Source: an optimization exercise on an open RTL-to-GDS flow (aim: small area, a short achievable clock period and few clock cycles). Production flows keep margins and buffers that such runs may drop. Where RTL was checked, it was by simulation tests only, not by an equivalence proof against the original. The series may have gaps, and a smaller design here may also do less where the tests do not look. No functional check of the RTL was part of runs 1 to 4.

--- flow/design.v: outline only ---
// module Divider16t: 82 lines
// module div_sub35: 321 lines
// module MultDiv: 2459 lines
// module mac_fa: 4 lines
// module mac_ha: 4 lines
// module mac_pp: 3 lines
// module mac_add64: 1052 lines
// module pfx_pg: 4 lines
// module pfx_black: 4 lines
// module pfx_grey: 3 lines
// module muldiv_unit: 145 lines
module muldiv_unit (
    input               clk,
    input               resetn,
    input               req_valid,
    output              req_ready,
    input       [2:0]   req_op,      
    input       [31:0]  req_a,
    input       [31:0]  req_b,
    input       [31:0]  req_hi,      
    input       [31:0]  req_lo,
    output              resp_valid,
    output      [31:0]  resp_hi,
    output      [31:0]  resp_lo
);
  // ...
==> flow/flow/run.sh <==
#!/bin/bash
# The standard layout (standard.sh) with two changes to how it is made:
#  - ORFS's setup repair is asked to leave a larger slack margin: the design's
#    20 ns clock leaves every path with slack, so without a margin the repair
#    never works on the critical paths;
#  - the port buffers that placement inserts on every input and output are
#    plain buffers (buf_4) rather than the slow delay cells it picks by itself.
set -euo pipefail
MARGIN=13
PORTBUF=sky130_fd_sc_hd__buf_4
sed "s|\"\${@:-finish}\"|SETUP_SLACK_MARGIN=$MARGIN 'BUFFER_PORTS_ARGS=-buffer_cell $PORTBUF' \"\${@:-finish}\"|" standard.sh > standard_mod.sh
grep -q "SETUP_SLACK_MARGIN=$MARGIN" standard_mod.sh
bash standard_mod.sh > layout.log 2>&1
==> flow/standard.sh <==
#!/bin/bash
# synth_recipe.tcl (not shown) runs the flow's synth.tcl, then flattens the netlist and writes it again
# the make line also repeats each setting of config.mk as NAME=value (left out here)
make -C /OpenROAD-flow-scripts/flow DESIGN_CONFIG=/design/flow/config.mk WORK_HOME=/design/flow/orfs CLKGATE_MAP_FILE= SYNTH_SCRIPT=/design/flow/synth_recipe.tcl "${@:-finish}"
==> flow/config.mk <==
export PLATFORM = sky130hd
export DESIGN_NAME = muldiv_unit
export DESIGN_NICKNAME = muldiv_unit
export VERILOG_FILES = /design/flow/design.v
export SDC_FILE = /design/flow/constraint.sdc
export NUM_CORES = 8
export LEC_CHECK = 0
export CAP_MARGIN = 20
export CORE_MARGIN = 2
export CORE_UTILIZATION = 40
export SLEW_MARGIN = 20
export SYNTH_HIERARCHICAL = 1
export SYNTH_MINIMUM_KEEP_SIZE = 0
==> flow/constraint.sdc <==
create_clock -name core_clock -period 20.0 [get_ports {clk}]
set_input_delay 4.0000 -clock core_clock [delete_from_list [all_inputs] [get_ports {clk}]]
set_output_delay 4.0000 -clock core_clock [all_outputs]
set_load 0.01 [all_outputs]
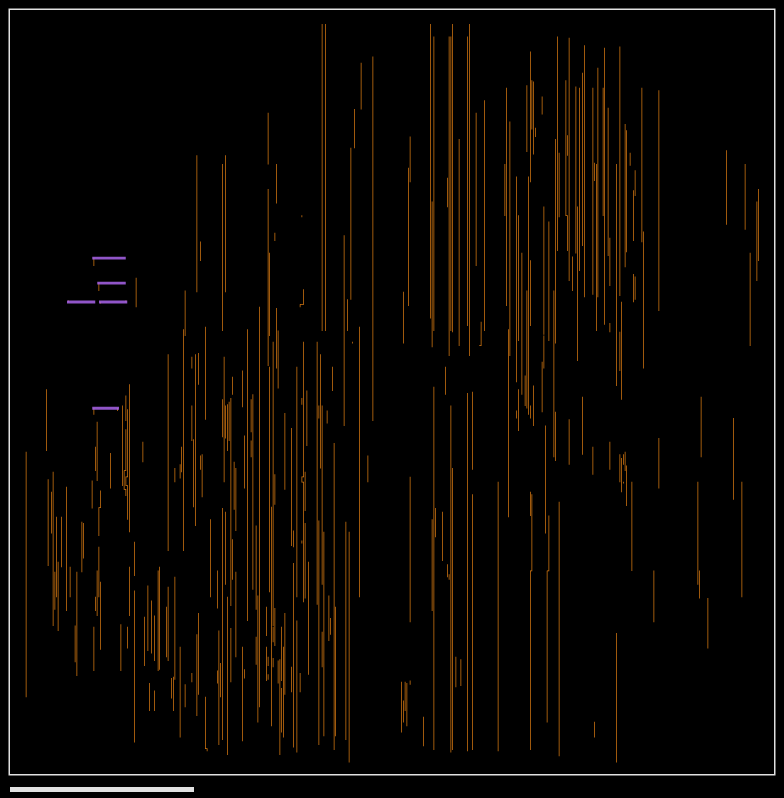
Fig. 1. Signal wires by layer (run 1).
Scale bar: 100 um. Two of the layers only.
[purple] M5 | wire length: 70.8 um
[orange] M4 | wire length: 16300 um
routed via count: 57600
WL/cell: 31.0 um
Routed Wire Length: 286000 um

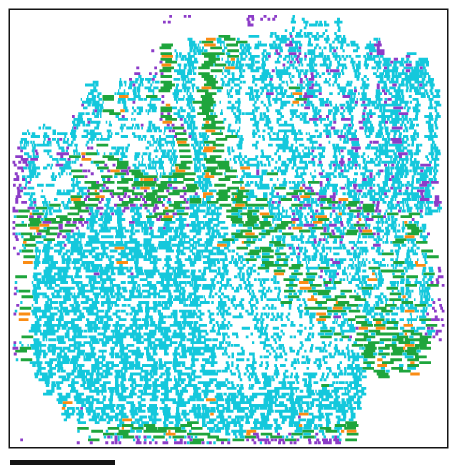
Fig. 2. Placed cells, one color a class (run 1).
Scale bar: 100 um.
[green] registers | cells: 455
[orange] clock drivers and dummy loads | cells: 105
[purple] remaining buffers and delay cells | cells: 540
[cyan] remaining logic cells | cells: 5904

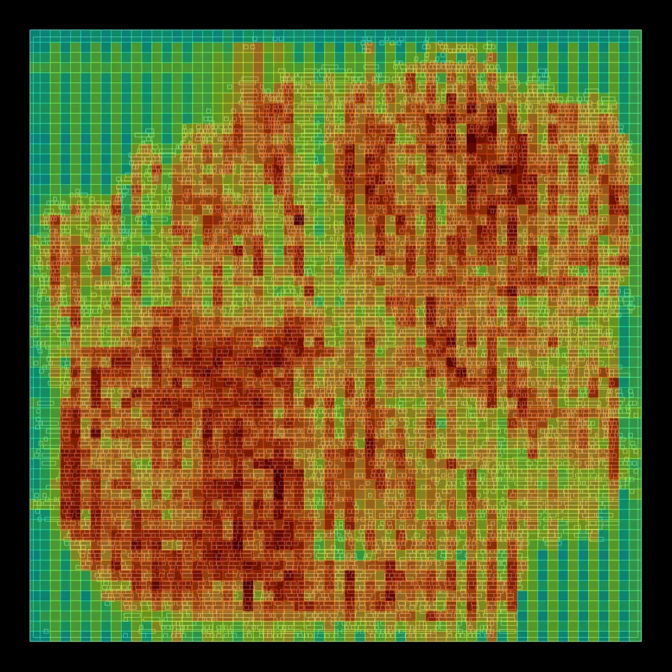
Fig. 3. Track usage over the die (run 1).
All-Layer GR Usage: 0.317
met2 Use GR: 0.487
GRT busiest layer: met2

==> summary.txt, run 1 <==
Outcome
  – Outcome: timing/DRC/antenna clean

Floorplanning
  – Die height: 415 um
  – Initial core utilization: 0.404
  – Die area: 173000 um^2
  – Ports: 200
  – # rows: 150
  – Core footprint: between 150000 and 200000 um^2
  – DIE WIDTH: 415 um

Logic synthesis
  – Mapped Avg Cell Area: ~10 um^2
  – Ys Warns: 10
  – Mapped cell area: around 68000 um^2
  – Cells after synthesis: 6469

Clock network
  – Worst-skew pair later-pin latency: 0.70 ns
  – H-tree level count: 2
  – Root buf cell: clkbuf_16
  – Clock tree from TritonCTS: done
  – Clk slew on worst S/H paths: 0.06 ns
  – Clock Path Buffers: 3
  – Total CTS buffers: 57
  – Sink Count: 455

Critical path
  – Critical path depth: 19
  – Reg2reg path depth: 28
  – CP peak stage delay: 0.37 ns
  – Critical-path cell list: buf_4 > or2_2 > o32ai_4 > o21ai_1 > o21a_4 > or3_1 > o31ai_2 > a211oi_2 > ha_2 > and3_4 > a211oi_1 > ha_1 > xnor2_1 > a22oi_2 > nand2b_1 > o21ai_1 > o211ai_1 > nor3b_4 > nor2_1
  – Worst-path fanout max: 7
  – CP max-delay cell: or3_1
  – Worst path bufs/invs: 1
  – Crit-path leading delay family: compound AO/OA/AOI/OAI gates
  – Worst setup SP type: input pin
  – Arrival time worst endpoint: 7.92 ns
  – R2r setup slk: 12.98 ns
  – WP data required: 20.44 ns
  – Endpoint class of the critical path: flop
  – CP Class: in -> reg
  – Most Frequent Cell on Critical Path: o21ai_1

GRT
  – Vias in the first global route: approximately 58000
  – Global route overflow: 0
  – Largest net degree at the start of global routing: 78
  – First-pass GRT wire length: 403000 um
  – Initial antenna violation count: 11

Route
  – Drt first pass iters: 6
  – Drt first-iter violations: ~6300
  – DRC: 0
  – Antenna viol nets, final: 0
  – Vias per cell: between 6 and 7

Place
  – Final GP Congestion: 1.00
  – Post-DP HPWL: 205000 um
  – Buffers on Ports: 199

Timing
  – Final Hold Fails: 0
  – Unrepaired setup endpoints after global routing: yes
  – Max-slew violation count: 0
  – Setup TNS Final: 0 ns
  – Period Utilization, post-route: 0.374
  – Slew @ Worst Pin: 1.12 ns
  – Slew HR: 0.247
  – Highest clock rate: 134 MHz
  – WHS: approximately 0.5 ns
  – Minimum clock period: 7.48 ns
  – Clock skew: 0.0434 ns
  – Final setup violation count: 0

Finish
  – Layout cells sized above 1: 0.229
  – Core Util, Final: 0.469
  – Synth-to-layout area growth: 16.2%
  – Nets: 8045

Hold path
  – Hold Crit Depth: 0
  – Hold Crit Class: reg -> reg

Run
  – Max cap viols: 0
==> run 1: worst reg2reg max path: cells and delay by family, from the launching register on <==
kind | cells | cell delay [ns]
AND/OR/NAND/NOR | 8 | 1.65
AO/OA/AOI/OAI | 12 | 2.77
XOR/XNOR | 2 | 0.45
adder cells (fa/ha/maj) | 2 | 0.53
flip-flops | 1 | 0.62
buffers and inverters | 4 | 0.74
==> run 1: layer usage <==
metal  wire length [um]  share of wire  global-route usage
met5                 70        0.00025                   0
met4              16300          0.057               0.160
met3              26600          0.093              0.0646
met2             126000           0.44               0.487
met1             117000           0.41               0.422
==> run 1: layout make-up <==
type | count | area [um^2]
antenna | 6 | 15.0
clock buffer | 65 | 1500
clock inverter | 40 | 489
fill | 15800 | 88900
inverter | 204 | 856
multi-input combinational | 5698 | 54600
sequential | 455 | 13600
tap | 2204 | 2760
timing repair buffer | 540 | 4870
timing repair inverter | 2 | 13.8
==> run 1: through the flow <==
stage	setup WS [ns]	cell area, um^2	std cells
2_1_floorplan	11.93	68000	6535
3_3_place_gp	10.40	72500	8880
4_1_cts	12.57	76300	9105
3_5_place_dp	10.36	72500	8880
6_report	12.52	78700	9214
5_1_grt	12.33	78700	9209
==> run 1: cell usage in the layout, fill, tap and decap left out, types with 37 or more instances in the layout <==
cell type / instances
a21o_1: 873
a21oi_1: 159
a22oi_2: 528
a31oi_1: 37
and2_1: 648
buf_4: 450
buf_6: 44
clkbuf_16: 69
conb_1: 70
edfxtp_1: 448
fa_1: 546
ha_1: 336
ha_4: 67
inv_1: 162
mux2_2: 142
mux2i_1: 64
nand2_1: 210
nand3_1: 46
nor2_1: 161
nor3_1: 65
o21ai_0: 125
o22ai_1: 37
xnor2_1: 690
xor2_1: 312
==> run 1: repair_timing <==
item	4_1_cts	5_1_grt
gates resized for setup	154	213
setup buffers	113	89
cloned	7	14
pin swaps	19	51
hold buffers	0	0
endpoints found under the setup margin	95	85
## Run 2: large edit since run 1, in outline
flow/design.v: 4083 -> 5382 lines; modules unchanged: 4
  Divider16t: edited, 82 -> 84 lines
  div_step: new, 26 lines
  div_mux8: new, 6 lines
  div_sgn: new, 3 lines
  MultDiv: edited, 2459 -> 2458 lines
  mac_add64: edited, 1052 -> 1751 lines
  div_sub35: edited, 321 -> 843 lines
  pfx_p: new, 3 lines
  pfx_g: new, 3 lines
  pfx_bn: new, 4 lines
  pfx_bp: new, 4 lines
  pfx_gn: new, 3 lines
  pfx_gp: new, 3 lines
  muldiv_unit: edited, 145 -> 174 lines
  removed: pfx_black, pfx_grey
==> module pfx_gp as of run 2 <==
module pfx_gp (input gh_n, input ph_n, input gl_n, output g);
    assign g = ~(gh_n & (ph_n | gl_n));
endmodule
==> module pfx_gn as of run 2 <==
module pfx_gn (input gh, input ph, input gl, output g_n);
    assign g_n = ~(gh | (ph & gl));
endmodule
==> module div_sgn as of run 2 <==
module div_sgn (input p, input c, output nonneg);
    assign nonneg = ~(p ^ c);
endmodule
==> module muldiv_unit as of run 2 <==
module muldiv_unit (
    input               clk,
    input               resetn,
    input               req_valid,
    output              req_ready,
    input       [2:0]   req_op,      
    input       [31:0]  req_a,
    input       [31:0]  req_b,
    input       [31:0]  req_hi,      
    input       [31:0]  req_lo,
    output              resp_valid,
    output      [31:0]  resp_hi,
    output      [31:0]  resp_lo
);
    reg         ir_valid;
    reg         ir_div, ir_sa, ir_sb;
    reg [31:0]  ir_a, ir_b, ir_hi, ir_lo;
    reg [16:0]  ir_one, ir_two, ir_neg;
    reg [5:0]   ir_lza, ir_lzb;      
    wire        rq_sgn = !req_op[0];
    wire        rq_sub = req_op[2] && req_op[1];
    wire        rq_sa  = rq_sgn && req_a[31];
    wire        rq_sb  = rq_sgn && req_b[31];
    wire [34:0] rq_bx  = {{2{rq_sb}}, req_b, 1'b0};
    wire        rq_flip = rq_sub ^ rq_sa;       
    reg  [16:0] rq_one, rq_two, rq_neg;
    integer j;
    always @(*) begin
        for (j = 0; j < 17; j = j + 1) begin
            rq_one[j] = rq_bx[2*j+1] ^ rq_bx[2*j];
            rq_two[j] = (rq_bx[2*j+2] & !rq_bx[2*j+1] & !rq_bx[2*j]) |
                        (!rq_bx[2*j+2] & rq_bx[2*j+1] & rq_bx[2*j]);
            rq_neg[j] = rq_bx[2*j+2] ^ rq_flip;
        end
    end
    function [5:0] lzc32;
        input [31:0] v;
        reg   [7:0]  nz4;
        reg   [15:0] l4;         
        reg   [3:0]  nz8;
        reg   [11:0] l8;         
        reg   [1:0]  nz16;
        reg   [7:0]  l16;        
        integer i;
        begin
            for (i = 0; i < 8; i = i + 1) begin
                nz4[i] = |v[4*i +: 4];
                l4[2*i +: 2] = v[4*i+3] ? 2'd0 : v[4*i+2] ? 2'd1 : v[4*i+1] ? 2'd2 : 2'd3;
            end
            for (i = 0; i < 4; i = i + 1) begin
                nz8[i] = nz4[2*i+1] | nz4[2*i];
                l8[3*i +: 3] = nz4[2*i+1] ? {1'b0, l4[4*i+2 +: 2]} : {1'b1, l4[4*i +: 2]};
            end
            for (i = 0; i < 2; i = i + 1) begin
                nz16[i] = nz8[2*i+1] | nz8[2*i];
                l16[4*i +: 4] = nz8[2*i+1] ? {1'b0, l8[6*i+3 +: 3]} : {1'b1, l8[6*i +: 3]};
            end
            lzc32 = nz16[1] ? {2'b00, l16[7:4]} : nz16[0] ? {2'b01, l16[3:0]} : 6'd32;
        end
    endfunction
    wire [5:0]  rq_lza = rq_sa ? lzc32(~req_a) : lzc32(req_a);
    wire [5:0]  rq_lzb = rq_sb ? lzc32(~req_b) : lzc32(req_b);
    wire [31:0] rq_na = -req_a;
    wire [31:0] rq_nb = -req_b;
    reg         b_valid, b_wait;     
    reg         e0_full, e1_full;    
    reg         e0_wait, e1_wait;    
    reg [63:0]  e0_res, e1_res;
    reg         resp_e0, resp_div;   
    reg         mul_ok, div_ok;      
    wire        div_idle, div_done;
    wire        dv_idle_n, dv_done_n;    
    wire [63:0] div_res;
    wire [63:0] mac_r0, mac_r1;
    reg  [63:0] b_r0, b_r1;
    wire [63:0] mac_res;
    wire        mac_co, mac_ct, mac_pt;
    wire        mul_issue = ir_valid && !ir_div && mul_ok;
    wire        div_issue = ir_valid &&  ir_div && div_ok;
    wire        consume   = mul_issue || div_issue;
    assign req_ready  = !ir_valid || consume;
    assign resp_valid = resp_e0 || resp_div;
    assign resp_hi    = resp_div ? div_res[63:32] : e0_res[63:32];
    assign resp_lo    = resp_div ? div_res[31:0]  : e0_res[31:0];
    wire        q1     = resp_e0 ? e1_full : (e0_full && !e1_full);     
    wire        q2     = !resp_e0 && e1_full;                           
    wire        e0_nf  = q1 || q2 || b_valid;
    wire        e1_nf  = q2 || (q1 && b_valid);
    wire        div_busy = !dv_idle_n;
    wire        b_wait_l = b_wait && !resp_div;
    wire        e0_nw  = resp_e0 ? (e1_full ? e1_wait && !resp_div : b_wait_l)
                                 : (e0_full ? e0_wait && !resp_div : b_wait_l);
    wire        e1_nw  = q1 ? b_wait_l : (e1_wait && !resp_div);
    wire        e0_rn  = e0_nf && !e0_nw;        
    always @(posedge clk) begin
        if (!resetn) begin
            ir_valid <= 1'b0;
            b_valid  <= 1'b0;
            b_wait   <= 1'b0;
            e0_full  <= 1'b0;
            e1_full  <= 1'b0;
            e0_wait  <= 1'b0;
            e1_wait  <= 1'b0;
            resp_e0  <= 1'b0;
            resp_div <= 1'b0;
            mul_ok   <= 1'b1;
            div_ok   <= 1'b1;
        end
        else begin
            ir_valid <= req_ready ? req_valid : ir_valid;
            b_valid  <= mul_issue;
            b_wait   <= div_busy;
            e0_full  <= e0_nf;
            e1_full  <= e1_nf;
            e0_wait  <= e0_nw;
            e1_wait  <= e1_nw;
            resp_e0  <= e0_rn;
            resp_div <= dv_done_n && !e0_rn;
            mul_ok   <= !e0_nf || (!e1_nf && (!mul_issue || e0_rn)) || (e1_nf && e0_rn && !mul_issue);
            div_ok   <= dv_idle_n || (dv_done_n && !e0_rn);
        end
    end
    always @(posedge clk) begin
        if (req_ready) begin
            ir_div <= !req_op[2] && req_op[1];
            ir_sa  <= rq_sa;
            ir_sb  <= rq_sb;
            ir_a   <= rq_sa ? rq_na : req_a;
            ir_b   <= rq_sb ? rq_nb : req_b;
            ir_one <= rq_one;
            ir_two <= rq_two;
            ir_neg <= rq_neg;
            ir_lza <= rq_lza;
            ir_lzb <= rq_lzb;
            ir_hi  <= req_op[2] ? req_hi : 32'd0;
            ir_lo  <= req_op[2] ? req_lo : 32'd0;
        end
        b_r0 <= mac_r0;
        b_r1 <= mac_r1;
        if (resp_e0 && e1_full)
            e0_res <= e1_res;
        else if (!e0_full || resp_e0)
            e0_res <= mac_res;
        if (q1)
            e1_res <= mac_res;
    end
    MultDiv u_mac (
        .a   ( ir_a            ),
        .one ( ir_one          ),
        .two ( ir_two          ),
        .neg ( ir_neg          ),
        .x   ( {ir_hi, ir_lo}  ),
        .r0  ( mac_r0          ),
        .r1  ( mac_r1          )
    );
    mac_add64 u_cpa (b_r0, b_r1, 1'b0, mac_res, mac_co, mac_ct, mac_pt);
    Divider16t u_div (
        .clk    ( clk       ),
        .resetn ( resetn    ),
        .start  ( div_issue ),
        .sa     ( ir_sa     ),
        .sb     ( ir_sb     ),
        .a      ( ir_a      ),
        .b      ( ir_b      ),
        .lza    ( ir_lza    ),
        .lzb    ( ir_lzb    ),
        .take   ( resp_div  ),
        .idle   ( div_idle  ),
        .done   ( div_done  ),
        .idle_n ( dv_idle_n ),
        .done_n ( dv_done_n ),
        .res    ( div_res   )
    );
endmodule
==> module pfx_g as of run 2 <==
module pfx_g (input a, input b, output g);
    assign g = a & b;
endmodule
==> module pfx_p as of run 2 <==
module pfx_p (input a, input b, output p);
    assign p = a ^ b;
endmodule
==> module div_step as of run 2 <==
module div_step (
    input  [33:0] x,
    input  [34:0] nd1,
    input  [34:0] nd2,
    input  [34:0] nd3,
    output [31:0] r,
    output [1:0]  q
);
    wire [34:0] t1, t2, t3;
    wire        co1, co2, co3, c1, c2, c3, p1, p2, p3;
    div_sub35 u_s1 ({1'b0, x}, nd1, 1'b1, t1, co1, c1, p1);
    div_sub35 u_s2 ({1'b0, x}, nd2, 1'b1, t2, co2, c2, p2);
    div_sub35 u_s3 ({1'b0, x}, nd3, 1'b1, t3, co3, c3, p3);
    wire [3:0]  k1, k2, k3;      
    genvar g;
    generate
        for (g = 0; g < 4; g = g + 1) begin : grp
            div_sgn u_k1 (p1, c1, k1[g]);
            div_sgn u_k2 (p2, c2, k2[g]);
            div_sgn u_k3 (p3, c3, k3[g]);
            div_mux8 u_m (k3[g], k2[g], k1[g], t3[8*g +: 8], t2[8*g +: 8], t1[8*g +: 8],
                          x[8*g +: 8], r[8*g +: 8]);
        end
    endgenerate
    assign q = {k2[3], k3[3] | (!k2[3] & k1[3])};
endmodule
==> module pfx_bp as of run 2 <==
module pfx_bp (input gh_n, input ph_n, input gl_n, input pl_n, output g, output p);
    assign g = ~(gh_n & (ph_n | gl_n));
    assign p = ~(ph_n | pl_n);
endmodule
==> module Divider16t as of run 2 <==
module Divider16t (
    input               clk,
    input               resetn,
    input               start,       
    input               sa,          
    input               sb,          
    input       [31:0]  a,           
    input       [31:0]  b,           
    input       [5:0]   lza,         
    input       [5:0]   lzb,         
    input               take,        
    output              idle,        
    output              done,        
    output              idle_n,      
    output              done_n,      
    output      [63:0]  res          
);
    localparam S_IDLE = 2'd0, S_ITER = 2'd1, S_DONE = 2'd2, S_FIX = 2'd3;
    reg [1:0]   state;
    reg [3:0]   cnt;
    reg [31:0]  rr, qq;          
    reg [31:0]  ddn;             
    reg [33:0]  d3n;             
    reg         q_neg, r_neg;
    wire [6:0]  nq3 = {1'b0, lzb} - {1'b0, lza} + {6'd0, sa} + 7'd4;    
    wire        qz  = nq3[6] || nq3[5:0] < 6'd4;                       
    wire [3:0]  kq  = nq3[5] ? 4'd8 : {1'b0, nq3[4:2]};                 
    wire [2:0]  sh  = 3'd0 - kq[2:0];             
    wire [63:0] w0 = {32'd0, a} << {sh, 2'b00};
    wire [33:0] x1 = {rr, qq[31:30]};
    wire [31:0] r1, r2;
    wire [1:0]  q1, q2;
    div_step u_st1 (x1, {3'b111, ddn}, {2'b11, ddn, 1'b1}, {1'b1, d3n}, r1, q1);
    wire [33:0] x2 = {r1, qq[29:28]};
    div_step u_st2 (x2, {3'b111, ddn}, {2'b11, ddn, 1'b1}, {1'b1, d3n}, r2, q2);
    wire [33:0] st1 = {r1, q1};
    wire [33:0] st2 = {r2, q2};
    wire        load = start && (state == S_IDLE || (state == S_DONE && take));
    assign idle = state == S_IDLE;
    assign done = state == S_DONE;
    assign res  = {rr, qq};
    wire        fix = r_neg || q_neg;
    reg [1:0]   state_n;
    always @(*) begin
        state_n = state;
        if (load)
            state_n = !qz ? S_ITER : sa ? S_FIX : S_DONE;
        else
            case (state)
                S_ITER: if (cnt == 4'd1) state_n = fix ? S_FIX : S_DONE;
                S_FIX:  state_n = S_DONE;
                S_DONE: if (take) state_n = S_IDLE;
                default: ;
            endcase
    end
    assign idle_n = state_n == S_IDLE;
    assign done_n = state_n == S_DONE;
    always @(posedge clk) begin
        if (!resetn)
            state <= S_IDLE;
        else
            state <= state_n;
    end
    wire        iter   = state == S_ITER;
    wire        w_en   = load || iter || state == S_FIX;
    wire [31:0] rr_alt = load ? (qz ? a : w0[63:32]) : (rr ^ {32{r_neg}}) + {31'd0, r_neg};
    wire [31:0] qq_alt = load ? (qz ? 32'd0 : w0[31:0]) : (qq ^ {32{q_neg}}) + {31'd0, q_neg};
    always @(posedge clk) begin
        if (w_en) begin
            rr    <= iter ? st2[33:2] : rr_alt;
            qq    <= iter ? {qq[27:0], st1[1:0], st2[1:0]} : qq_alt;
        end
        if (load) begin
            cnt   <= kq;
            ddn   <= ~b;
            d3n   <= ~({2'b0, b} + {1'b0, b, 1'b0});
            q_neg <= !qz && (sa ^ sb);
            r_neg <= sa;
        end
        else if (iter) begin
            cnt   <= cnt - 4'd1;
        end
    end
endmodule  
==> module pfx_bn as of run 2 <==
module pfx_bn (input gh, input ph, input gl, input pl, output g_n, output p_n);
    assign g_n = ~(gh | (ph & gl));
    assign p_n = ~(ph & pl);
endmodule
==> module div_mux8 as of run 2 <==
module div_mux8 (input c3, input c2, input c1, input [7:0] t3, input [7:0] t2,
                 input [7:0] t1, input [7:0] x, output [7:0] r);
    wire [7:0] u = c3 ? t3 : t2;
    wire [7:0] v = c1 ? t1 : x;
    assign r = c2 ? u : v;
endmodule
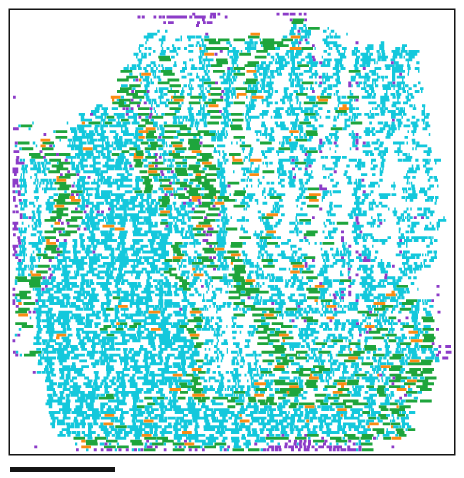
Fig. 4. Placed cells, one color a class (run 2).
Scale bar: 100 um.
[green] registers | cells: 596
[cyan] remaining logic cells | cells: 5606
[purple] remaining buffers and delay cells | cells: 399
[orange] clock drivers and dummy loads | cells: 141
Seq area share: 0.214
Core Util, Final: 0.445

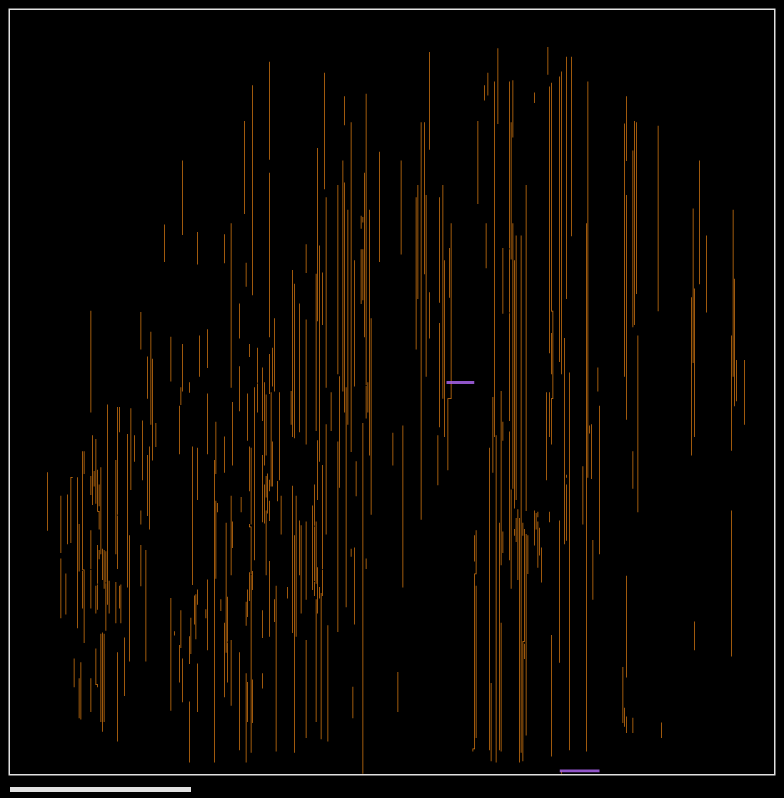
Fig. 5. Signal wires by layer (run 2).
Scale bar: 100 um. Two of the layers only.
[purple] M5 | wire length: 34.0 um
[orange] M4 | wire length: 17300 um

==> run 2 against run 1 <==
Still clean. Die area is 2.9% higher. Synthesized cell count fell by 0.49%. Final area fell by 2.0%. Synthesized area rose by 2.9%. Routed wire length rose by 1.4%. Hold slack got worse by 0.064 ns. Critical path depth is 6 higher. Global-route usage up 0.13 points. Cell count down 1.6%. Critical endpoint is now u_div.rr[28]$_DFFE_PP_.
==> summary.txt, run 2 <==
Critical path
  – Crit-path leading delay family: simple AND/OR/NAND/NOR gates (was compound AO/OA/AOI/OAI gates)
  – WP data required: 20.46 ns (was 20.44 ns)
  – R2r setup slk: 13.10 ns (was 12.98 ns)
  – Most Frequent Cell on Critical Path: nand2_1 (was o21ai_1)
  – CP Class: reg -> reg (was in -> reg)
  – Arrival time worst endpoint: 7.36 ns (was 7.92 ns)
  – Critical path depth: 25 (was 19)
  – Reg2reg path depth: 25 (was 28)
  – Worst-path fanout max: 8 (was 7)
  – CP peak stage delay: 0.71 ns (was 0.37 ns)
  – CP max-delay cell: o21ai_1 (was or3_1)
  – Worst setup SP type: flop (was input pin)
  – Endpoint class of the critical path: flop (unchanged)
  – Worst path bufs/invs: 4 (was 1)

Clock network
  – Clock tree from TritonCTS: done (unchanged)
  – H-tree level count: 3 (was 2)
  – Root buf cell: clkbuf_16 (unchanged)
  – Clock Path Buffers: 3 (unchanged)
  – Cts hold-fix bufs: 0 (unchanged)
  – Clk slew on worst S/H paths: 0.06 ns (about the same)
  – Worst-skew pair later-pin latency: 0.74 ns (was 0.70 ns)

Place
  – Placed Instances: 8858 (was 8880)
  – Final GP Congestion: 1.01 (was 1.00)
  – Post-DP HPWL: 214000 um (was 205000 um)
  – Buffers on Ports: 199 (unchanged)

Route
  – Drt first-iter violations: 5462 (was 6258)
  – Drt first pass iters: 8 (was 6)
  – DRC: 0 (unchanged)
  – Antenna viol nets, final: 0 (unchanged)
  – Vias per cell: 6.06 (was 6.25)
  – WL/cell: 31.9 um (was 31.0 um)
  – Routed Wire Length: 290000 um (was 286000 um)
  – Routed via count: 55000 (was 57600)

Finish
  – Layout cells sized above 1: 0.285 (was 0.229)
  – Synth-to-layout area growth: 10.7% (was 16.2%)
  – Nets: 7776 (was 8045)
  – Commonest non-fill, non-tap cells in the layout: xnor2_1, fa_1, a22oi_2, edfxtp_1, a21oi_2 (was a21o_1, xnor2_1, and2_1, fa_1, a22oi_2)
  – Layout Cells excl Fill: 9071 (was 9214)
  – Leading cell type in the layout, fill and taps excluded: xnor2_1 (was a21o_1)

Timing
  – Setup TNS Final: 0 ns (unchanged)
  – Final Hold Fails: 0 (unchanged)
  – Slew HR: 0.215 (was 0.247)
  – Unrepaired setup endpoints after global routing: no (was yes)
  – Minimum clock period: 6.90 ns (was 7.48 ns)
  – Max-slew violation count: 0 (unchanged)
  – Highest clock rate: 145 MHz (was 134 MHz)
  – Period Utilization, post-route: 0.345 (was 0.374)
  – Slew @ Worst Pin: 1.18 ns (was 1.12 ns)
  – Clock skew: 0.0530 ns (was 0.0434 ns)
  – Final setup violation count: 0 (unchanged)

GRT
  – All-Layer GR Usage: 0.318 (was 0.317)
  – Largest net degree at the start of global routing: 68 (was 78)
  – Global route overflow: 0 (unchanged)
  – First-pass GRT wire length: 410000 um (was 403000 um)
  – Initial antenna violation count: 12 (was 11)
  – Vias in the first global route: 56400 (was 57900)

Logic synthesis
  – Mapped Avg Cell Area: 10.8 um^2 (was 10.5 um^2)
  – Cells after synthesis: 6437 (was 6469)
  – Ys Warns: 8 (was 10)
  – Mapped cell area: 69700 um^2 (was 67700 um^2)

Floorplanning
  – Initial core utilization: 0.402 (was 0.404)
  – Ports: 200 (unchanged)
  – Die height: 421 um (was 415 um)
  – DIE WIDTH: 421 um (was 415 um)
  – # rows: 153 (was 150)
  – Core footprint: 173000 um^2 (was 168000 um^2)
  – Die area: 178000 um^2 (was 173000 um^2)

Run
  – Max cap viols: 0 (unchanged)

Hold path
  – Hold Crit Class: reg -> reg (unchanged)
  – Hold Crit Depth: 1 (was 0)

Outcome
  – Outcome: timing/DRC/antenna clean (unchanged)
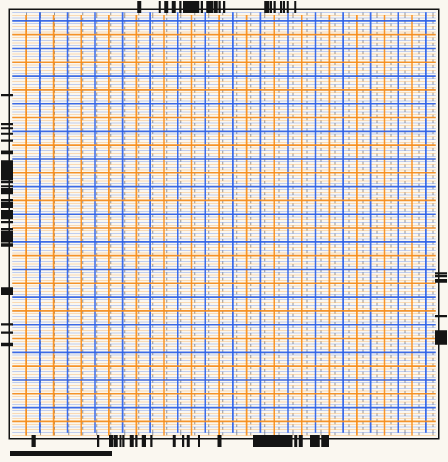
Fig. 6. Supply network (run 2).
Scale bar: 100 um. Pins as bars on the die edge. Tap cells in gray.
[blue] VDD
[orange] VSS
met5 straps: 30
rows: 153
signal pins: 200

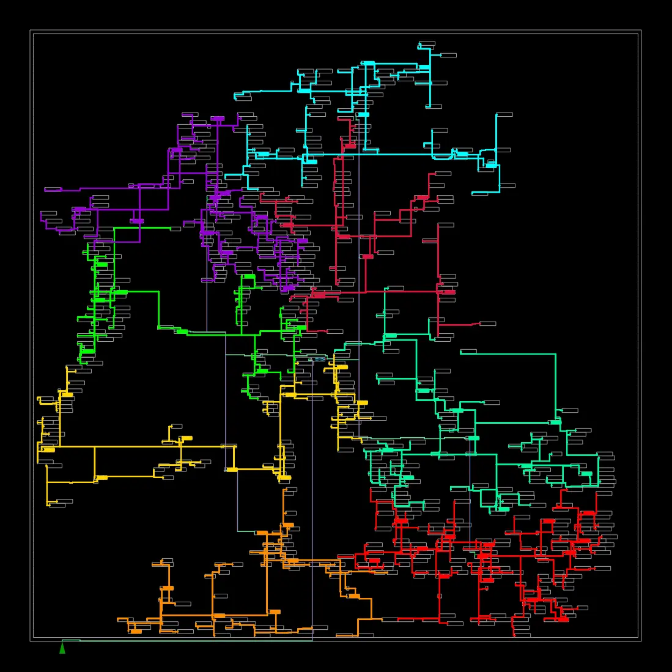
Fig. 7. Clock tree after CTS (run 2).
total CTS buffers: 76
Sink Count: 596

## run 2: timing repair
item                                    in CTS  in global routing
endpoints found under the hold margin        0                  0
gates resized for setup                      5                 40
endpoints found under the setup margin      11                 33
setup buffers                                0                 68
## run 2: area by class of cell
cell class,instances,area [um^2]
clock inverters,51,652
repair buffers,399,3020
diodes,4,10.0
fillers,16400,96300
multi-input cells,5281,50700
flip-flops and latches,596,16500
well taps,2325,2910
inverters,325,1220
clock buffers,90,2110
## run 2: metrics by stage
step | util | setup WS (ns) | hold slack (ns) | area [um^2]
floorplan | - | 12.98 | 0.473 | 69900
global placement | 0.424 | 12.75 | 0.442 | 73600
detailed placement | 0.424 | 12.83 | 0.443 | 73600
CTS | 0.440 | 13.01 | 0.449 | 76400
global route | 0.445 | 12.97 | 0.464 | 77100
finish | 0.445 | 13.10 | 0.447 | 77100
## run 2: layer usage
layer,up-vias,global-route usage,routed length [um]
met5,-,0,34
met4,4,0.169,17300
met3,733,0.0597,23700
met2,3001,0.510,132000
met1,27800,0.407,116000
li1,23400,-,-
## Run 3: what changed since run 2
--- a/flow/flow/run.sh
+++ b/flow/flow/run.sh
@@ -7,5 +7,5 @@
 #    plain buffers (buf_4) rather than the slow delay cells it picks by itself.
 set -euo pipefail
-MARGIN=13
+MARGIN=14
 PORTBUF=sky130_fd_sc_hd__buf_4
 sed "s|\"\${@:-finish}\"|SETUP_SLACK_MARGIN=$MARGIN 'BUFFER_PORTS_ARGS=-buffer_cell $PORTBUF' \"\${@:-finish}\"|" standard.sh > standard_mod.sh
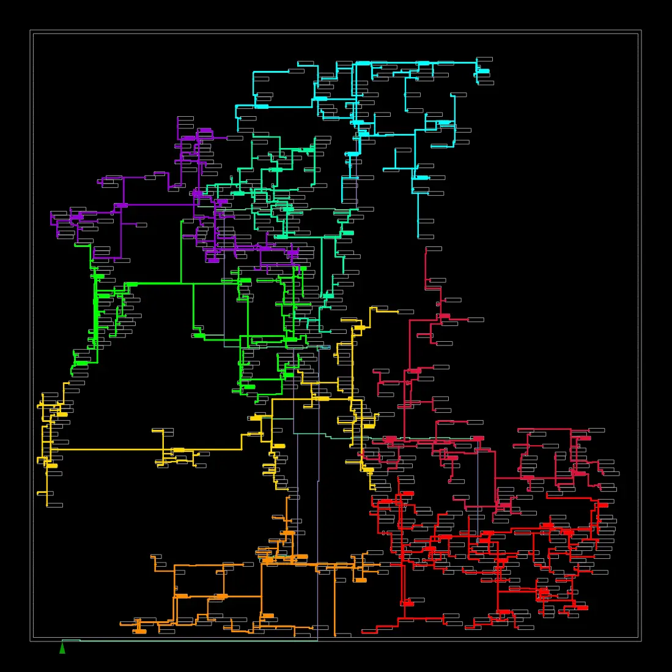
Fig. 8. Clock tree after CTS (run 3).
seq_cells: 596
root buf cell: clkbuf_16
total CTS buffers: 77

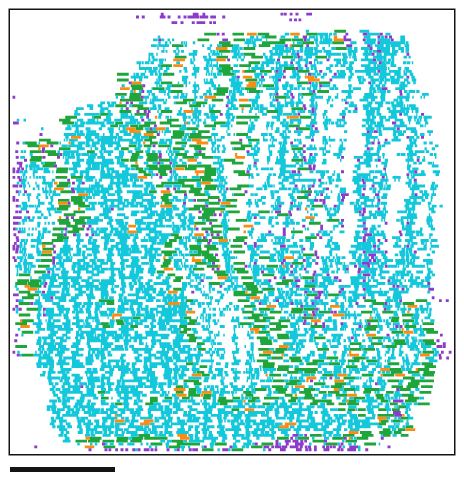
Fig. 9. Placed cells, one color a class (run 3).
Scale bar: 100 um.
[purple] remaining buffers and delay cells | cells: 561
[orange] clock drivers and dummy loads | cells: 144
[green] registers | cells: 596
[cyan] remaining logic cells | cells: 5606

==> run 3 against run 2 <==
Critical path type is now reg -> out. Hold slack improved by 0.053 ns. Register-to-register slack improved by 0.99 ns. Final area increased by 4.6%. Routed wire length increased by 1.3%. Synthesized cell count unchanged. Flip-flop and latch count unchanged. Utilization increased by 2.0 points.
==> summary.txt, run 3 <==
GRT
  – Vias in the first global route: 57700 (was 56400)
  – Global route overflow: 0 (unchanged)
  – First-pass GRT wire length: 414000 um (was 410000 um)
  – All-Layer GR Usage: 0.321 (was 0.318)
  – Initial antenna violation count: 11 (was 12)

Place
  – Post-DP HPWL: 209000 um (was 214000 um)
  – Placed Instances: 8856 (was 8858)
  – Place WS: 12.88 ns (was 12.83 ns)
  – Final GP Congestion: 1.03 (was 1.01)
  – Buffers on Ports: 199 (unchanged)

Timing
  – Slew HR: 0.223 (was 0.215)
  – Final setup violation count: 0 (unchanged)
  – Unrepaired setup endpoints after global routing: yes (was no)
  – Max-slew violation count: 0 (unchanged)
  – Worst setup margin: 14.00 ns (was 13.10 ns)
  – Setup TNS Final: 0 ns (unchanged)
  – Period Utilization, post-route: 0.300 (was 0.345)
  – Clock skew: 0.0612 ns (was 0.0530 ns)
  – Final Hold Fails: 0 (unchanged)
  – Slew @ Worst Pin: 1.17 ns (was 1.18 ns)

Critical path
  – CP max-delay cell: edfxtp_1 (was o21ai_1)
  – CP peak stage delay: 0.39 ns (was 0.71 ns)
  – Crit-path leading delay family: buffers and inverters (was simple AND/OR/NAND/NOR gates)
  – Critical path depth: 4 (was 25)
  – Arrival time worst endpoint: 2.00 ns (was 7.36 ns)
  – WP data required: 16.00 ns (was 20.46 ns)
  – Reg2reg path depth: 30 (was 25)
  – Worst path bufs/invs: 3 (was 4)
  – Worst setup SP type: flop (unchanged)
  – Worst-path fanout max: 8 (unchanged)
  – R2r setup slk: 14.09 ns (was 13.10 ns)
  – Most Frequent Cell on Critical Path: buf_4 (was nand2_1)
  – CP Class: reg -> out (was reg -> reg)

Route
  – Antenna viol nets, final: 0 (unchanged)
  – Routed via count: 55900 (was 55000)
  – Drt first pass iters: 6 (was 8)
  – Routed Wire Length: 293000 um (was 290000 um)

Floorplanning
  – # rows: 153 (unchanged)
  – Initial core utilization: 0.402 (unchanged)
  – Ports: 200 (unchanged)

Logic synthesis
  – Cells after synthesis: 6437 (unchanged)
  – Mapped Avg Cell Area: 10.8 um^2 (unchanged)
  – Ys Warns: 8 (unchanged)
  – Mapped cell area: 69700 um^2 (unchanged)

Clock network
  – Clock tree from TritonCTS: done (unchanged)
  – H-tree level count: 3 (unchanged)
  – Clock Path Buffers: 3 (unchanged)
  – Sink Count: 596 (unchanged)
  – Cts hold-fix bufs: 0 (unchanged)
  – Worst-skew pair later-pin latency: 0.74 ns (about the same)

Run
  – Max cap viols: 0 (unchanged)

Finish
  – Filler cell count in the final layout: 16300 (was 16400)
  – Nets: 7939 (was 7776)
  – Multi-input gate area: 53000 um^2 (was 50700 um^2)
  – Layout cells sized above 1: 0.334 (was 0.285)
  – Leading cell type in the layout, fill and taps excluded: xnor2_1 (unchanged)
  – Storage cell area: 16500 um^2 (unchanged)

Hold path
  – Hold Crit Depth: 1 (unchanged)
  – Hold Crit Class: reg -> reg (unchanged)

Outcome
  – Outcome: timing/DRC/antenna clean (unchanged)
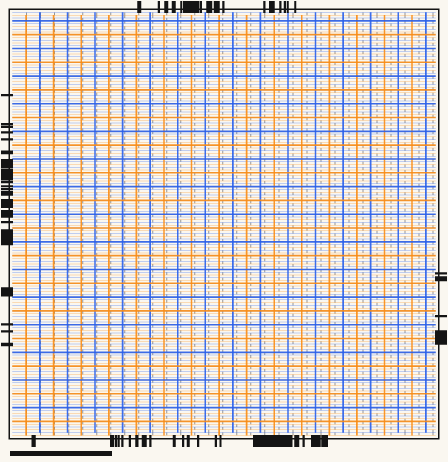
Fig. 10. Supply network (run 3).
Scale bar: 100 um. Pins as bars on the die edge. Tap cells in gray.
[blue] VDD
[orange] VSS
signal pins: 200
rows: 153
met1 rails: 154
met5 straps: 30
DIE WIDTH: 421 um
die height: 421 um
core footprint: 173000 um^2

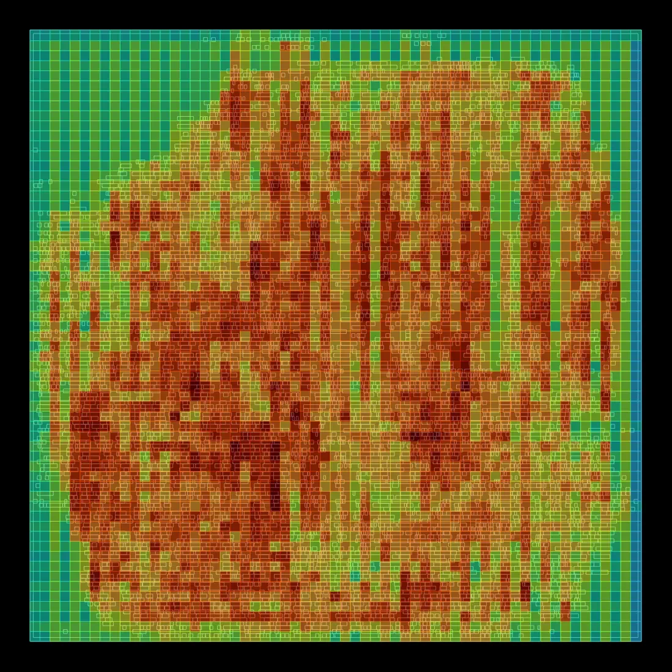
Fig. 11. Track usage over the die (run 3).
WL/cell: 31.8 um
grt met1 use: 0.413

## run 3: layer usage
| metal | GRT usage | share of wire | vias to the layer above |
|---|---|---|---|
| li1 | - | - | 23800 |
| met1 | 0.413 | 0.40 | 28300 |
| met2 | 0.503 | 0.45 | 3076 |
| met3 | 0.0704 | 0.087 | 725 |
| met4 | 0.173 | 0.063 | 6 |
| met5 | 0 | 0.00016 | - |
## run 3: timing repair
item	4_1_cts	5_1_grt
gates resized for setup	210	259
buffers inserted	126	105
gates cloned	0	1
hold endpoints to repair	0	0
pin swaps	4	71
setup endpoints to repair	99	43
## run 3: worst reg2reg max path: cells and delay by family (launching register included)
| family | cells | cell delay [ns] |
|---|---|---|
| flip-flops | 1 | 0.49 |
| XOR/XNOR | 2 | 0.35 |
| AND/OR/NAND/NOR | 2 | 0.28 |
| multiplexers | 3 | 0.67 |
| AO/OA/AOI/OAI | 15 | 2.28 |
| buffers and inverters | 6 | 0.97 |
| adder cells (fa/ha/maj) | 2 | 0.64 |
## run 3: cell type report
cell class	instances	share of cell area
Clock buffer	101	0.0258
Antenna cell	2	0.0000621
Tap cell	2325	0.0361
Clock inverter	43	0.00633
Sequential cell	596	0.204
Timing Repair Buffer	561	0.0542
Inverter	325	0.0153
Multi-Input combinational cell	5281	0.658
## run 3: through the flow
stage / area (um^2) / utilization / hold slack, ns
floorplan: 69900 / - / 0.497
global placement: 73500 / 0.424 / 0.480
detailed placement: 73600 / 0.424 / 0.494
CTS: 78300 / 0.452 / 0.506
global route: 80600 / 0.465 / 0.526
finish: 80600 / 0.465 / 0.500
## Run 4: what changed since run 3
--- a/flow/flow/run.sh
+++ b/flow/flow/run.sh
@@ -7,5 +7,5 @@
 #    plain buffers (buf_4) rather than the slow delay cells it picks by itself.
 set -euo pipefail
-MARGIN=14
+MARGIN=15
 PORTBUF=sky130_fd_sc_hd__buf_4
 sed "s|\"\${@:-finish}\"|SETUP_SLACK_MARGIN=$MARGIN 'BUFFER_PORTS_ARGS=-buffer_cell $PORTBUF' \"\${@:-finish}\"|" standard.sh > standard_mod.sh
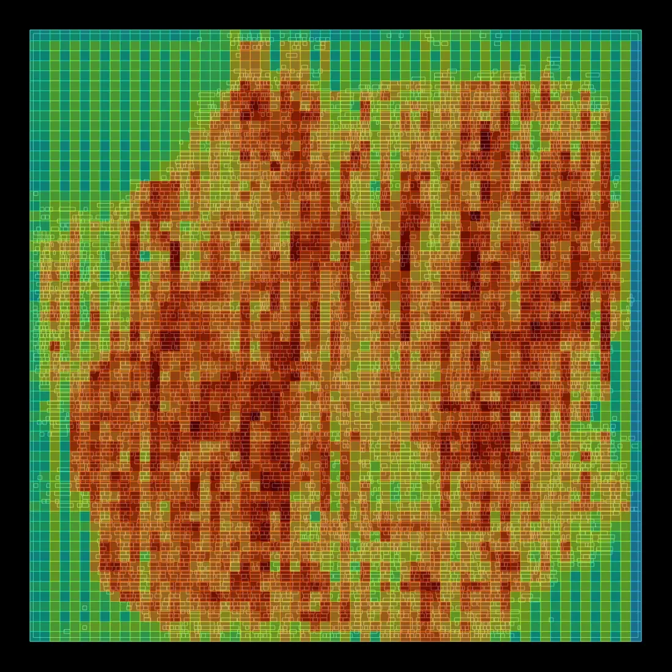
Fig. 12. Track usage over the die (run 4).
met3 global-route usage: 0.0636
grt met1 use: 0.416
All-Layer GR Usage: 0.323
Core Util, Final: 0.495

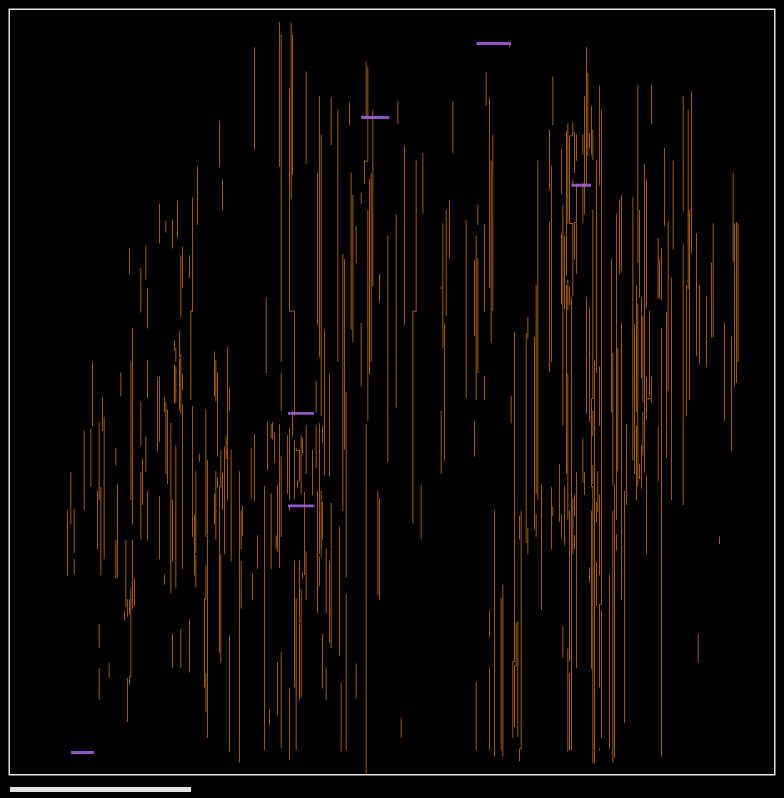
Fig. 13. Signal wires by layer (run 4).
Scale bar: 100 um. Two of the layers only.
[orange] M4 | wire length: 19400 um
[purple] M5 | wire length: 77.3 um

==> run 4 against run 3 <==
Still clean. Register-to-register slack improved by 0.18 ns. First-iteration DRC count grew 16%. Global-route usage grew 0.21 points. Non-clock buffer count is 171 higher. Routed wire length increased by 0.29%. Clock-buffer cell count is 7 lower. Critical path depth is 1 lower. Critical endpoint is now resp_hi[0].
==> summary.txt, run 4 <==
GRT
  – Initial antenna violation count: 13 (was 11)
  – First-pass GRT wire length: 420000 um (was 414000 um)
  – Vias in the first global route: 58900 (was 57700)
  – Largest net degree at the start of global routing: 77 (was 67)
  – Global route overflow: 0 (unchanged)

Outcome
  – Outcome: timing/DRC/antenna clean (unchanged)

Hold path
  – Hold Crit Class: reg -> reg (unchanged)
  – Hold Crit Depth: 1 (unchanged)

Timing
  – Slew HR: 0.222 (was 0.223)
  – Final setup violation count: 0 (unchanged)
  – Max-slew violation count: 0 (unchanged)
  – Clock skew: 0.0399 ns (was 0.0612 ns)
  – Minimum clock period: 6.00 ns (about the same)
  – Worst setup margin: 14.00 ns (about the same)
  – WHS: 0.484 ns (was 0.500 ns)
  – Final Hold Fails: 0 (unchanged)
  – Highest clock rate: 167 MHz (about the same)
  – Slew @ Worst Pin: 1.17 ns (about the same)
  – Setup TNS Final: 0 ns (unchanged)
  – Period Utilization, post-route: 0.300 (about the same)
  – Unrepaired setup endpoints after global routing: yes (unchanged)

Critical path
  – WP data required: 16.00 ns (about the same)
  – Worst-path fanout max: 9 (was 8)
  – Worst setup SP type: flop (unchanged)
  – Endpoint class of the critical path: primary output (unchanged)
  – CP Class: reg -> out (unchanged)
  – Arrival time worst endpoint: 2.00 ns (about the same)
  – R2r setup slk: 14.27 ns (was 14.09 ns)
  – Reg2reg path depth: 33 (was 30)

Finish
  – Final instance area: 85800 um^2 (was 80600 um^2)
  – Commonest non-fill, non-tap cells in the layout: xnor2_1, buf_4, fa_1, a22oi_2, edfxtp_1 (was xnor2_1, fa_1, buf_4, a22oi_2, edfxtp_1)
  – Synth-to-layout area growth: 23.1% (was 15.7%)
  – Nets: 8111 (was 7939)
  – Layout cells sized above 1: 0.393 (was 0.334)
  – Filler cell count in the final layout: 15700 (was 16300)
  – Leading cell type in the layout, fill and taps excluded: xnor2_1 (unchanged)
  – Layout Cells excl Fill: 9407 (was 9234)

Logic synthesis
  – Ys Warns: 8 (unchanged)
  – Cells after synthesis: 6437 (unchanged)
  – Mapped cell area: 69700 um^2 (unchanged)
  – Mapped Avg Cell Area: 10.8 um^2 (unchanged)

Place
  – Place WS: 13.25 ns (was 12.88 ns)
  – Final GP Congestion: 1.04 (was 1.03)
  – Placed inst area: 74300 um^2 (was 73600 um^2)
  – Placed Instances: 8856 (unchanged)
  – Buffers on Ports: 199 (unchanged)
  – Post-DP HPWL: 206000 um (was 209000 um)

Route
  – Routed via count: 57400 (was 55900)
  – DRC: 0 (unchanged)
  – Vias per cell: 6.10 (was 6.05)
  – Routed Wire Length: 294000 um (was 293000 um)
  – WL/cell: 31.3 um (was 31.8 um)
  – Drt first-iter violations: 6378 (was 5483)
  – Drt first pass iters: 7 (was 6)
  – Antenna viol nets, final: 0 (unchanged)

Floorplanning
  – DIE WIDTH: 421 um (unchanged)
  – Die height: 421 um (unchanged)
  – Core footprint: 173000 um^2 (unchanged)
  – Ports: 200 (unchanged)
  – Die area: 178000 um^2 (unchanged)
  – Initial core utilization: 0.402 (unchanged)
  – # rows: 153 (unchanged)

Clock network
  – Root buf cell: clkbuf_16 (unchanged)
  – H-tree level count: 3 (unchanged)
  – Worst-skew pair later-pin latency: 0.73 ns (was 0.74 ns)
  – Clock Path Buffers: 3 (unchanged)
  – Clk slew on worst S/H paths: 0.06 ns (about the same)
  – Clock tree from TritonCTS: done (unchanged)
  – Total CTS buffers: 76 (was 77)
  – Sink Count: 596 (unchanged)

Run
  – Max cap viols: 0 (unchanged)
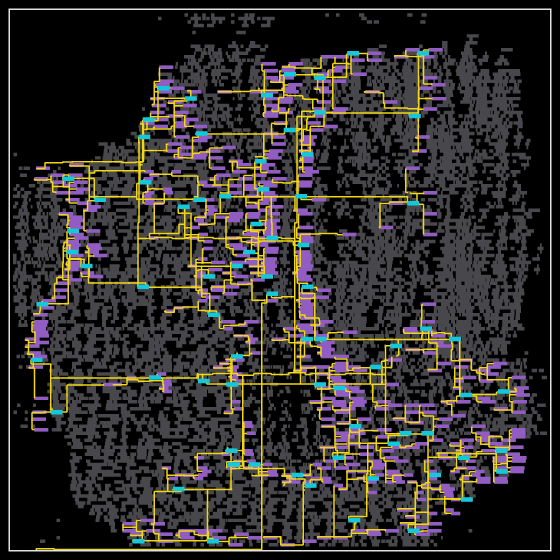
Fig. 14. Clock wires, drivers and flops (run 4).
[cyan] clock-net drivers | count: 76
[purple] flip-flops | count: 596
[yellow] clock wires | length: 9980 um
flops lie: spread over the die
routed clock nets: 77

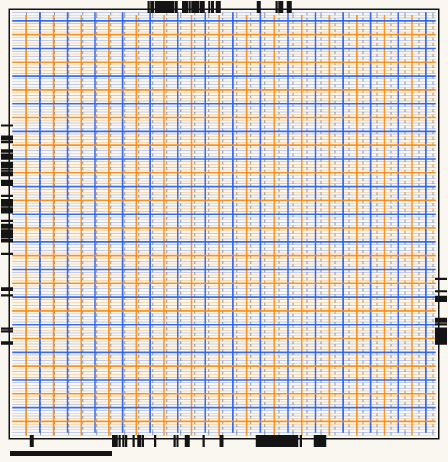
Fig. 15. Supply network (run 4).
Scale bar: 100 um. Pins as bars on the die edge. Tap cells in gray.
[orange] VSS
[blue] VDD
met5 straps: 30
met1 rails: 154
rows: 153

-- run 4: cell type report --
cell class | count | area, um^2 | area share
clock inverter | 47 | 648 | 0.00756
antenna | 5 | 12.5 | 0.000146
multi-input combinational | 5283 | 55900 | 0.651
inverter | 325 | 1310 | 0.0153
tap | 2325 | 2910 | 0.0339
timing repair buffer | 732 | 6540 | 0.0762
clock buffer | 94 | 2000 | 0.0233
sequential | 596 | 16500 | 0.192
-- run 4: what timing repair did --
action,in CTS,in global routing
hold buffers,0,0
cloned,9,2
setup endpoints to repair,185,179
endpoints found under the hold margin,0,0
pin swaps,169,120
gates resized for setup,720,164
setup buffers,314,80
-- run 4: metal layers --
layer,routed length (um),track usage
met3,26700,0.0636
met4,19400,0.182
met1,116000,0.416
met5,77,0
met2,132000,0.507
-- run 4: worst max-delay path, stage by stage, from the launching register on --
cell     delay, ns
dfxtp_4       0.41
buf_4         0.24
mux2_2        0.44
buf_4         0.17
## Run 5: what changed since run 4
--- a/flow/design.v
+++ b/flow/design.v
@@ -67,8 +67,11 @@
     wire [31:0] rr_alt = load ? (qz ? a : w0[63:32]) : (rr ^ {32{r_neg}}) + {31'd0, r_neg};
     wire [31:0] qq_alt = load ? (qz ? 32'd0 : w0[31:0]) : (qq ^ {32{q_neg}}) + {31'd0, q_neg};
+    wire [31:0] rr_d, qq_d;
+    div_nsel u_nr (iter, st2[33:2], rr_alt, rr_d);
+    div_nsel u_nq (iter, {qq[27:0], st1[1:0], st2[1:0]}, qq_alt, qq_d);
     always @(posedge clk) begin
         if (w_en) begin
-            rr    <= iter ? st2[33:2] : rr_alt;
-            qq    <= iter ? {qq[27:0], st1[1:0], st2[1:0]} : qq_alt;
+            rr    <= rr_d;
+            qq    <= qq_d;
         end
         if (load) begin
@@ -116,6 +119,9 @@
     assign r = c2 ? u : v;
 endmodule
-module div_sgn (input p, input c, output nonneg);
-    assign nonneg = ~(p ^ c);
+module div_sgn (input p, input c_n, output nonneg);
+    assign nonneg = p ^ c_n;
+endmodule
+module div_nsel (input iter, input [31:0] st, input [31:0] alt, output [31:0] d);
+    assign d = iter ? st : alt;
 endmodule
 module MultDiv (
@@ -4336,5 +4342,5 @@
     assign s[63] = p0[63] ^ g8_63;
     assign cout = g8_64;
-    assign ctop = g8_63;
+    assign ctop = g8_63;     
     assign ptop = p0[63];
 endmodule
@@ -5179,5 +5185,5 @@
     assign s[34] = ~(p0[34] ^ g7_34);
     assign cout = ~g7_35;
-    assign ctop = ~g7_34;
+    assign ctop = g7_34;     
     assign ptop = p0[34];
 endmodule
@@ -5276,5 +5282,7 @@
     reg [63:0]  e0_res, e1_res;
     reg         resp_e0, resp_div;   
+    reg         resp_any;            
     reg         mul_ok, div_ok;      
+    reg         rdy;                 
     wire        div_idle, div_done;
     wire        dv_idle_n, dv_done_n;    
@@ -5287,6 +5295,6 @@
     wire        div_issue = ir_valid &&  ir_div && div_ok;
     wire        consume   = mul_issue || div_issue;
-    assign req_ready  = !ir_valid || consume;
-    assign resp_valid = resp_e0 || resp_div;
+    assign req_ready  = rdy;             
+    assign resp_valid = resp_any;
     assign resp_hi    = resp_div ? div_res[63:32] : e0_res[63:32];
     assign resp_lo    = resp_div ? div_res[31:0]  : e0_res[31:0];
@@ -5301,4 +5309,8 @@
     wire        e1_nw  = q1 ? b_wait_l : (e1_wait && !resp_div);
     wire        e0_rn  = e0_nf && !e0_nw;        
+    wire        mul_ok_n = !e0_nf || (!e1_nf && (!mul_issue || e0_rn)) || (e1_nf && e0_rn && !mul_issue);
+    wire        div_ok_n = dv_idle_n || (dv_done_n && !e0_rn);
+    wire        ir_valid_n = req_ready ? req_valid : (ir_valid && !consume);
+    wire        ir_div_n   = req_ready ? (!req_op[2] && req_op[1]) : ir_div;
     always @(posedge clk) begin
         if (!resetn) begin
@@ -5312,9 +5324,11 @@
             resp_e0  <= 1'b0;
             resp_div <= 1'b0;
+            resp_any <= 1'b0;
+            rdy      <= 1'b1;
             mul_ok   <= 1'b1;
             div_ok   <= 1'b1;
         end
         else begin
-            ir_valid <= req_ready ? req_valid : ir_valid;
+            ir_valid <= ir_valid_n;
             b_valid  <= mul_issue;
             b_wait   <= div_busy;
@@ -5325,6 +5339,8 @@
             resp_e0  <= e0_rn;
             resp_div <= dv_done_n && !e0_rn;
-            mul_ok   <= !e0_nf || (!e1_nf && (!mul_issue || e0_rn)) || (e1_nf && e0_rn && !mul_issue);
-            div_ok   <= dv_idle_n || (dv_done_n && !e0_rn);
+            resp_any <= e0_rn || dv_done_n;
+            mul_ok   <= mul_ok_n;
+            div_ok   <= div_ok_n;
+            rdy      <= !ir_valid_n || (ir_div_n ? div_ok_n : mul_ok_n);
         end
     end
--- a/flow/flow/run.sh
+++ b/flow/flow/run.sh
@@ -7,5 +7,5 @@
 #    plain buffers (buf_4) rather than the slow delay cells it picks by itself.
 set -euo pipefail
-MARGIN=15
+MARGIN=14.25
 PORTBUF=sky130_fd_sc_hd__buf_4
 sed "s|\"\${@:-finish}\"|SETUP_SLACK_MARGIN=$MARGIN 'BUFFER_PORTS_ARGS=-buffer_cell $PORTBUF' \"\${@:-finish}\"|" standard.sh > standard_mod.sh
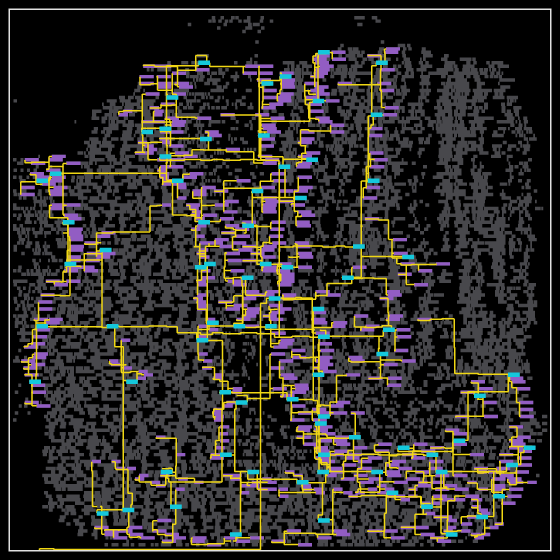
Fig. 16. Clock wires, drivers and flops (run 5).
[yellow] clock wires | length: 10000 um
[purple] flip-flops | count: 598
[cyan] clock-net drivers | count: 79
routed clock nets: 80
flops lie: spread over the die

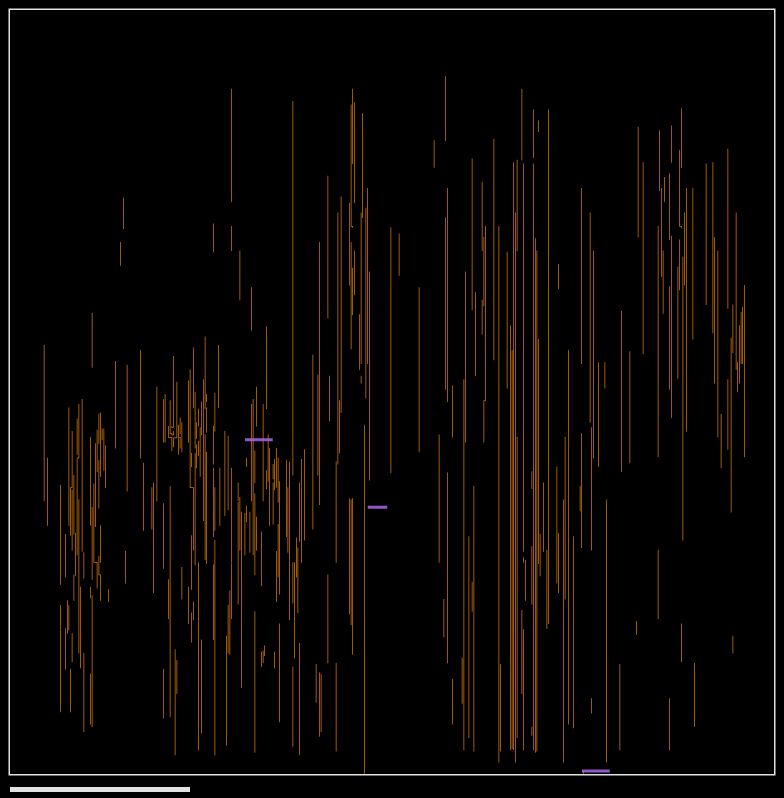
Fig. 17. Signal wires by layer (run 5).
Scale bar: 100 um. Two of the layers only.
[purple] M5 | wire length: 36.8 um
[orange] M4 | wire length: 17300 um
Routed Wire Length: 294000 um
All-Layer GR Usage: 0.319
routed via count: 55900
WL/cell: 31.8 um

==> run 5 against run 4 <==
Still clean. Cell count down 1.6%. Flip-flop and latch count grew 2. Sequential share of layout area rose by 0.77 points. Die area up 1.0%. Utilization down 2.1 points. Clock-buffer cell count grew 17. Maximum frequency shrank 0.23%. Clock skew increased by 0.034 ns. Critical endpoint is now resp_hi[27].
==> summary.txt, run 5 <==
Floorplanning
  – # rows: 153 (unchanged)
  – DIE WIDTH: 424 um (was 421 um)
  – Die height: 424 um (was 421 um)
  – Ports: 200 (unchanged)
  – Core footprint: 174000 um^2 (was 173000 um^2)
  – Die area: 179000 um^2 (was 178000 um^2)
  – Initial core utilization: 0.404 (was 0.402)

Clock network
  – Worst-skew pair later-pin latency: 0.71 ns (was 0.73 ns)
  – Clock tree from TritonCTS: done (unchanged)
  – Clk slew on worst S/H paths: 0.06 ns (about the same)
  – Root buf cell: clkbuf_16 (unchanged)
  – Clock Path Buffers: 3 (unchanged)
  – Cts hold-fix bufs: 0 (unchanged)

GRT
  – Largest net degree at the start of global routing: 70 (was 77)
  – First-pass GRT wire length: 415000 um (was 420000 um)
  – Vias in the first global route: 57400 (was 58900)
  – Initial antenna violation count: 6 (was 13)
  – Global route overflow: 0 (unchanged)

Hold path
  – Hold Crit Depth: 1 (unchanged)
  – Hold Crit Class: reg -> reg (unchanged)

Critical path
  – Arrival time worst endpoint: 2.02 ns (was 2.00 ns)
  – Endpoint class of the critical path: primary output (unchanged)
  – CP Class: reg -> out (unchanged)
  – R2r setup slk: 14.28 ns (was 14.27 ns)
  – Reg2reg path depth: 29 (was 33)
  – Worst setup SP type: flop (unchanged)
  – Worst-path fanout max: 28 (was 9)
  – WP data required: 16.00 ns (about the same)

Run
  – Max cap viols: 0 (unchanged)

Timing
  – Final Hold Fails: 0 (unchanged)
  – Slew HR: 0.257 (was 0.222)
  – WHS: 0.467 ns (was 0.484 ns)
  – Highest clock rate: 166 MHz (was 167 MHz)
  – Slew @ Worst Pin: 1.12 ns (was 1.17 ns)
  – Setup TNS Final: 0 ns (unchanged)
  – Final setup violation count: 0 (unchanged)
  – Minimum clock period: 6.02 ns (was 6.00 ns)
  – Period Utilization, post-route: 0.301 (was 0.300)
  – Max-slew violation count: 0 (unchanged)
  – Clock skew: 0.0738 ns (was 0.0399 ns)
  – Unrepaired setup endpoints after global routing: yes (unchanged)
  – Worst setup margin: 13.98 ns (was 14.00 ns)

Finish
  – Layout cells sized above 1: 0.347 (was 0.393)
  – Commonest non-fill, non-tap cells in the layout: xnor2_1, fa_1, a22oi_2, buf_4, edfxtp_1 (was xnor2_1, buf_4, fa_1, a22oi_2, edfxtp_1)
  – Synth-to-layout area growth: 17.4% (was 23.1%)
  – Layout Cells excl Fill: 9253 (was 9407)
  – Core Util, Final: 0.474 (was 0.495)
  – Leading cell type in the layout, fill and taps excluded: xnor2_1 (unchanged)
  – Nets: 7958 (was 8111)
  – Filler cell count in the final layout: 16000 (was 15700)

Route
  – Antenna viol nets, final: 0 (unchanged)
  – Drt first-iter violations: 5701 (was 6378)
  – DRC: 0 (unchanged)
  – Drt first pass iters: 6 (was 7)
  – Vias per cell: 6.04 (was 6.10)

Place
  – Placed Instances: 8855 (was 8856)
  – Buffers on Ports: 199 (unchanged)
  – Place WS: 12.48 ns (was 13.25 ns)
  – Post-DP HPWL: 211000 um (was 206000 um)
  – Final GP Congestion: 1.01 (was 1.04)

Outcome
  – Outcome: timing/DRC/antenna clean (unchanged)

Logic synthesis
  – Ys Warns: 8 (unchanged)
  – Cells after synthesis: 6433 (was 6437)
  – Mapped cell area: 70400 um^2 (was 69700 um^2)
  – Mapped Avg Cell Area: 10.9 um^2 (was 10.8 um^2)
Testbench counts for the RTL of run 5, summed over its fixed seeds: cycles 5,290.
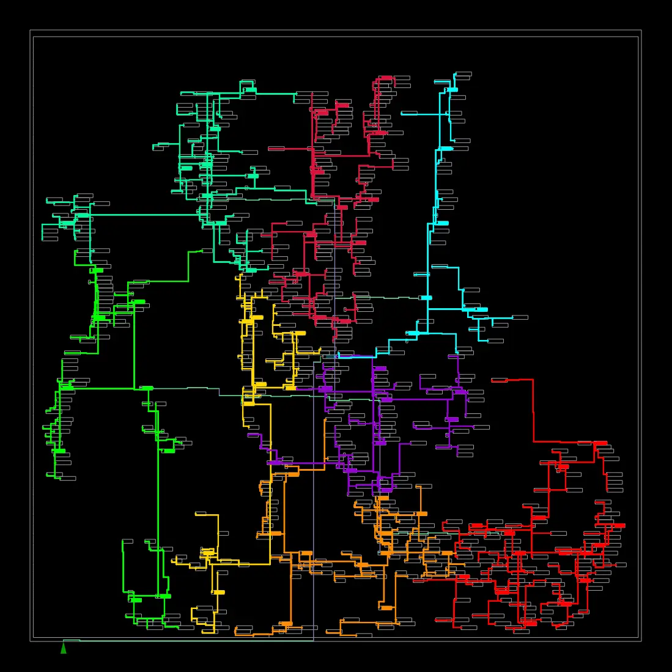
Fig. 18. Clock tree after CTS (run 5).
total CTS buffers: 79
seq_cells: 598
H-tree level count: 3
Sink Count: 598

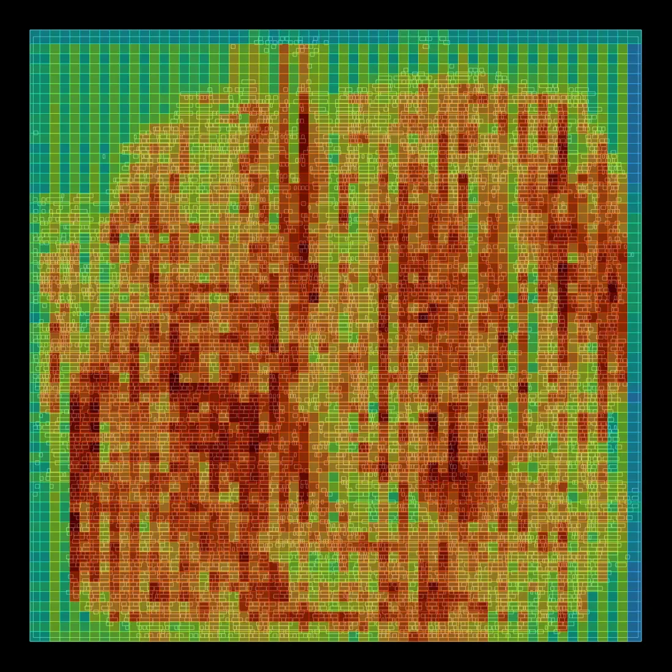
Fig. 19. Track usage over the die (run 5).
met3 global-route usage: 0.0524
grt met1 use: 0.417

==> run 5: what timing repair did <==
item	4_1_cts	5_1_grt
pin swaps	34	43
endpoints found under the setup margin	106	125
cloned	7	2
setup buffers	132	108
resized for setup	294	301
==> run 5: final cells by class <==
| type | count | area [um^2] | area share |
|---|---|---|---|
| clock inverters | 36 | 394 | 0.00477 |
| diodes | 1 | 2.50 | 0.0000303 |
| flip-flops and latches | 598 | 16500 | 0.200 |
| well taps | 2325 | 2910 | 0.0352 |
| clock buffers | 111 | 2230 | 0.0270 |
| multi-input cells | 5281 | 54400 | 0.658 |
| repair buffers | 566 | 4940 | 0.0598 |
| inverters | 335 | 1270 | 0.0153 |
==> run 5: worst max-delay path, stage by stage, from the launching register on <==
cell and delay (ns):
dfxtp_4 0.39, buf_16 0.22, mux2_4 0.45, buf_4 0.19
==> run 5: per-stage QoR <==
stage               cell area (um^2)
floorplan                      70600
global placement               74100
detailed placement             74100
CTS                            79900
global route                   82700
finish                         82700
==> run 5: metal layers <==
layer | vias to the layer above | routed length (um) | track usage
met1 | 28400 | 120000 | 0.417
met2 | 2975 | 134000 | 0.508
li1 | 23800 | - | -
met5 | - | 36 | 0
met4 | 6 | 17300 | 0.164
met3 | 704 | 22900 | 0.0524
## Run 6: what changed since run 5
--- a/flow/flow/run.sh
+++ b/flow/flow/run.sh
@@ -7,5 +7,5 @@
 #    plain buffers (buf_4) rather than the slow delay cells it picks by itself.
 set -euo pipefail
-MARGIN=14.25
+MARGIN=14
 PORTBUF=sky130_fd_sc_hd__buf_4
 sed "s|\"\${@:-finish}\"|SETUP_SLACK_MARGIN=$MARGIN 'BUFFER_PORTS_ARGS=-buffer_cell $PORTBUF' \"\${@:-finish}\"|" standard.sh > standard_mod.sh
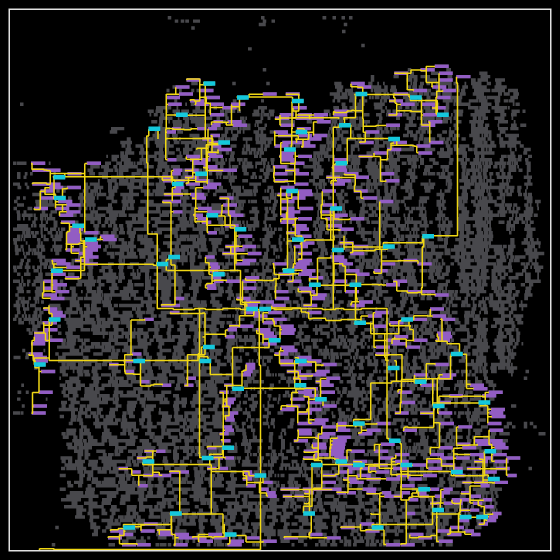
Fig. 20. Clock wires, drivers and flops (run 6).
[cyan] clock-net drivers | count: 76
[purple] flip-flops | count: 598
[yellow] clock wires | length: 10100 um
flops lie: spread over the die

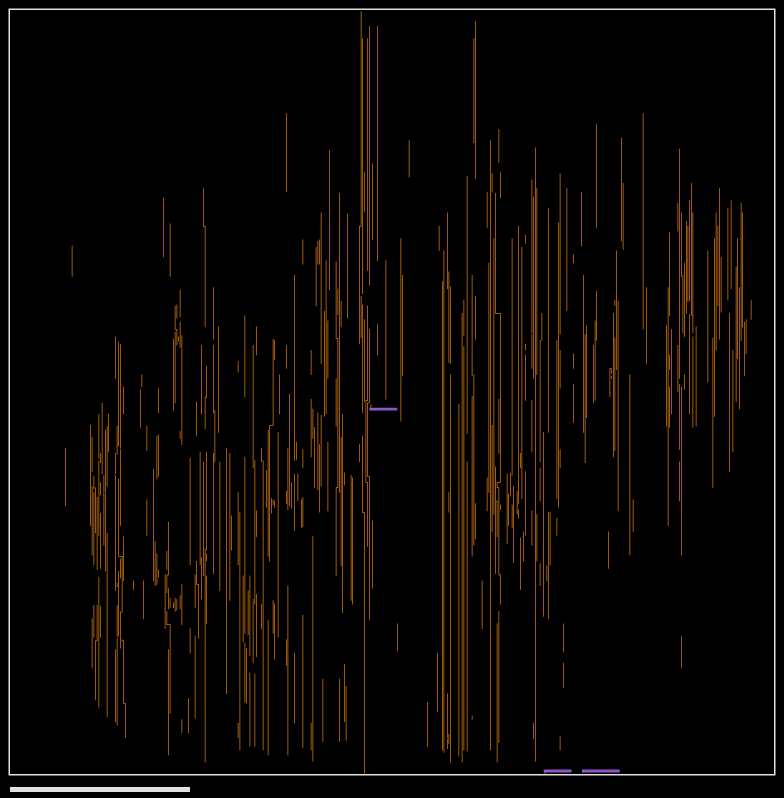
Fig. 21. Signal wires by layer (run 6).
Scale bar: 100 um. Two of the layers only.
[purple] M5 | wire length: 46.9 um
[orange] M4 | wire length: 18700 um
routed via count: 55700
Routed Wire Length: 277000 um
WL/cell: 30.4 um
All-Layer GR Usage: 0.299

==> run 6 against run 5 <==
Die area unchanged. Global-route usage decreased by 2.0 points. Routed wire length decreased by 5.8%. Utilization decreased by 2.1 points. Largest cell class unchanged. Still clean. Maximum frequency increased by 0.33%. Via count decreased by 0.45%. Cell count decreased by 1.5%.
==> summary.txt, run 6 <==
Outcome
  – Outcome: timing/DRC/antenna clean (unchanged)

Finish
  – Synth-to-layout area growth: 12.2% (was 17.4%)
  – Nets: 7817 (was 7958)
  – Leading cell type in the layout, fill and taps excluded: xnor2_1 (unchanged)
  – Layout cells sized above 1: 0.307 (was 0.347)
  – Commonest non-fill, non-tap cells in the layout: xnor2_1, fa_1, a22oi_2, edfxtp_1, nand2_1 (was xnor2_1, fa_1, a22oi_2, buf_4, edfxtp_1)
  – Filler cell count in the final layout: 16200 (was 16000)
  – Core Util, Final: 0.453 (was 0.474)

GRT
  – Global route overflow: 0 (unchanged)
  – Initial antenna violation count: 14 (was 6)
  – First-pass GRT wire length: 394000 um (was 415000 um)
  – Vias in the first global route: 56600 (was 57400)
  – Largest net degree at the start of global routing: 70 (unchanged)
  – Grt met1 use: 0.388 (was 0.417)
  – Met2 Use GR: 0.465 (was 0.508)
  – GRT busiest layer: met2 (unchanged)
  – Met3 global-route usage: 0.0625 (was 0.0524)

Clock network
  – Clock tree from TritonCTS: done (unchanged)
  – H-tree level count: 3 (unchanged)
  – Worst-skew pair later-pin latency: 0.72 ns (was 0.71 ns)
  – Root buf cell: clkbuf_16 (unchanged)
  – Sink Count: 598 (unchanged)
  – Clk slew on worst S/H paths: 0.06 ns (about the same)
  – Clock Path Buffers: 3 (unchanged)

Place
  – Buffers on Ports: 199 (unchanged)
  – Final GP Congestion: 1.06 (was 1.01)
  – Post-DP HPWL: 196000 um (was 211000 um)

Logic synthesis
  – Mapped Avg Cell Area: 10.9 um^2 (unchanged)
  – Mapped cell area: 70400 um^2 (unchanged)
  – Cells after synthesis: 6433 (unchanged)
  – Ys Warns: 8 (unchanged)

Route
  – Antenna viol nets, final: 0 (unchanged)
  – Drt first-iter violations: 6494 (was 5701)
  – Vias per cell: 6.11 (was 6.04)
  – Drt first pass iters: 6 (unchanged)
  – DRC: 0 (unchanged)

Critical path
  – Critical path depth: 4 (was 3)
  – Worst path bufs/invs: 3 (was 2)
  – WP data required: 16.00 ns (about the same)
  – Arrival time worst endpoint: 2.00 ns (was 2.02 ns)
  – CP peak stage delay: 0.40 ns (was 0.45 ns)
  – R2r setup slk: 14.02 ns (was 14.28 ns)
  – Worst-path fanout max: 9 (was 28)
  – Crit-path leading delay family: buffers and inverters (was multiplexers)
  – Worst setup SP type: flop (unchanged)
  – Critical-path cell list: buf_12 > buf_16 > mux2_2 > buf_4 (was buf_16 > mux2_4 > buf_4)
  – CP Class: reg -> out (unchanged)
  – CP max-delay cell: mux2_2 (was mux2_4)
  – Endpoint class of the critical path: primary output (unchanged)
  – Reg2reg path depth: 27 (was 29)

Timing
  – Unrepaired setup endpoints after global routing: yes (unchanged)
  – Final Hold Fails: 0 (unchanged)
  – Highest clock rate: 167 MHz (was 166 MHz)
  – Minimum clock period: 6.00 ns (was 6.02 ns)
  – Final setup violation count: 0 (unchanged)
  – Max-slew violation count: 0 (unchanged)
  – Setup TNS Final: 0 ns (unchanged)
  – Period Utilization, post-route: 0.300 (was 0.301)
  – Slew @ Worst Pin: 1.14 ns (was 1.12 ns)
  – Clock skew: 0.0603 ns (was 0.0738 ns)
  – Slew HR: 0.240 (was 0.257)

Hold path
  – Hold Crit Depth: 1 (unchanged)
  – Hold Crit Class: reg -> reg (unchanged)

Floorplanning
  – Initial core utilization: 0.404 (unchanged)
  – DIE WIDTH: 424 um (unchanged)
  – # rows: 153 (unchanged)
  – Die height: 424 um (unchanged)
  – Die area: 179000 um^2 (unchanged)
  – Ports: 200 (unchanged)
  – Core footprint: 174000 um^2 (unchanged)

Run
  – Max cap viols: 0 (unchanged)
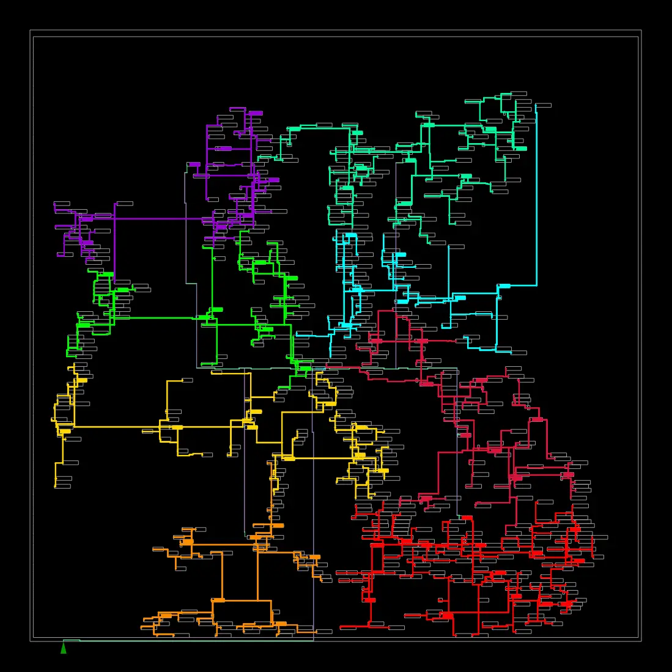
Fig. 22. Clock tree after CTS (run 6).
total CTS buffers: 76

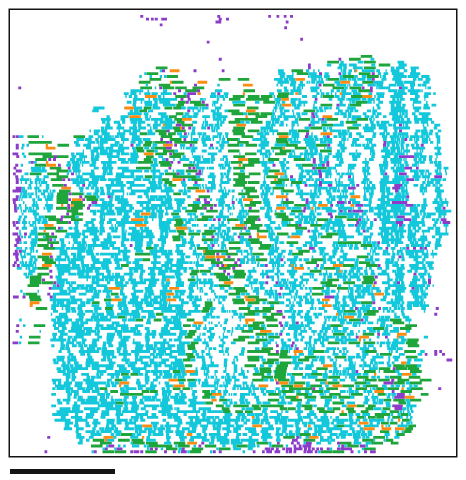
Fig. 23. Placed cells, one color a class (run 6).
Scale bar: 100 um.
[cyan] remaining logic cells | cells: 5615
[green] registers | cells: 598
[purple] remaining buffers and delay cells | cells: 429
[orange] clock drivers and dummy loads | cells: 141

[run 6: layout make-up]
type,instances,area [um^2],share of cell area
clock buffers,100,2060,0.0261
repair buffers,429,3570,0.0452
well taps,2325,2910,0.0368
multi-input cells,5280,52200,0.661
diodes,4,10.0,0.000127
inverters,335,1270,0.0161
flip-flops and latches,598,16500,0.209
clock inverters,41,433,0.00548
[run 6: layer usage]
layer  up-vias  wire length [um]
met3       829             25300
met2      3312            123000
met1     28000            110000
met5         -                46
li1      23500                 -
met4         6             18700
[run 6: stage by stage]
step / instance area [um^2] / worst slack, ns / hold WS, ns / cells
after global placement: 74100 / 12.88 / 0.508 / 8854
after detailed placement: 74100 / 12.83 / 0.501 / 8855
after CTS: 78000 / 13.97 / 0.514 / 9064
final: 79000 / 14.00 / 0.503 / 9112
after global routing: 79000 / 13.94 / 0.531 / 9110
after floorplan: 70600 / 13.43 / 0.504 / 6492
[run 6: what timing repair did]
action / in CTS / in global routing
setup buffers: 66 / 41
hold buffers: 0 / 0
gates cloned: 2 / 3
resized for setup: 103 / 117
pin swaps: 18 / 25
endpoints found under the setup margin: 98 / 76
## Run 7: what changed since run 6
--- a/flow/config.mk
+++ b/flow/config.mk
@@ -9,4 +9,5 @@
 export CORE_MARGIN = 2
 export CORE_UTILIZATION = 40
+export CTS_BUF_LIST = sky130_fd_sc_hd__clkbuf_8
 export SLEW_MARGIN = 20
 export SYNTH_HIERARCHICAL = 1
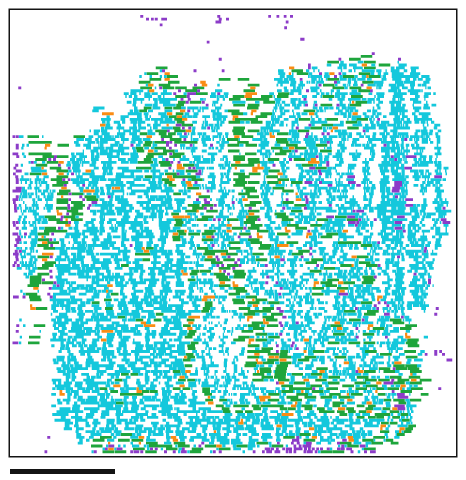
Fig. 24. Placed cells, one color a class (run 7).
Scale bar: 100 um.
[orange] clock drivers and dummy loads | cells: 213
[purple] remaining buffers and delay cells | cells: 422
[green] registers | cells: 598
[cyan] remaining logic cells | cells: 5614
final instance area: 79100 um^2
# rows: 153
Seq area share: 0.209
Core Util, Final: 0.453
core footprint: 174000 um^2

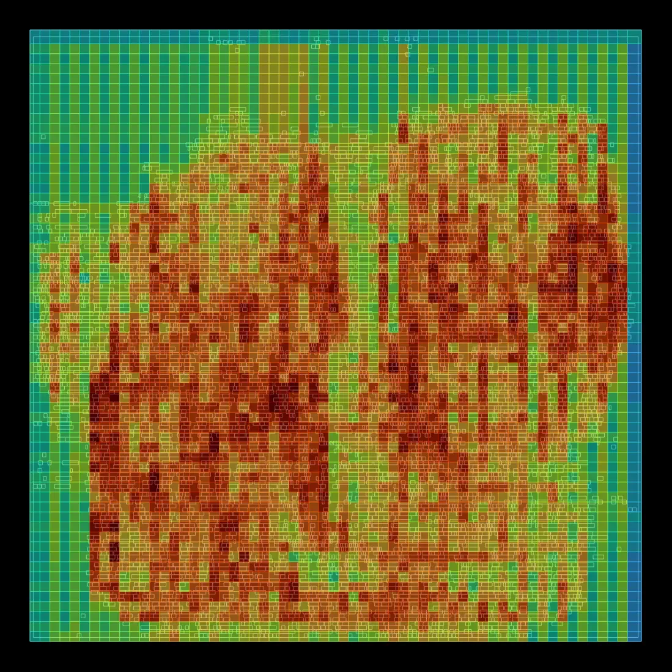
Fig. 25. Track usage over the die (run 7).
grt met1 use: 0.385
met3 global-route usage: 0.0642
WL/cell: 30.1 um

==> run 7 against run 6 <==
Still clean. Synthesized cell count unchanged. Die area unchanged. Clock-buffer cell count increased by 31. Synthesized area unchanged. Global-route usage decreased by 0.081 points. First-iteration DRC count decreased by 3.7%.
==> summary.txt, run 7 <==
Route
  – Vias per cell: 6.09 (was 6.11)
  – Routed Wire Length: 276000 um (was 277000 um)
  – Routed via count: 55900 (was 55700)
  – Drt first-iter violations: 6252 (was 6494)
  – DRC: 0 (unchanged)
  – Drt first pass iters: 6 (unchanged)
  – Antenna viol nets, final: 0 (unchanged)

Run
  – Max cap viols: 0 (unchanged)

Hold path
  – Hold Crit Class: reg -> reg (unchanged)
  – Hold Crit Depth: 1 (unchanged)

Finish
  – Layout cells sized above 1: 0.311 (was 0.307)
  – Nets: 7847 (was 7817)
  – Synth-to-layout area growth: 12.3% (was 12.2%)
  – Filler cell count in the final layout: 16200 (about the same)
  – Leading cell type in the layout, fill and taps excluded: xnor2_1 (unchanged)
  – Commonest non-fill, non-tap cells in the layout: xnor2_1, fa_1, a22oi_2, edfxtp_1, nand2_1 (unchanged)

Place
  – Final GP Congestion: 1.06 (unchanged)
  – Buffers on Ports: 199 (unchanged)
  – Place WS: 12.83 ns (unchanged)
  – Post-DP HPWL: 196000 um (unchanged)

Timing
  – Worst setup margin: 13.82 ns (was 14.00 ns)
  – Highest clock rate: 162 MHz (was 167 MHz)
  – Final setup violation count: 0 (unchanged)
  – Final Hold Fails: 0 (unchanged)
  – Minimum clock period: 6.18 ns (was 6.00 ns)
  – Setup TNS Final: 0 ns (unchanged)
  – Period Utilization, post-route: 0.309 (was 0.300)
  – Slew @ Worst Pin: 1.14 ns (about the same)
  – Unrepaired setup endpoints after global routing: yes (unchanged)
  – Max-slew violation count: 0 (unchanged)
  – Slew HR: 0.237 (was 0.240)

Clock network
  – Clock Path Buffers: 3 (unchanged)
  – Root buf cell: clkbuf_8 (was clkbuf_16)
  – H-tree level count: 3 (unchanged)
  – Clk slew on worst S/H paths: 0.06 ns (about the same)
  – Sink Count: 598 (unchanged)
  – Total CTS buffers: 114 (was 76)
  – Worst-skew pair later-pin latency: 0.91 ns (was 0.72 ns)
  – Clock tree from TritonCTS: done (unchanged)
  – Cts hold-fix bufs: 0 (unchanged)

Logic synthesis
  – Ys Warns: 8 (unchanged)
  – Mapped Avg Cell Area: 10.9 um^2 (unchanged)
  – Cells after synthesis: 6433 (unchanged)
  – Mapped cell area: 70400 um^2 (unchanged)

Critical path
  – CP peak stage delay: 0.39 ns (was 0.40 ns)
  – CP Class: reg -> out (unchanged)
  – CP max-delay cell: mux2_2 (unchanged)
  – Worst-path fanout max: 9 (unchanged)
  – R2r setup slk: 14.10 ns (was 14.02 ns)
  – Endpoint class of the critical path: primary output (unchanged)
  – Critical-path cell list: buf_12 > buf_16 > mux2_2 > buf_4 (unchanged)
  – Worst setup SP type: flop (unchanged)
  – WP data required: 16.00 ns (about the same)
  – Arrival time worst endpoint: 2.18 ns (was 2.00 ns)
  – Reg2reg path depth: 26 (was 27)

Floorplanning
  – Die area: 179000 um^2 (unchanged)
  – Ports: 200 (unchanged)
  – Initial core utilization: 0.404 (unchanged)
  – Die height: 424 um (unchanged)
  – DIE WIDTH: 424 um (unchanged)

GRT
  – First-pass GRT wire length: 394000 um (about the same)
  – All-Layer GR Usage: 0.299 (about the same)
  – Vias in the first global route: 57200 (was 56600)
  – Initial antenna violation count: 16 (was 14)
  – Largest net degree at the start of global routing: 70 (unchanged)
  – Global route overflow: 0 (unchanged)

Outcome
  – Outcome: timing/DRC/antenna clean (unchanged)
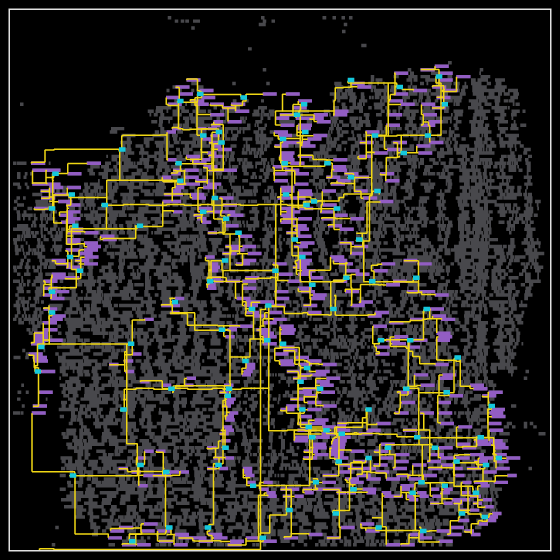
Fig. 26. Clock wires, drivers and flops (run 7).
[cyan] clock-net drivers | count: 114
[purple] flip-flops | count: 598
[yellow] clock wires | length: 10500 um
routed clock nets: 115
flops lie: spread over the die
clock skew: 0.0964 ns

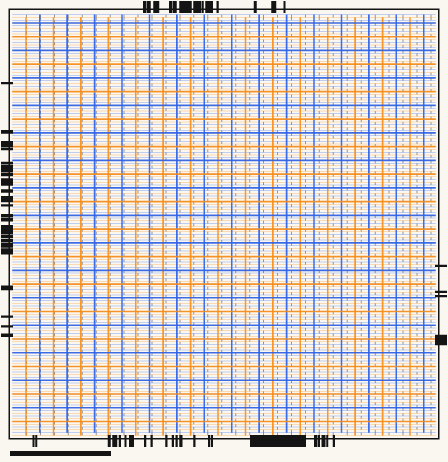
Fig. 27. Supply network (run 7).
Scale bar: 100 um. Pins as bars on the die edge. Tap cells in gray.
[blue] VDD
[orange] VSS
rows: 153
tap cells: 2325
signal pins: 200
met5 straps: 30

run 7: area by class of cell:
type,count,area (um^2),area share
multi-input cells,5279,52300,0.661
flip-flops and latches,598,16500,0.209
repair buffers,422,3560,0.0451
well taps,2325,2910,0.0368
clock buffers,131,1800,0.0228
inverters,335,1270,0.0161
clock inverters,82,716,0.00905
diodes,7,17.5,0.000222
run 7: timing repair:
item	CTS	global route
resized for setup	112	135
pin swaps	23	18
setup endpoints to repair	98	107
buffers inserted	76	24
gates cloned	1	3
hold endpoints to repair	0	0
run 7: metrics by stage:
| step | std cells | instance area [um^2] | hold WS [ns] | util |
|---|---|---|---|---|
| after global routing | 9177 | 79100 | 0.529 | 0.453 |
| after global placement | 8854 | 74100 | 0.508 | 0.425 |
| final | 9179 | 79100 | 0.503 | 0.453 |
| after CTS | 9145 | 78100 | 0.503 | 0.448 |
| after detailed placement | 8855 | 74100 | 0.501 | 0.425 |
| after floorplan | 6492 | 70600 | 0.504 | - |
run 7: critical path, delay by kind of cell, from the launching register on:
family | cells | cell delay (ns)
buffers and inverters | 3 | 0.48
DFF | 1 | 0.37
muxes | 1 | 0.39
run 7: layer usage:
layer | part of all wire | global-route usage | wire length, um
met1 | 0.40 | 0.385 | 109000
met2 | 0.44 | 0.461 | 122000
met3 | 0.092 | 0.0642 | 25300
met4 | 0.070 | 0.176 | 19400
met5 | 0.00021 | 0 | 59
## Run 8: what changed since run 7
--- a/flow/design.v
+++ b/flow/design.v
@@ -5278,7 +5278,6 @@
     wire [31:0] rq_nb = -req_b;
     reg         b_valid, b_wait;     
-    reg         e0_full, e1_full;    
-    reg         e0_wait, e1_wait;    
-    reg [63:0]  e0_res, e1_res;
+    reg         e0_full, e0_wait;    
+    reg [63:0]  e0_res;
     reg         resp_e0, resp_div;   
     reg         resp_any;            
@@ -5299,15 +5298,12 @@
     assign resp_hi    = resp_div ? div_res[63:32] : e0_res[63:32];
     assign resp_lo    = resp_div ? div_res[31:0]  : e0_res[31:0];
-    wire        q1     = resp_e0 ? e1_full : (e0_full && !e1_full);     
-    wire        q2     = !resp_e0 && e1_full;                           
-    wire        e0_nf  = q1 || q2 || b_valid;
-    wire        e1_nf  = q2 || (q1 && b_valid);
+    wire        b_land   = b_valid && (!e0_full || resp_e0);
     wire        div_busy = !dv_idle_n;
-    wire        b_wait_l = b_wait && !resp_div;
-    wire        e0_nw  = resp_e0 ? (e1_full ? e1_wait && !resp_div : b_wait_l)
-                                 : (e0_full ? e0_wait && !resp_div : b_wait_l);
-    wire        e1_nw  = q1 ? b_wait_l : (e1_wait && !resp_div);
-    wire        e0_rn  = e0_nf && !e0_nw;        
-    wire        mul_ok_n = !e0_nf || (!e1_nf && (!mul_issue || e0_rn)) || (e1_nf && e0_rn && !mul_issue);
+    wire        e0_nf    = b_land || (e0_full && !resp_e0);
+    wire        e0_nw    = b_land ? b_wait && !resp_div : e0_wait && !resp_div;
+    wire        b_nv     = mul_issue || (b_valid && !b_land);
+    wire        b_nw     = mul_issue ? div_busy : b_wait && !resp_div;
+    wire        e0_rn    = e0_nf && !e0_nw;      
+    wire        mul_ok_n = !b_nv || (!e0_nf || e0_rn);
     wire        div_ok_n = dv_idle_n || (dv_done_n && !e0_rn);
     wire        ir_valid_n = req_ready ? req_valid : (ir_valid && !consume);
@@ -5319,7 +5315,5 @@
             b_wait   <= 1'b0;
             e0_full  <= 1'b0;
-            e1_full  <= 1'b0;
             e0_wait  <= 1'b0;
-            e1_wait  <= 1'b0;
             resp_e0  <= 1'b0;
             resp_div <= 1'b0;
@@ -5331,10 +5325,8 @@
         else begin
             ir_valid <= ir_valid_n;
-            b_valid  <= mul_issue;
-            b_wait   <= div_busy;
+            b_valid  <= b_nv;
+            b_wait   <= b_nw;
             e0_full  <= e0_nf;
-            e1_full  <= e1_nf;
             e0_wait  <= e0_nw;
-            e1_wait  <= e1_nw;
             resp_e0  <= e0_rn;
             resp_div <= dv_done_n && !e0_rn;
@@ -5360,12 +5352,10 @@
             ir_lo  <= req_op[2] ? req_lo : 32'd0;
         end
-        b_r0 <= mac_r0;
-        b_r1 <= mac_r1;
-        if (resp_e0 && e1_full)
-            e0_res <= e1_res;
-        else if (!e0_full || resp_e0)
+        if (mul_issue) begin
+            b_r0 <= mac_r0;
+            b_r1 <= mac_r1;
+        end
+        if (b_land)
             e0_res <= mac_res;
-        if (q1)
-            e1_res <= mac_res;
     end
     MultDiv u_mac (
--- a/flow/flow/run.sh
+++ b/flow/flow/run.sh
@@ -7,5 +7,5 @@
 #    plain buffers (buf_4) rather than the slow delay cells it picks by itself.
 set -euo pipefail
-MARGIN=14
+MARGIN=13.75
 PORTBUF=sky130_fd_sc_hd__buf_4
 sed "s|\"\${@:-finish}\"|SETUP_SLACK_MARGIN=$MARGIN 'BUFFER_PORTS_ARGS=-buffer_cell $PORTBUF' \"\${@:-finish}\"|" standard.sh > standard_mod.sh
--- a/flow/config.mk
+++ b/flow/config.mk
@@ -9,5 +9,4 @@
 export CORE_MARGIN = 2
 export CORE_UTILIZATION = 40
-export CTS_BUF_LIST = sky130_fd_sc_hd__clkbuf_8
 export SLEW_MARGIN = 20
 export SYNTH_HIERARCHICAL = 1
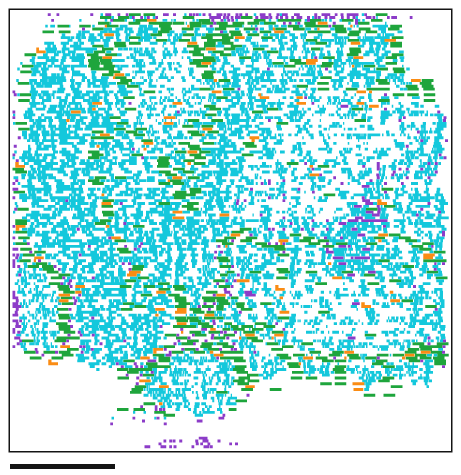
Fig. 28. Placed cells, one color a class (run 8).
Scale bar: 100 um.
[cyan] remaining logic cells | cells: 5548
[purple] remaining buffers and delay cells | cells: 454
[green] registers | cells: 532
[orange] clock drivers and dummy loads | cells: 133
Seq area share: 0.205
final instance area: 77400 um^2

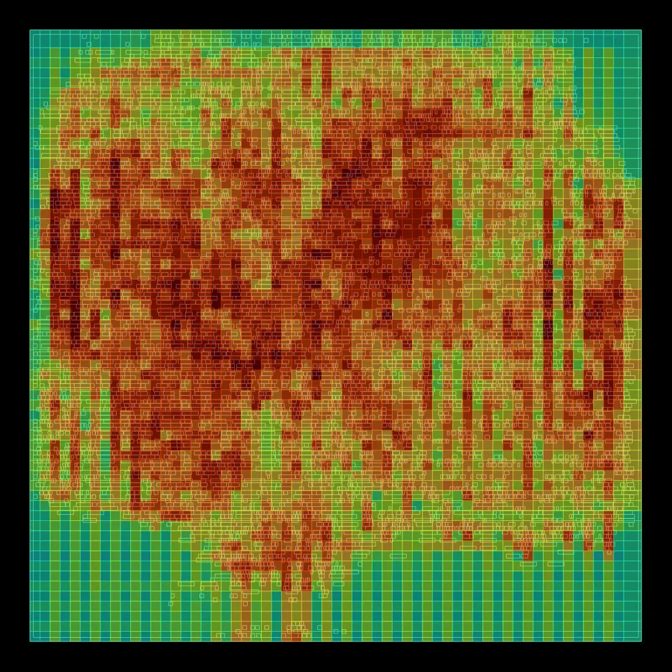
Fig. 29. Track usage over the die (run 8).
Core Util, Final: 0.451
All-Layer GR Usage: 0.327

==> run 8 against run 7 <==
Setup slack worse by 0.0098 ns. Synthesized cell count is 2.1% lower. Clock-buffer cell count is 54 lower. Final area is 2.1% lower. Global-route usage is 2.9 points higher. Critical endpoint is now resp_lo[7]. Largest cell class unchanged.
==> summary.txt, run 8 <==
Outcome
  – Outcome: timing/DRC/antenna clean (unchanged)

Logic synthesis
  – Mapped cell area: 69000 um^2 (was 70400 um^2)
  – Ys Warns: 8 (unchanged)
  – Mapped Avg Cell Area: 11.0 um^2 (was 10.9 um^2)
  – Cells after synthesis: 6296 (was 6433)

Floorplanning
  – # rows: 152 (was 153)
  – Ports: 200 (unchanged)
  – Initial core utilization: 0.402 (was 0.404)
  – Die area: 176000 um^2 (was 179000 um^2)
  – Core footprint: 172000 um^2 (was 174000 um^2)
  – DIE WIDTH: 419 um (was 424 um)
  – Die height: 419 um (was 424 um)

Route
  – DRC: 0 (unchanged)
  – Antenna viol nets, final: 0 (unchanged)
  – Routed via count: 54600 (was 55900)
  – Vias per cell: 6.08 (was 6.09)
  – Drt first pass iters: 8 (was 6)
  – Drt first-iter violations: 5437 (was 6252)
  – Routed Wire Length: 293000 um (was 276000 um)
  – WL/cell: 32.6 um (was 30.1 um)

Critical path
  – WP data required: 16.00 ns (about the same)
  – CP Class: reg -> out (unchanged)
  – Endpoint class of the critical path: primary output (unchanged)
  – Worst-path fanout max: 34 (was 9)
  – Arrival time worst endpoint: 2.19 ns (was 2.18 ns)
  – Worst setup SP type: flop (unchanged)
  – Reg2reg path depth: 24 (was 26)
  – R2r setup slk: 13.87 ns (was 14.10 ns)

Clock network
  – Clk slew on worst S/H paths: 0.06 ns (about the same)
  – Clock tree from TritonCTS: done (unchanged)
  – H-tree level count: 3 (unchanged)
  – Clock Path Buffers: 3 (unchanged)
  – Worst-skew pair later-pin latency: 0.71 ns (was 0.91 ns)
  – Root buf cell: clkbuf_16 (was clkbuf_8)

Finish
  – Leading cell type in the layout, fill and taps excluded: xnor2_1 (unchanged)
  – Filler cell count in the final layout: 16300 (was 16200)
  – Nets: 7706 (was 7847)
  – Commonest non-fill, non-tap cells in the layout: xnor2_1, fa_1, a22oi_2, edfxtp_1, buf_4 (was xnor2_1, fa_1, a22oi_2, edfxtp_1, nand2_1)
  – Multi-input gate area: 51100 um^2 (was 52300 um^2)
  – Storage cell area: 15800 um^2 (was 16500 um^2)
  – Layout Cells excl Fill: 8980 (was 9179)
  – Synth-to-layout area growth: 12.2% (was 12.3%)
  – Layout cells sized above 1: 0.301 (was 0.311)

Timing
  – Unrepaired setup endpoints after global routing: yes (unchanged)
  – Setup TNS Final: 0 ns (unchanged)
  – Period Utilization, post-route: 0.309 (about the same)
  – Slew HR: 0.187 (was 0.237)
  – Max-slew violation count: 0 (unchanged)
  – Highest clock rate: 162 MHz (about the same)
  – WHS: 0.545 ns (was 0.503 ns)
  – Clock skew: 0.0340 ns (was 0.0964 ns)
  – Slew @ Worst Pin: 1.22 ns (was 1.14 ns)
  – Final Hold Fails: 0 (unchanged)
  – Worst setup margin: 13.81 ns (was 13.82 ns)
  – Minimum clock period: 6.19 ns (was 6.18 ns)
  – Final setup violation count: 0 (unchanged)

GRT
  – Initial antenna violation count: 13 (was 16)
  – Global route overflow: 0 (unchanged)
  – Largest net degree at the start of global routing: 76 (was 70)
  – First-pass GRT wire length: 409000 um (was 394000 um)
  – Vias in the first global route: 55300 (was 57200)

Place
  – Final GP Congestion: 1.00 (was 1.06)
  – Placed inst area: 72800 um^2 (was 74100 um^2)
  – Post-DP HPWL: 217000 um (was 196000 um)
  – Place WS: 12.75 ns (was 12.83 ns)
  – Buffers on Ports: 199 (unchanged)
  – Placed Instances: 8721 (was 8855)

Hold path
  – Hold Crit Class: reg -> reg (unchanged)
  – Hold Crit Depth: 3 (was 1)

Run
  – Max cap viols: 0 (unchanged)
Testbench counts for the RTL of run 8, summed over its fixed seeds: cycles 5,290.
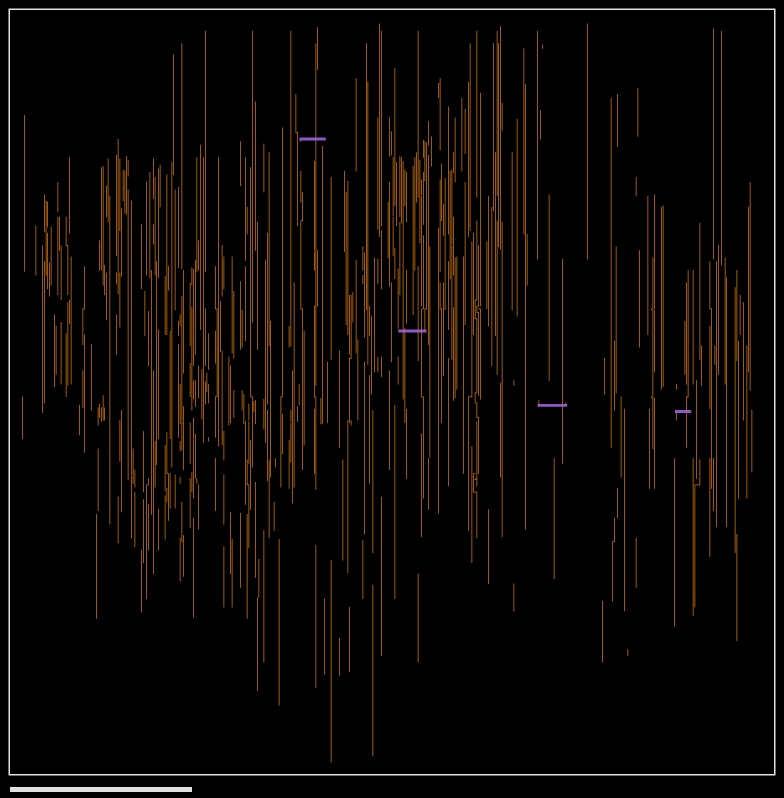
Fig. 30. Signal wires by layer (run 8).
Scale bar: 100 um. Two of the layers only.
[orange] M4 | wire length: 22.6 mm
[purple] M5 | wire length: 48.8 um

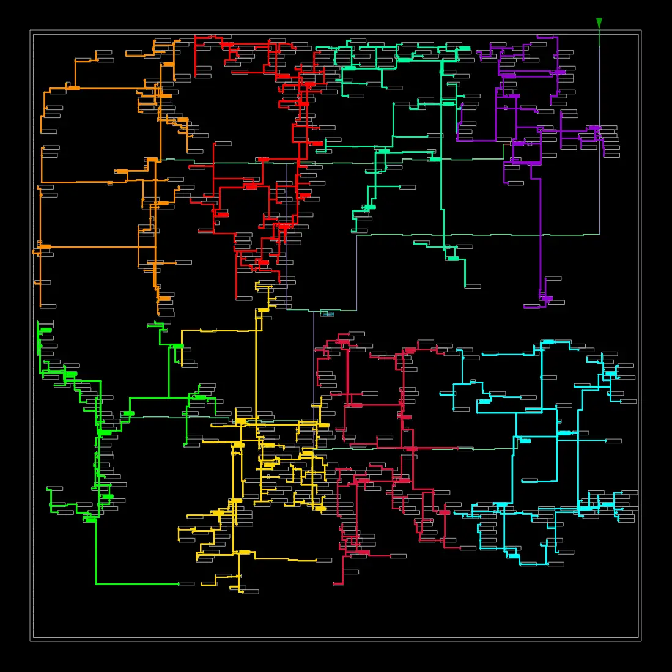
Fig. 31. Clock tree after CTS (run 8).
seq_cells: 532
Sink Count: 532
total CTS buffers: 73

==> run 8: metal layers <==
layer / routed length, um / share of wire / vias to the layer above / global-route usage
li1: - / - / 23200 / -
met1: 111000 / 0.38 / 27400 / 0.392
met2: 135000 / 0.46 / 3007 / 0.522
met3: 24900 / 0.085 / 958 / 0.0802
met4: 22600 / 0.077 / 8 / 0.217
met5: 48 / 0.00016 / - / 0
==> run 8: critical path: stages, from the launching register on <==
cell and delay [ns]:
dfxtp_4 0.61, buf_16 0.27, mux2_2 0.39, buf_4 0.15
==> run 8: cell type report <==
cell class | count | area share
Tap cell | 2310 | 0.0374
Antenna cell | 3 | 0.0000970
Timing Repair Buffer | 454 | 0.0485
Sequential cell | 532 | 0.205
Clock inverter | 56 | 0.00825
Clock buffer | 77 | 0.0239
Inverter | 335 | 0.0163
Multi-Input combinational cell | 5213 | 0.661
==> run 8: timing repair <==
item                                    4_1_cts  5_1_grt
pin swaps                                    15       16
resized for setup                            88       40
endpoints found under the setup margin       98       34
setup buffers                                25       96
gates cloned                                  2        0
hold buffers                                  0        0
## Run 9: what changed since run 8
--- a/flow/flow/run.sh
+++ b/flow/flow/run.sh
@@ -7,5 +7,5 @@
 #    plain buffers (buf_4) rather than the slow delay cells it picks by itself.
 set -euo pipefail
-MARGIN=13.75
+MARGIN=14
 PORTBUF=sky130_fd_sc_hd__buf_4
 sed "s|\"\${@:-finish}\"|SETUP_SLACK_MARGIN=$MARGIN 'BUFFER_PORTS_ARGS=-buffer_cell $PORTBUF' \"\${@:-finish}\"|" standard.sh > standard_mod.sh
--- a/flow/config.mk
+++ b/flow/config.mk
@@ -9,4 +9,6 @@
 export CORE_MARGIN = 2
 export CORE_UTILIZATION = 40
+export CTS_CLUSTER_DIAMETER = 100
+export CTS_CLUSTER_SIZE = 20
 export SLEW_MARGIN = 20
 export SYNTH_HIERARCHICAL = 1
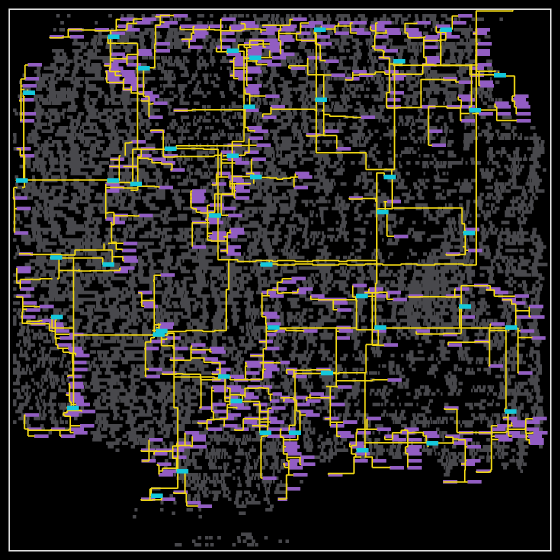
Fig. 32. Clock wires, drivers and flops (run 9).
[yellow] clock wires | length: 9170 um
[purple] flip-flops | count: 532
[cyan] clock-net drivers | count: 44
flops lie: spread over the die
worst-skew pair later-pin latency: 0.70 ns
clock skew: 0.0284 ns

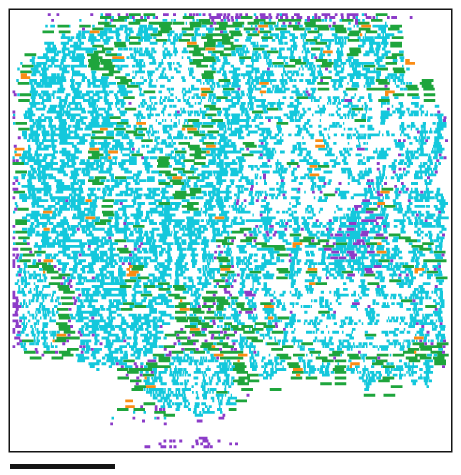
Fig. 33. Placed cells, one color a class (run 9).
Scale bar: 100 um.
[cyan] remaining logic cells | cells: 5548
[purple] remaining buffers and delay cells | cells: 479
[green] registers | cells: 532
[orange] clock drivers and dummy loads | cells: 79
final instance area: 76900 um^2
Seq area share: 0.206
core footprint: 172000 um^2

==> run 9 against run 8 <==
Critical path depth down 1. Largest cell class unchanged. Die area unchanged. Routed wire length about the same. Maximum frequency up 3.6%. Final area down 0.60%. Synthesized cell count unchanged. Flip-flop and latch count unchanged. Critical endpoint is now resp_hi[31]. Hold slack better by 0.013 ns. Still clean on timing, DRC and antenna. Clock-buffer cell count down 23. Global-route usage about the same.
==> summary.txt, run 9 <==
Place
  – Placed inst area: 72800 um^2 (unchanged)
  – Buffers on Ports: 199 (unchanged)
  – Place WS: 12.75 ns (unchanged)
  – Post-DP HPWL: 217000 um (unchanged)
  – Final GP Congestion: 1.00 (unchanged)

Critical path
  – Endpoint class of the critical path: primary output (unchanged)
  – Worst-path fanout max: 5 (was 34)
  – CP max-delay cell: edfxtp_1 (was dfxtp_4)
  – Worst setup SP type: flop (unchanged)
  – Critical-path cell list: mux2_2 > buf_4 (was buf_16 > mux2_2 > buf_4)
  – R2r setup slk: 14.06 ns (was 13.87 ns)
  – CP peak stage delay: 0.72 ns (was 0.61 ns)
  – WP data required: 16.00 ns (about the same)
  – CP Class: reg -> out (unchanged)
  – Reg2reg path depth: 25 (was 24)
  – Arrival time worst endpoint: 1.97 ns (was 2.19 ns)

Run
  – Max cap viols: 0 (unchanged)

GRT
  – Vias in the first global route: 55500 (was 55300)
  – Largest net degree at the start of global routing: 76 (unchanged)
  – Global route overflow: 0 (unchanged)
  – Grt met1 use: 0.393 (was 0.392)
  – GRT busiest layer: met2 (unchanged)
  – Initial antenna violation count: 11 (was 13)
  – First-pass GRT wire length: 410000 um (was 409000 um)

Logic synthesis
  – Mapped cell area: 69000 um^2 (unchanged)
  – Ys Warns: 8 (unchanged)
  – Mapped Avg Cell Area: 11.0 um^2 (unchanged)
  – Cells after synthesis: 6296 (unchanged)

Floorplanning
  – Die height: 419 um (unchanged)
  – # rows: 152 (unchanged)
  – Initial core utilization: 0.402 (unchanged)
  – Die area: 176000 um^2 (unchanged)
  – Ports: 200 (unchanged)
  – DIE WIDTH: 419 um (unchanged)

Timing
  – Unrepaired setup endpoints after global routing: no (was yes)
  – WHS: 0.558 ns (was 0.545 ns)
  – Period Utilization, post-route: 0.299 (was 0.309)
  – Slew @ Worst Pin: 1.22 ns (about the same)
  – Final Hold Fails: 0 (unchanged)
  – Max-slew violation count: 0 (unchanged)
  – Final setup violation count: 0 (unchanged)
  – Minimum clock period: 5.97 ns (was 6.19 ns)
  – Worst setup margin: 14.03 ns (was 13.81 ns)
  – Setup TNS Final: 0 ns (unchanged)
  – Highest clock rate: 167 MHz (was 162 MHz)
  – Slew HR: 0.186 (was 0.187)

Route
  – Drt first-iter violations: 5491 (was 5437)
  – DRC: 0 (unchanged)
  – Drt first pass iters: 9 (was 8)
  – Routed via count: 54700 (was 54600)
  – Vias per cell: 6.10 (was 6.08)
  – Routed Wire Length: 293000 um (about the same)
  – Antenna viol nets, final: 0 (unchanged)

Clock network
  – Root buf cell: clkbuf_16 (unchanged)
  – Clk slew on worst S/H paths: 0.09 ns (was 0.06 ns)
  – Clock Path Buffers: 3 (unchanged)
  – H-tree level count: 2 (was 3)
  – Cts hold-fix bufs: 0 (unchanged)
  – Clock tree from TritonCTS: done (unchanged)
  – Sink Count: 532 (unchanged)
  – Total CTS buffers: 44 (was 73)

Finish
  – Multi-input gate area: 51400 um^2 (was 51100 um^2)
  – Storage cell area: 15800 um^2 (unchanged)
  – Nets: 7702 (was 7706)
  – Leading cell type in the layout, fill and taps excluded: xnor2_1 (unchanged)
  – Commonest non-fill, non-tap cells in the layout: xnor2_1, fa_1, a22oi_2, edfxtp_1, buf_4 (unchanged)
  – Layout cells sized above 1: 0.305 (was 0.301)
  – Synth-to-layout area growth: 11.5% (was 12.2%)
  – Filler cell count in the final layout: 16300 (about the same)

Hold path
  – Hold Crit Depth: 1 (was 3)
  – Hold Crit Class: reg -> reg (unchanged)

Outcome
  – Outcome: timing/DRC/antenna clean (unchanged)
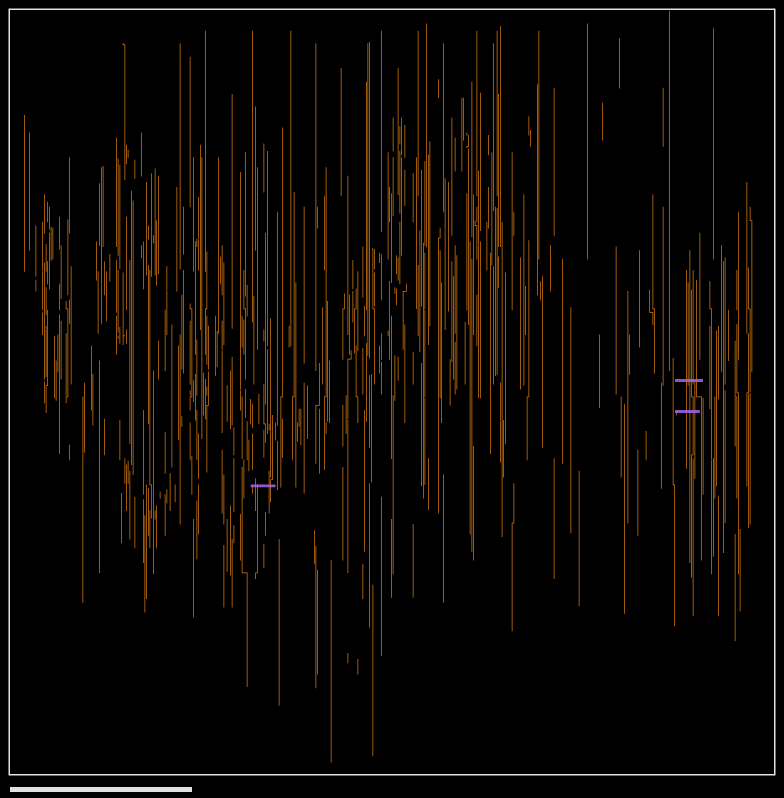
Fig. 34. Signal wires by layer (run 9).
Scale bar: 100 um. Two of the layers only.
[purple] M5 | wire length: 37.7 um
[orange] M4 | wire length: 23.1 mm

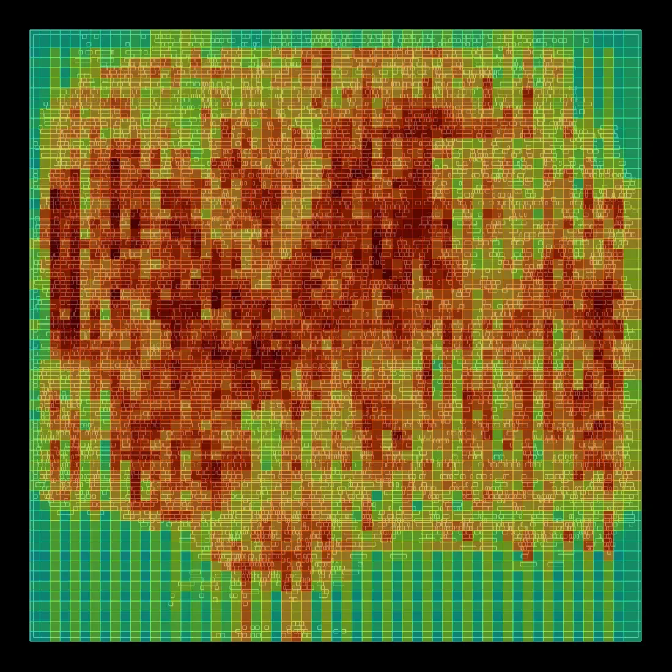
Fig. 35. Track usage over the die (run 9).
WL/cell: 32.7 um
Core Util, Final: 0.448
met2 Use GR: 0.524
All-Layer GR Usage: 0.327
met3 global-route usage: 0.0736

## run 9: critical path: cells and delay by family (launching register included)
kind     cells  cell delay, ns
buf+inv      1            0.15
flops        1            0.72
mux          1            0.41
## run 9: cell type report
type | count | area share
Clock inverter | 25 | 0.00430
Sequential cell | 532 | 0.206
Multi-Input combinational cell | 5213 | 0.669
Timing Repair Buffer | 479 | 0.0520
Antenna cell | 6 | 0.000195
Clock buffer | 54 | 0.0149
Inverter | 335 | 0.0164
Tap cell | 2310 | 0.0376
## run 9: per-stage QoR
step                instances   util
floorplan                6355      -
global placement         8721  0.424
detailed placement       8721  0.424
CTS                      8911  0.444
global route             8950  0.448
finish                   8954  0.448
## run 9: layer usage
layer	vias up	wire (um)	part of all wire
met5	-	37	0.00013
met4	6	23100	0.079
met3	981	24600	0.084
met2	3059	134000	0.46
met1	27400	111000	0.38
li1	23200	-	-
## run 9: repair_timing
action,4_1_cts,5_1_grt
endpoints found under the setup margin,98,37
cloned,2,0
pin swaps,26,6
setup buffers,109,37
resized for setup,99,89

==> notes/layouts.md <==
Pictures saved along the way, in no particular order.

Clock wires, drivers and flops.
picture 1
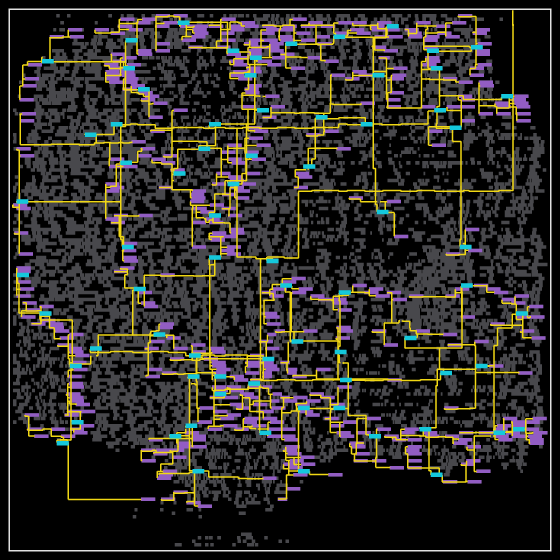
picture 2
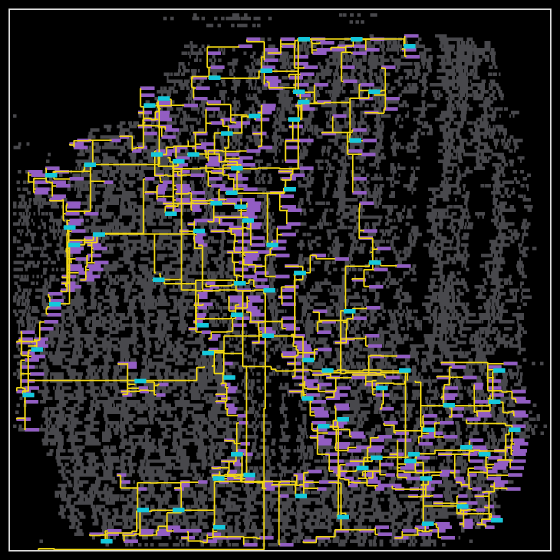
picture 3
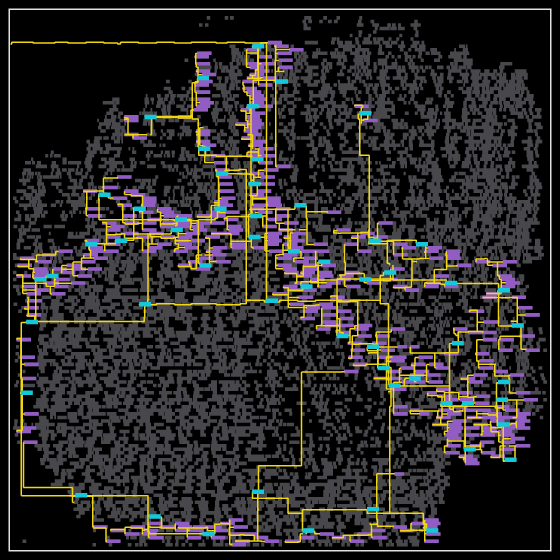
Of these, fewest sequential cells: picture 3
Run 3 is picture 2.
Run 8 is picture 1.
Run 1 is picture 3.


## Gallery

Clock tree after CTS.
Plate I
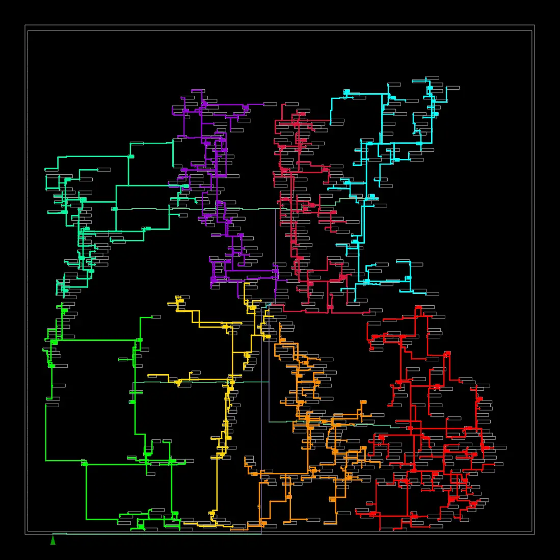
Plate II
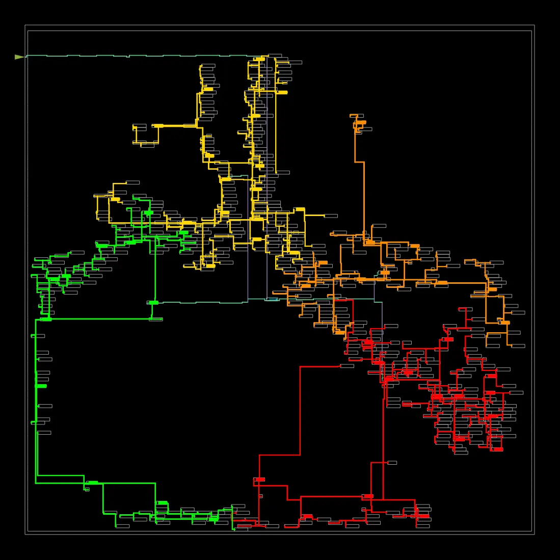
Plate III
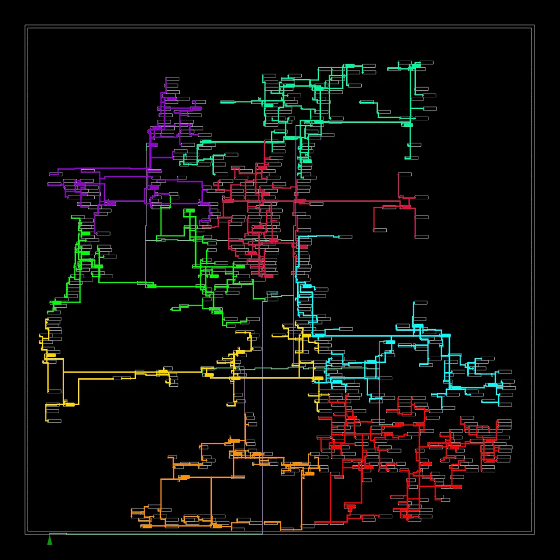
Plate IV
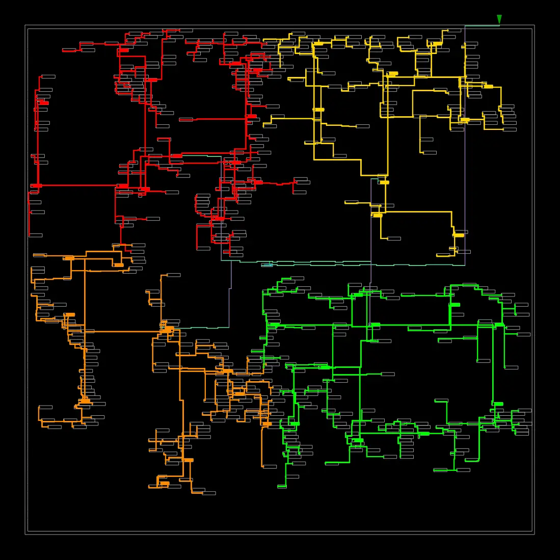
- fewest sequential cells: Plate II
- run 4 = Plate III
- run 7 = Plate I
- run 1 = Plate II
- run 9 = Plate IV

[separate check: timing with driven ports]
The flow's constraints put no driver on any port. The routed layouts listed below were extracted and timed again, unchanged, in two steps.
Step 1, drivers: a clkbuf_16 drives clk and a buf_2 each remaining input, both assumed.
Step 2 adds t to the input delays and takes it off the output delays; t is the mean of the earliest and latest rising clock arrival at the registers after step 1. Input paths then give back, and output paths get back, about the clock's delay inside the block.
Three values: no drivers, after step 1, after step 2; two values: the first two.
run | t (ns) | setup WS [ns] | worst setup path after step 2
run 1 | 0.760 | 12.522 / 12.545 / 11.784 | input to register
run 2 | 0.794 | 13.101 / 13.101 / 13.101 | register to register
run 3 | 0.782 | 14.003 / 13.926 / 13.556 | input to register
run 4 | 0.788 | 13.999 / 13.918 / 14.061 | input to register
run 5 | 0.754 | 13.984 / 13.902 / 13.677 | input to register
run 6 | 0.763 | 14.004 / 13.928 / 13.442 | input to register
run 7 | 0.939 | 13.821 / 13.744 / 13.394 | input to register
run 8 | 0.780 | 13.811 / 13.722 / 13.466 | input to register
run 9 | 0.772 | 14.027 / 13.936 / 13.475 | input to register
After both steps every run listed still meets setup and hold. The setup slack of run 1, which loses most, moves by +0.023 ns with the drivers and by -0.738 ns with both steps.
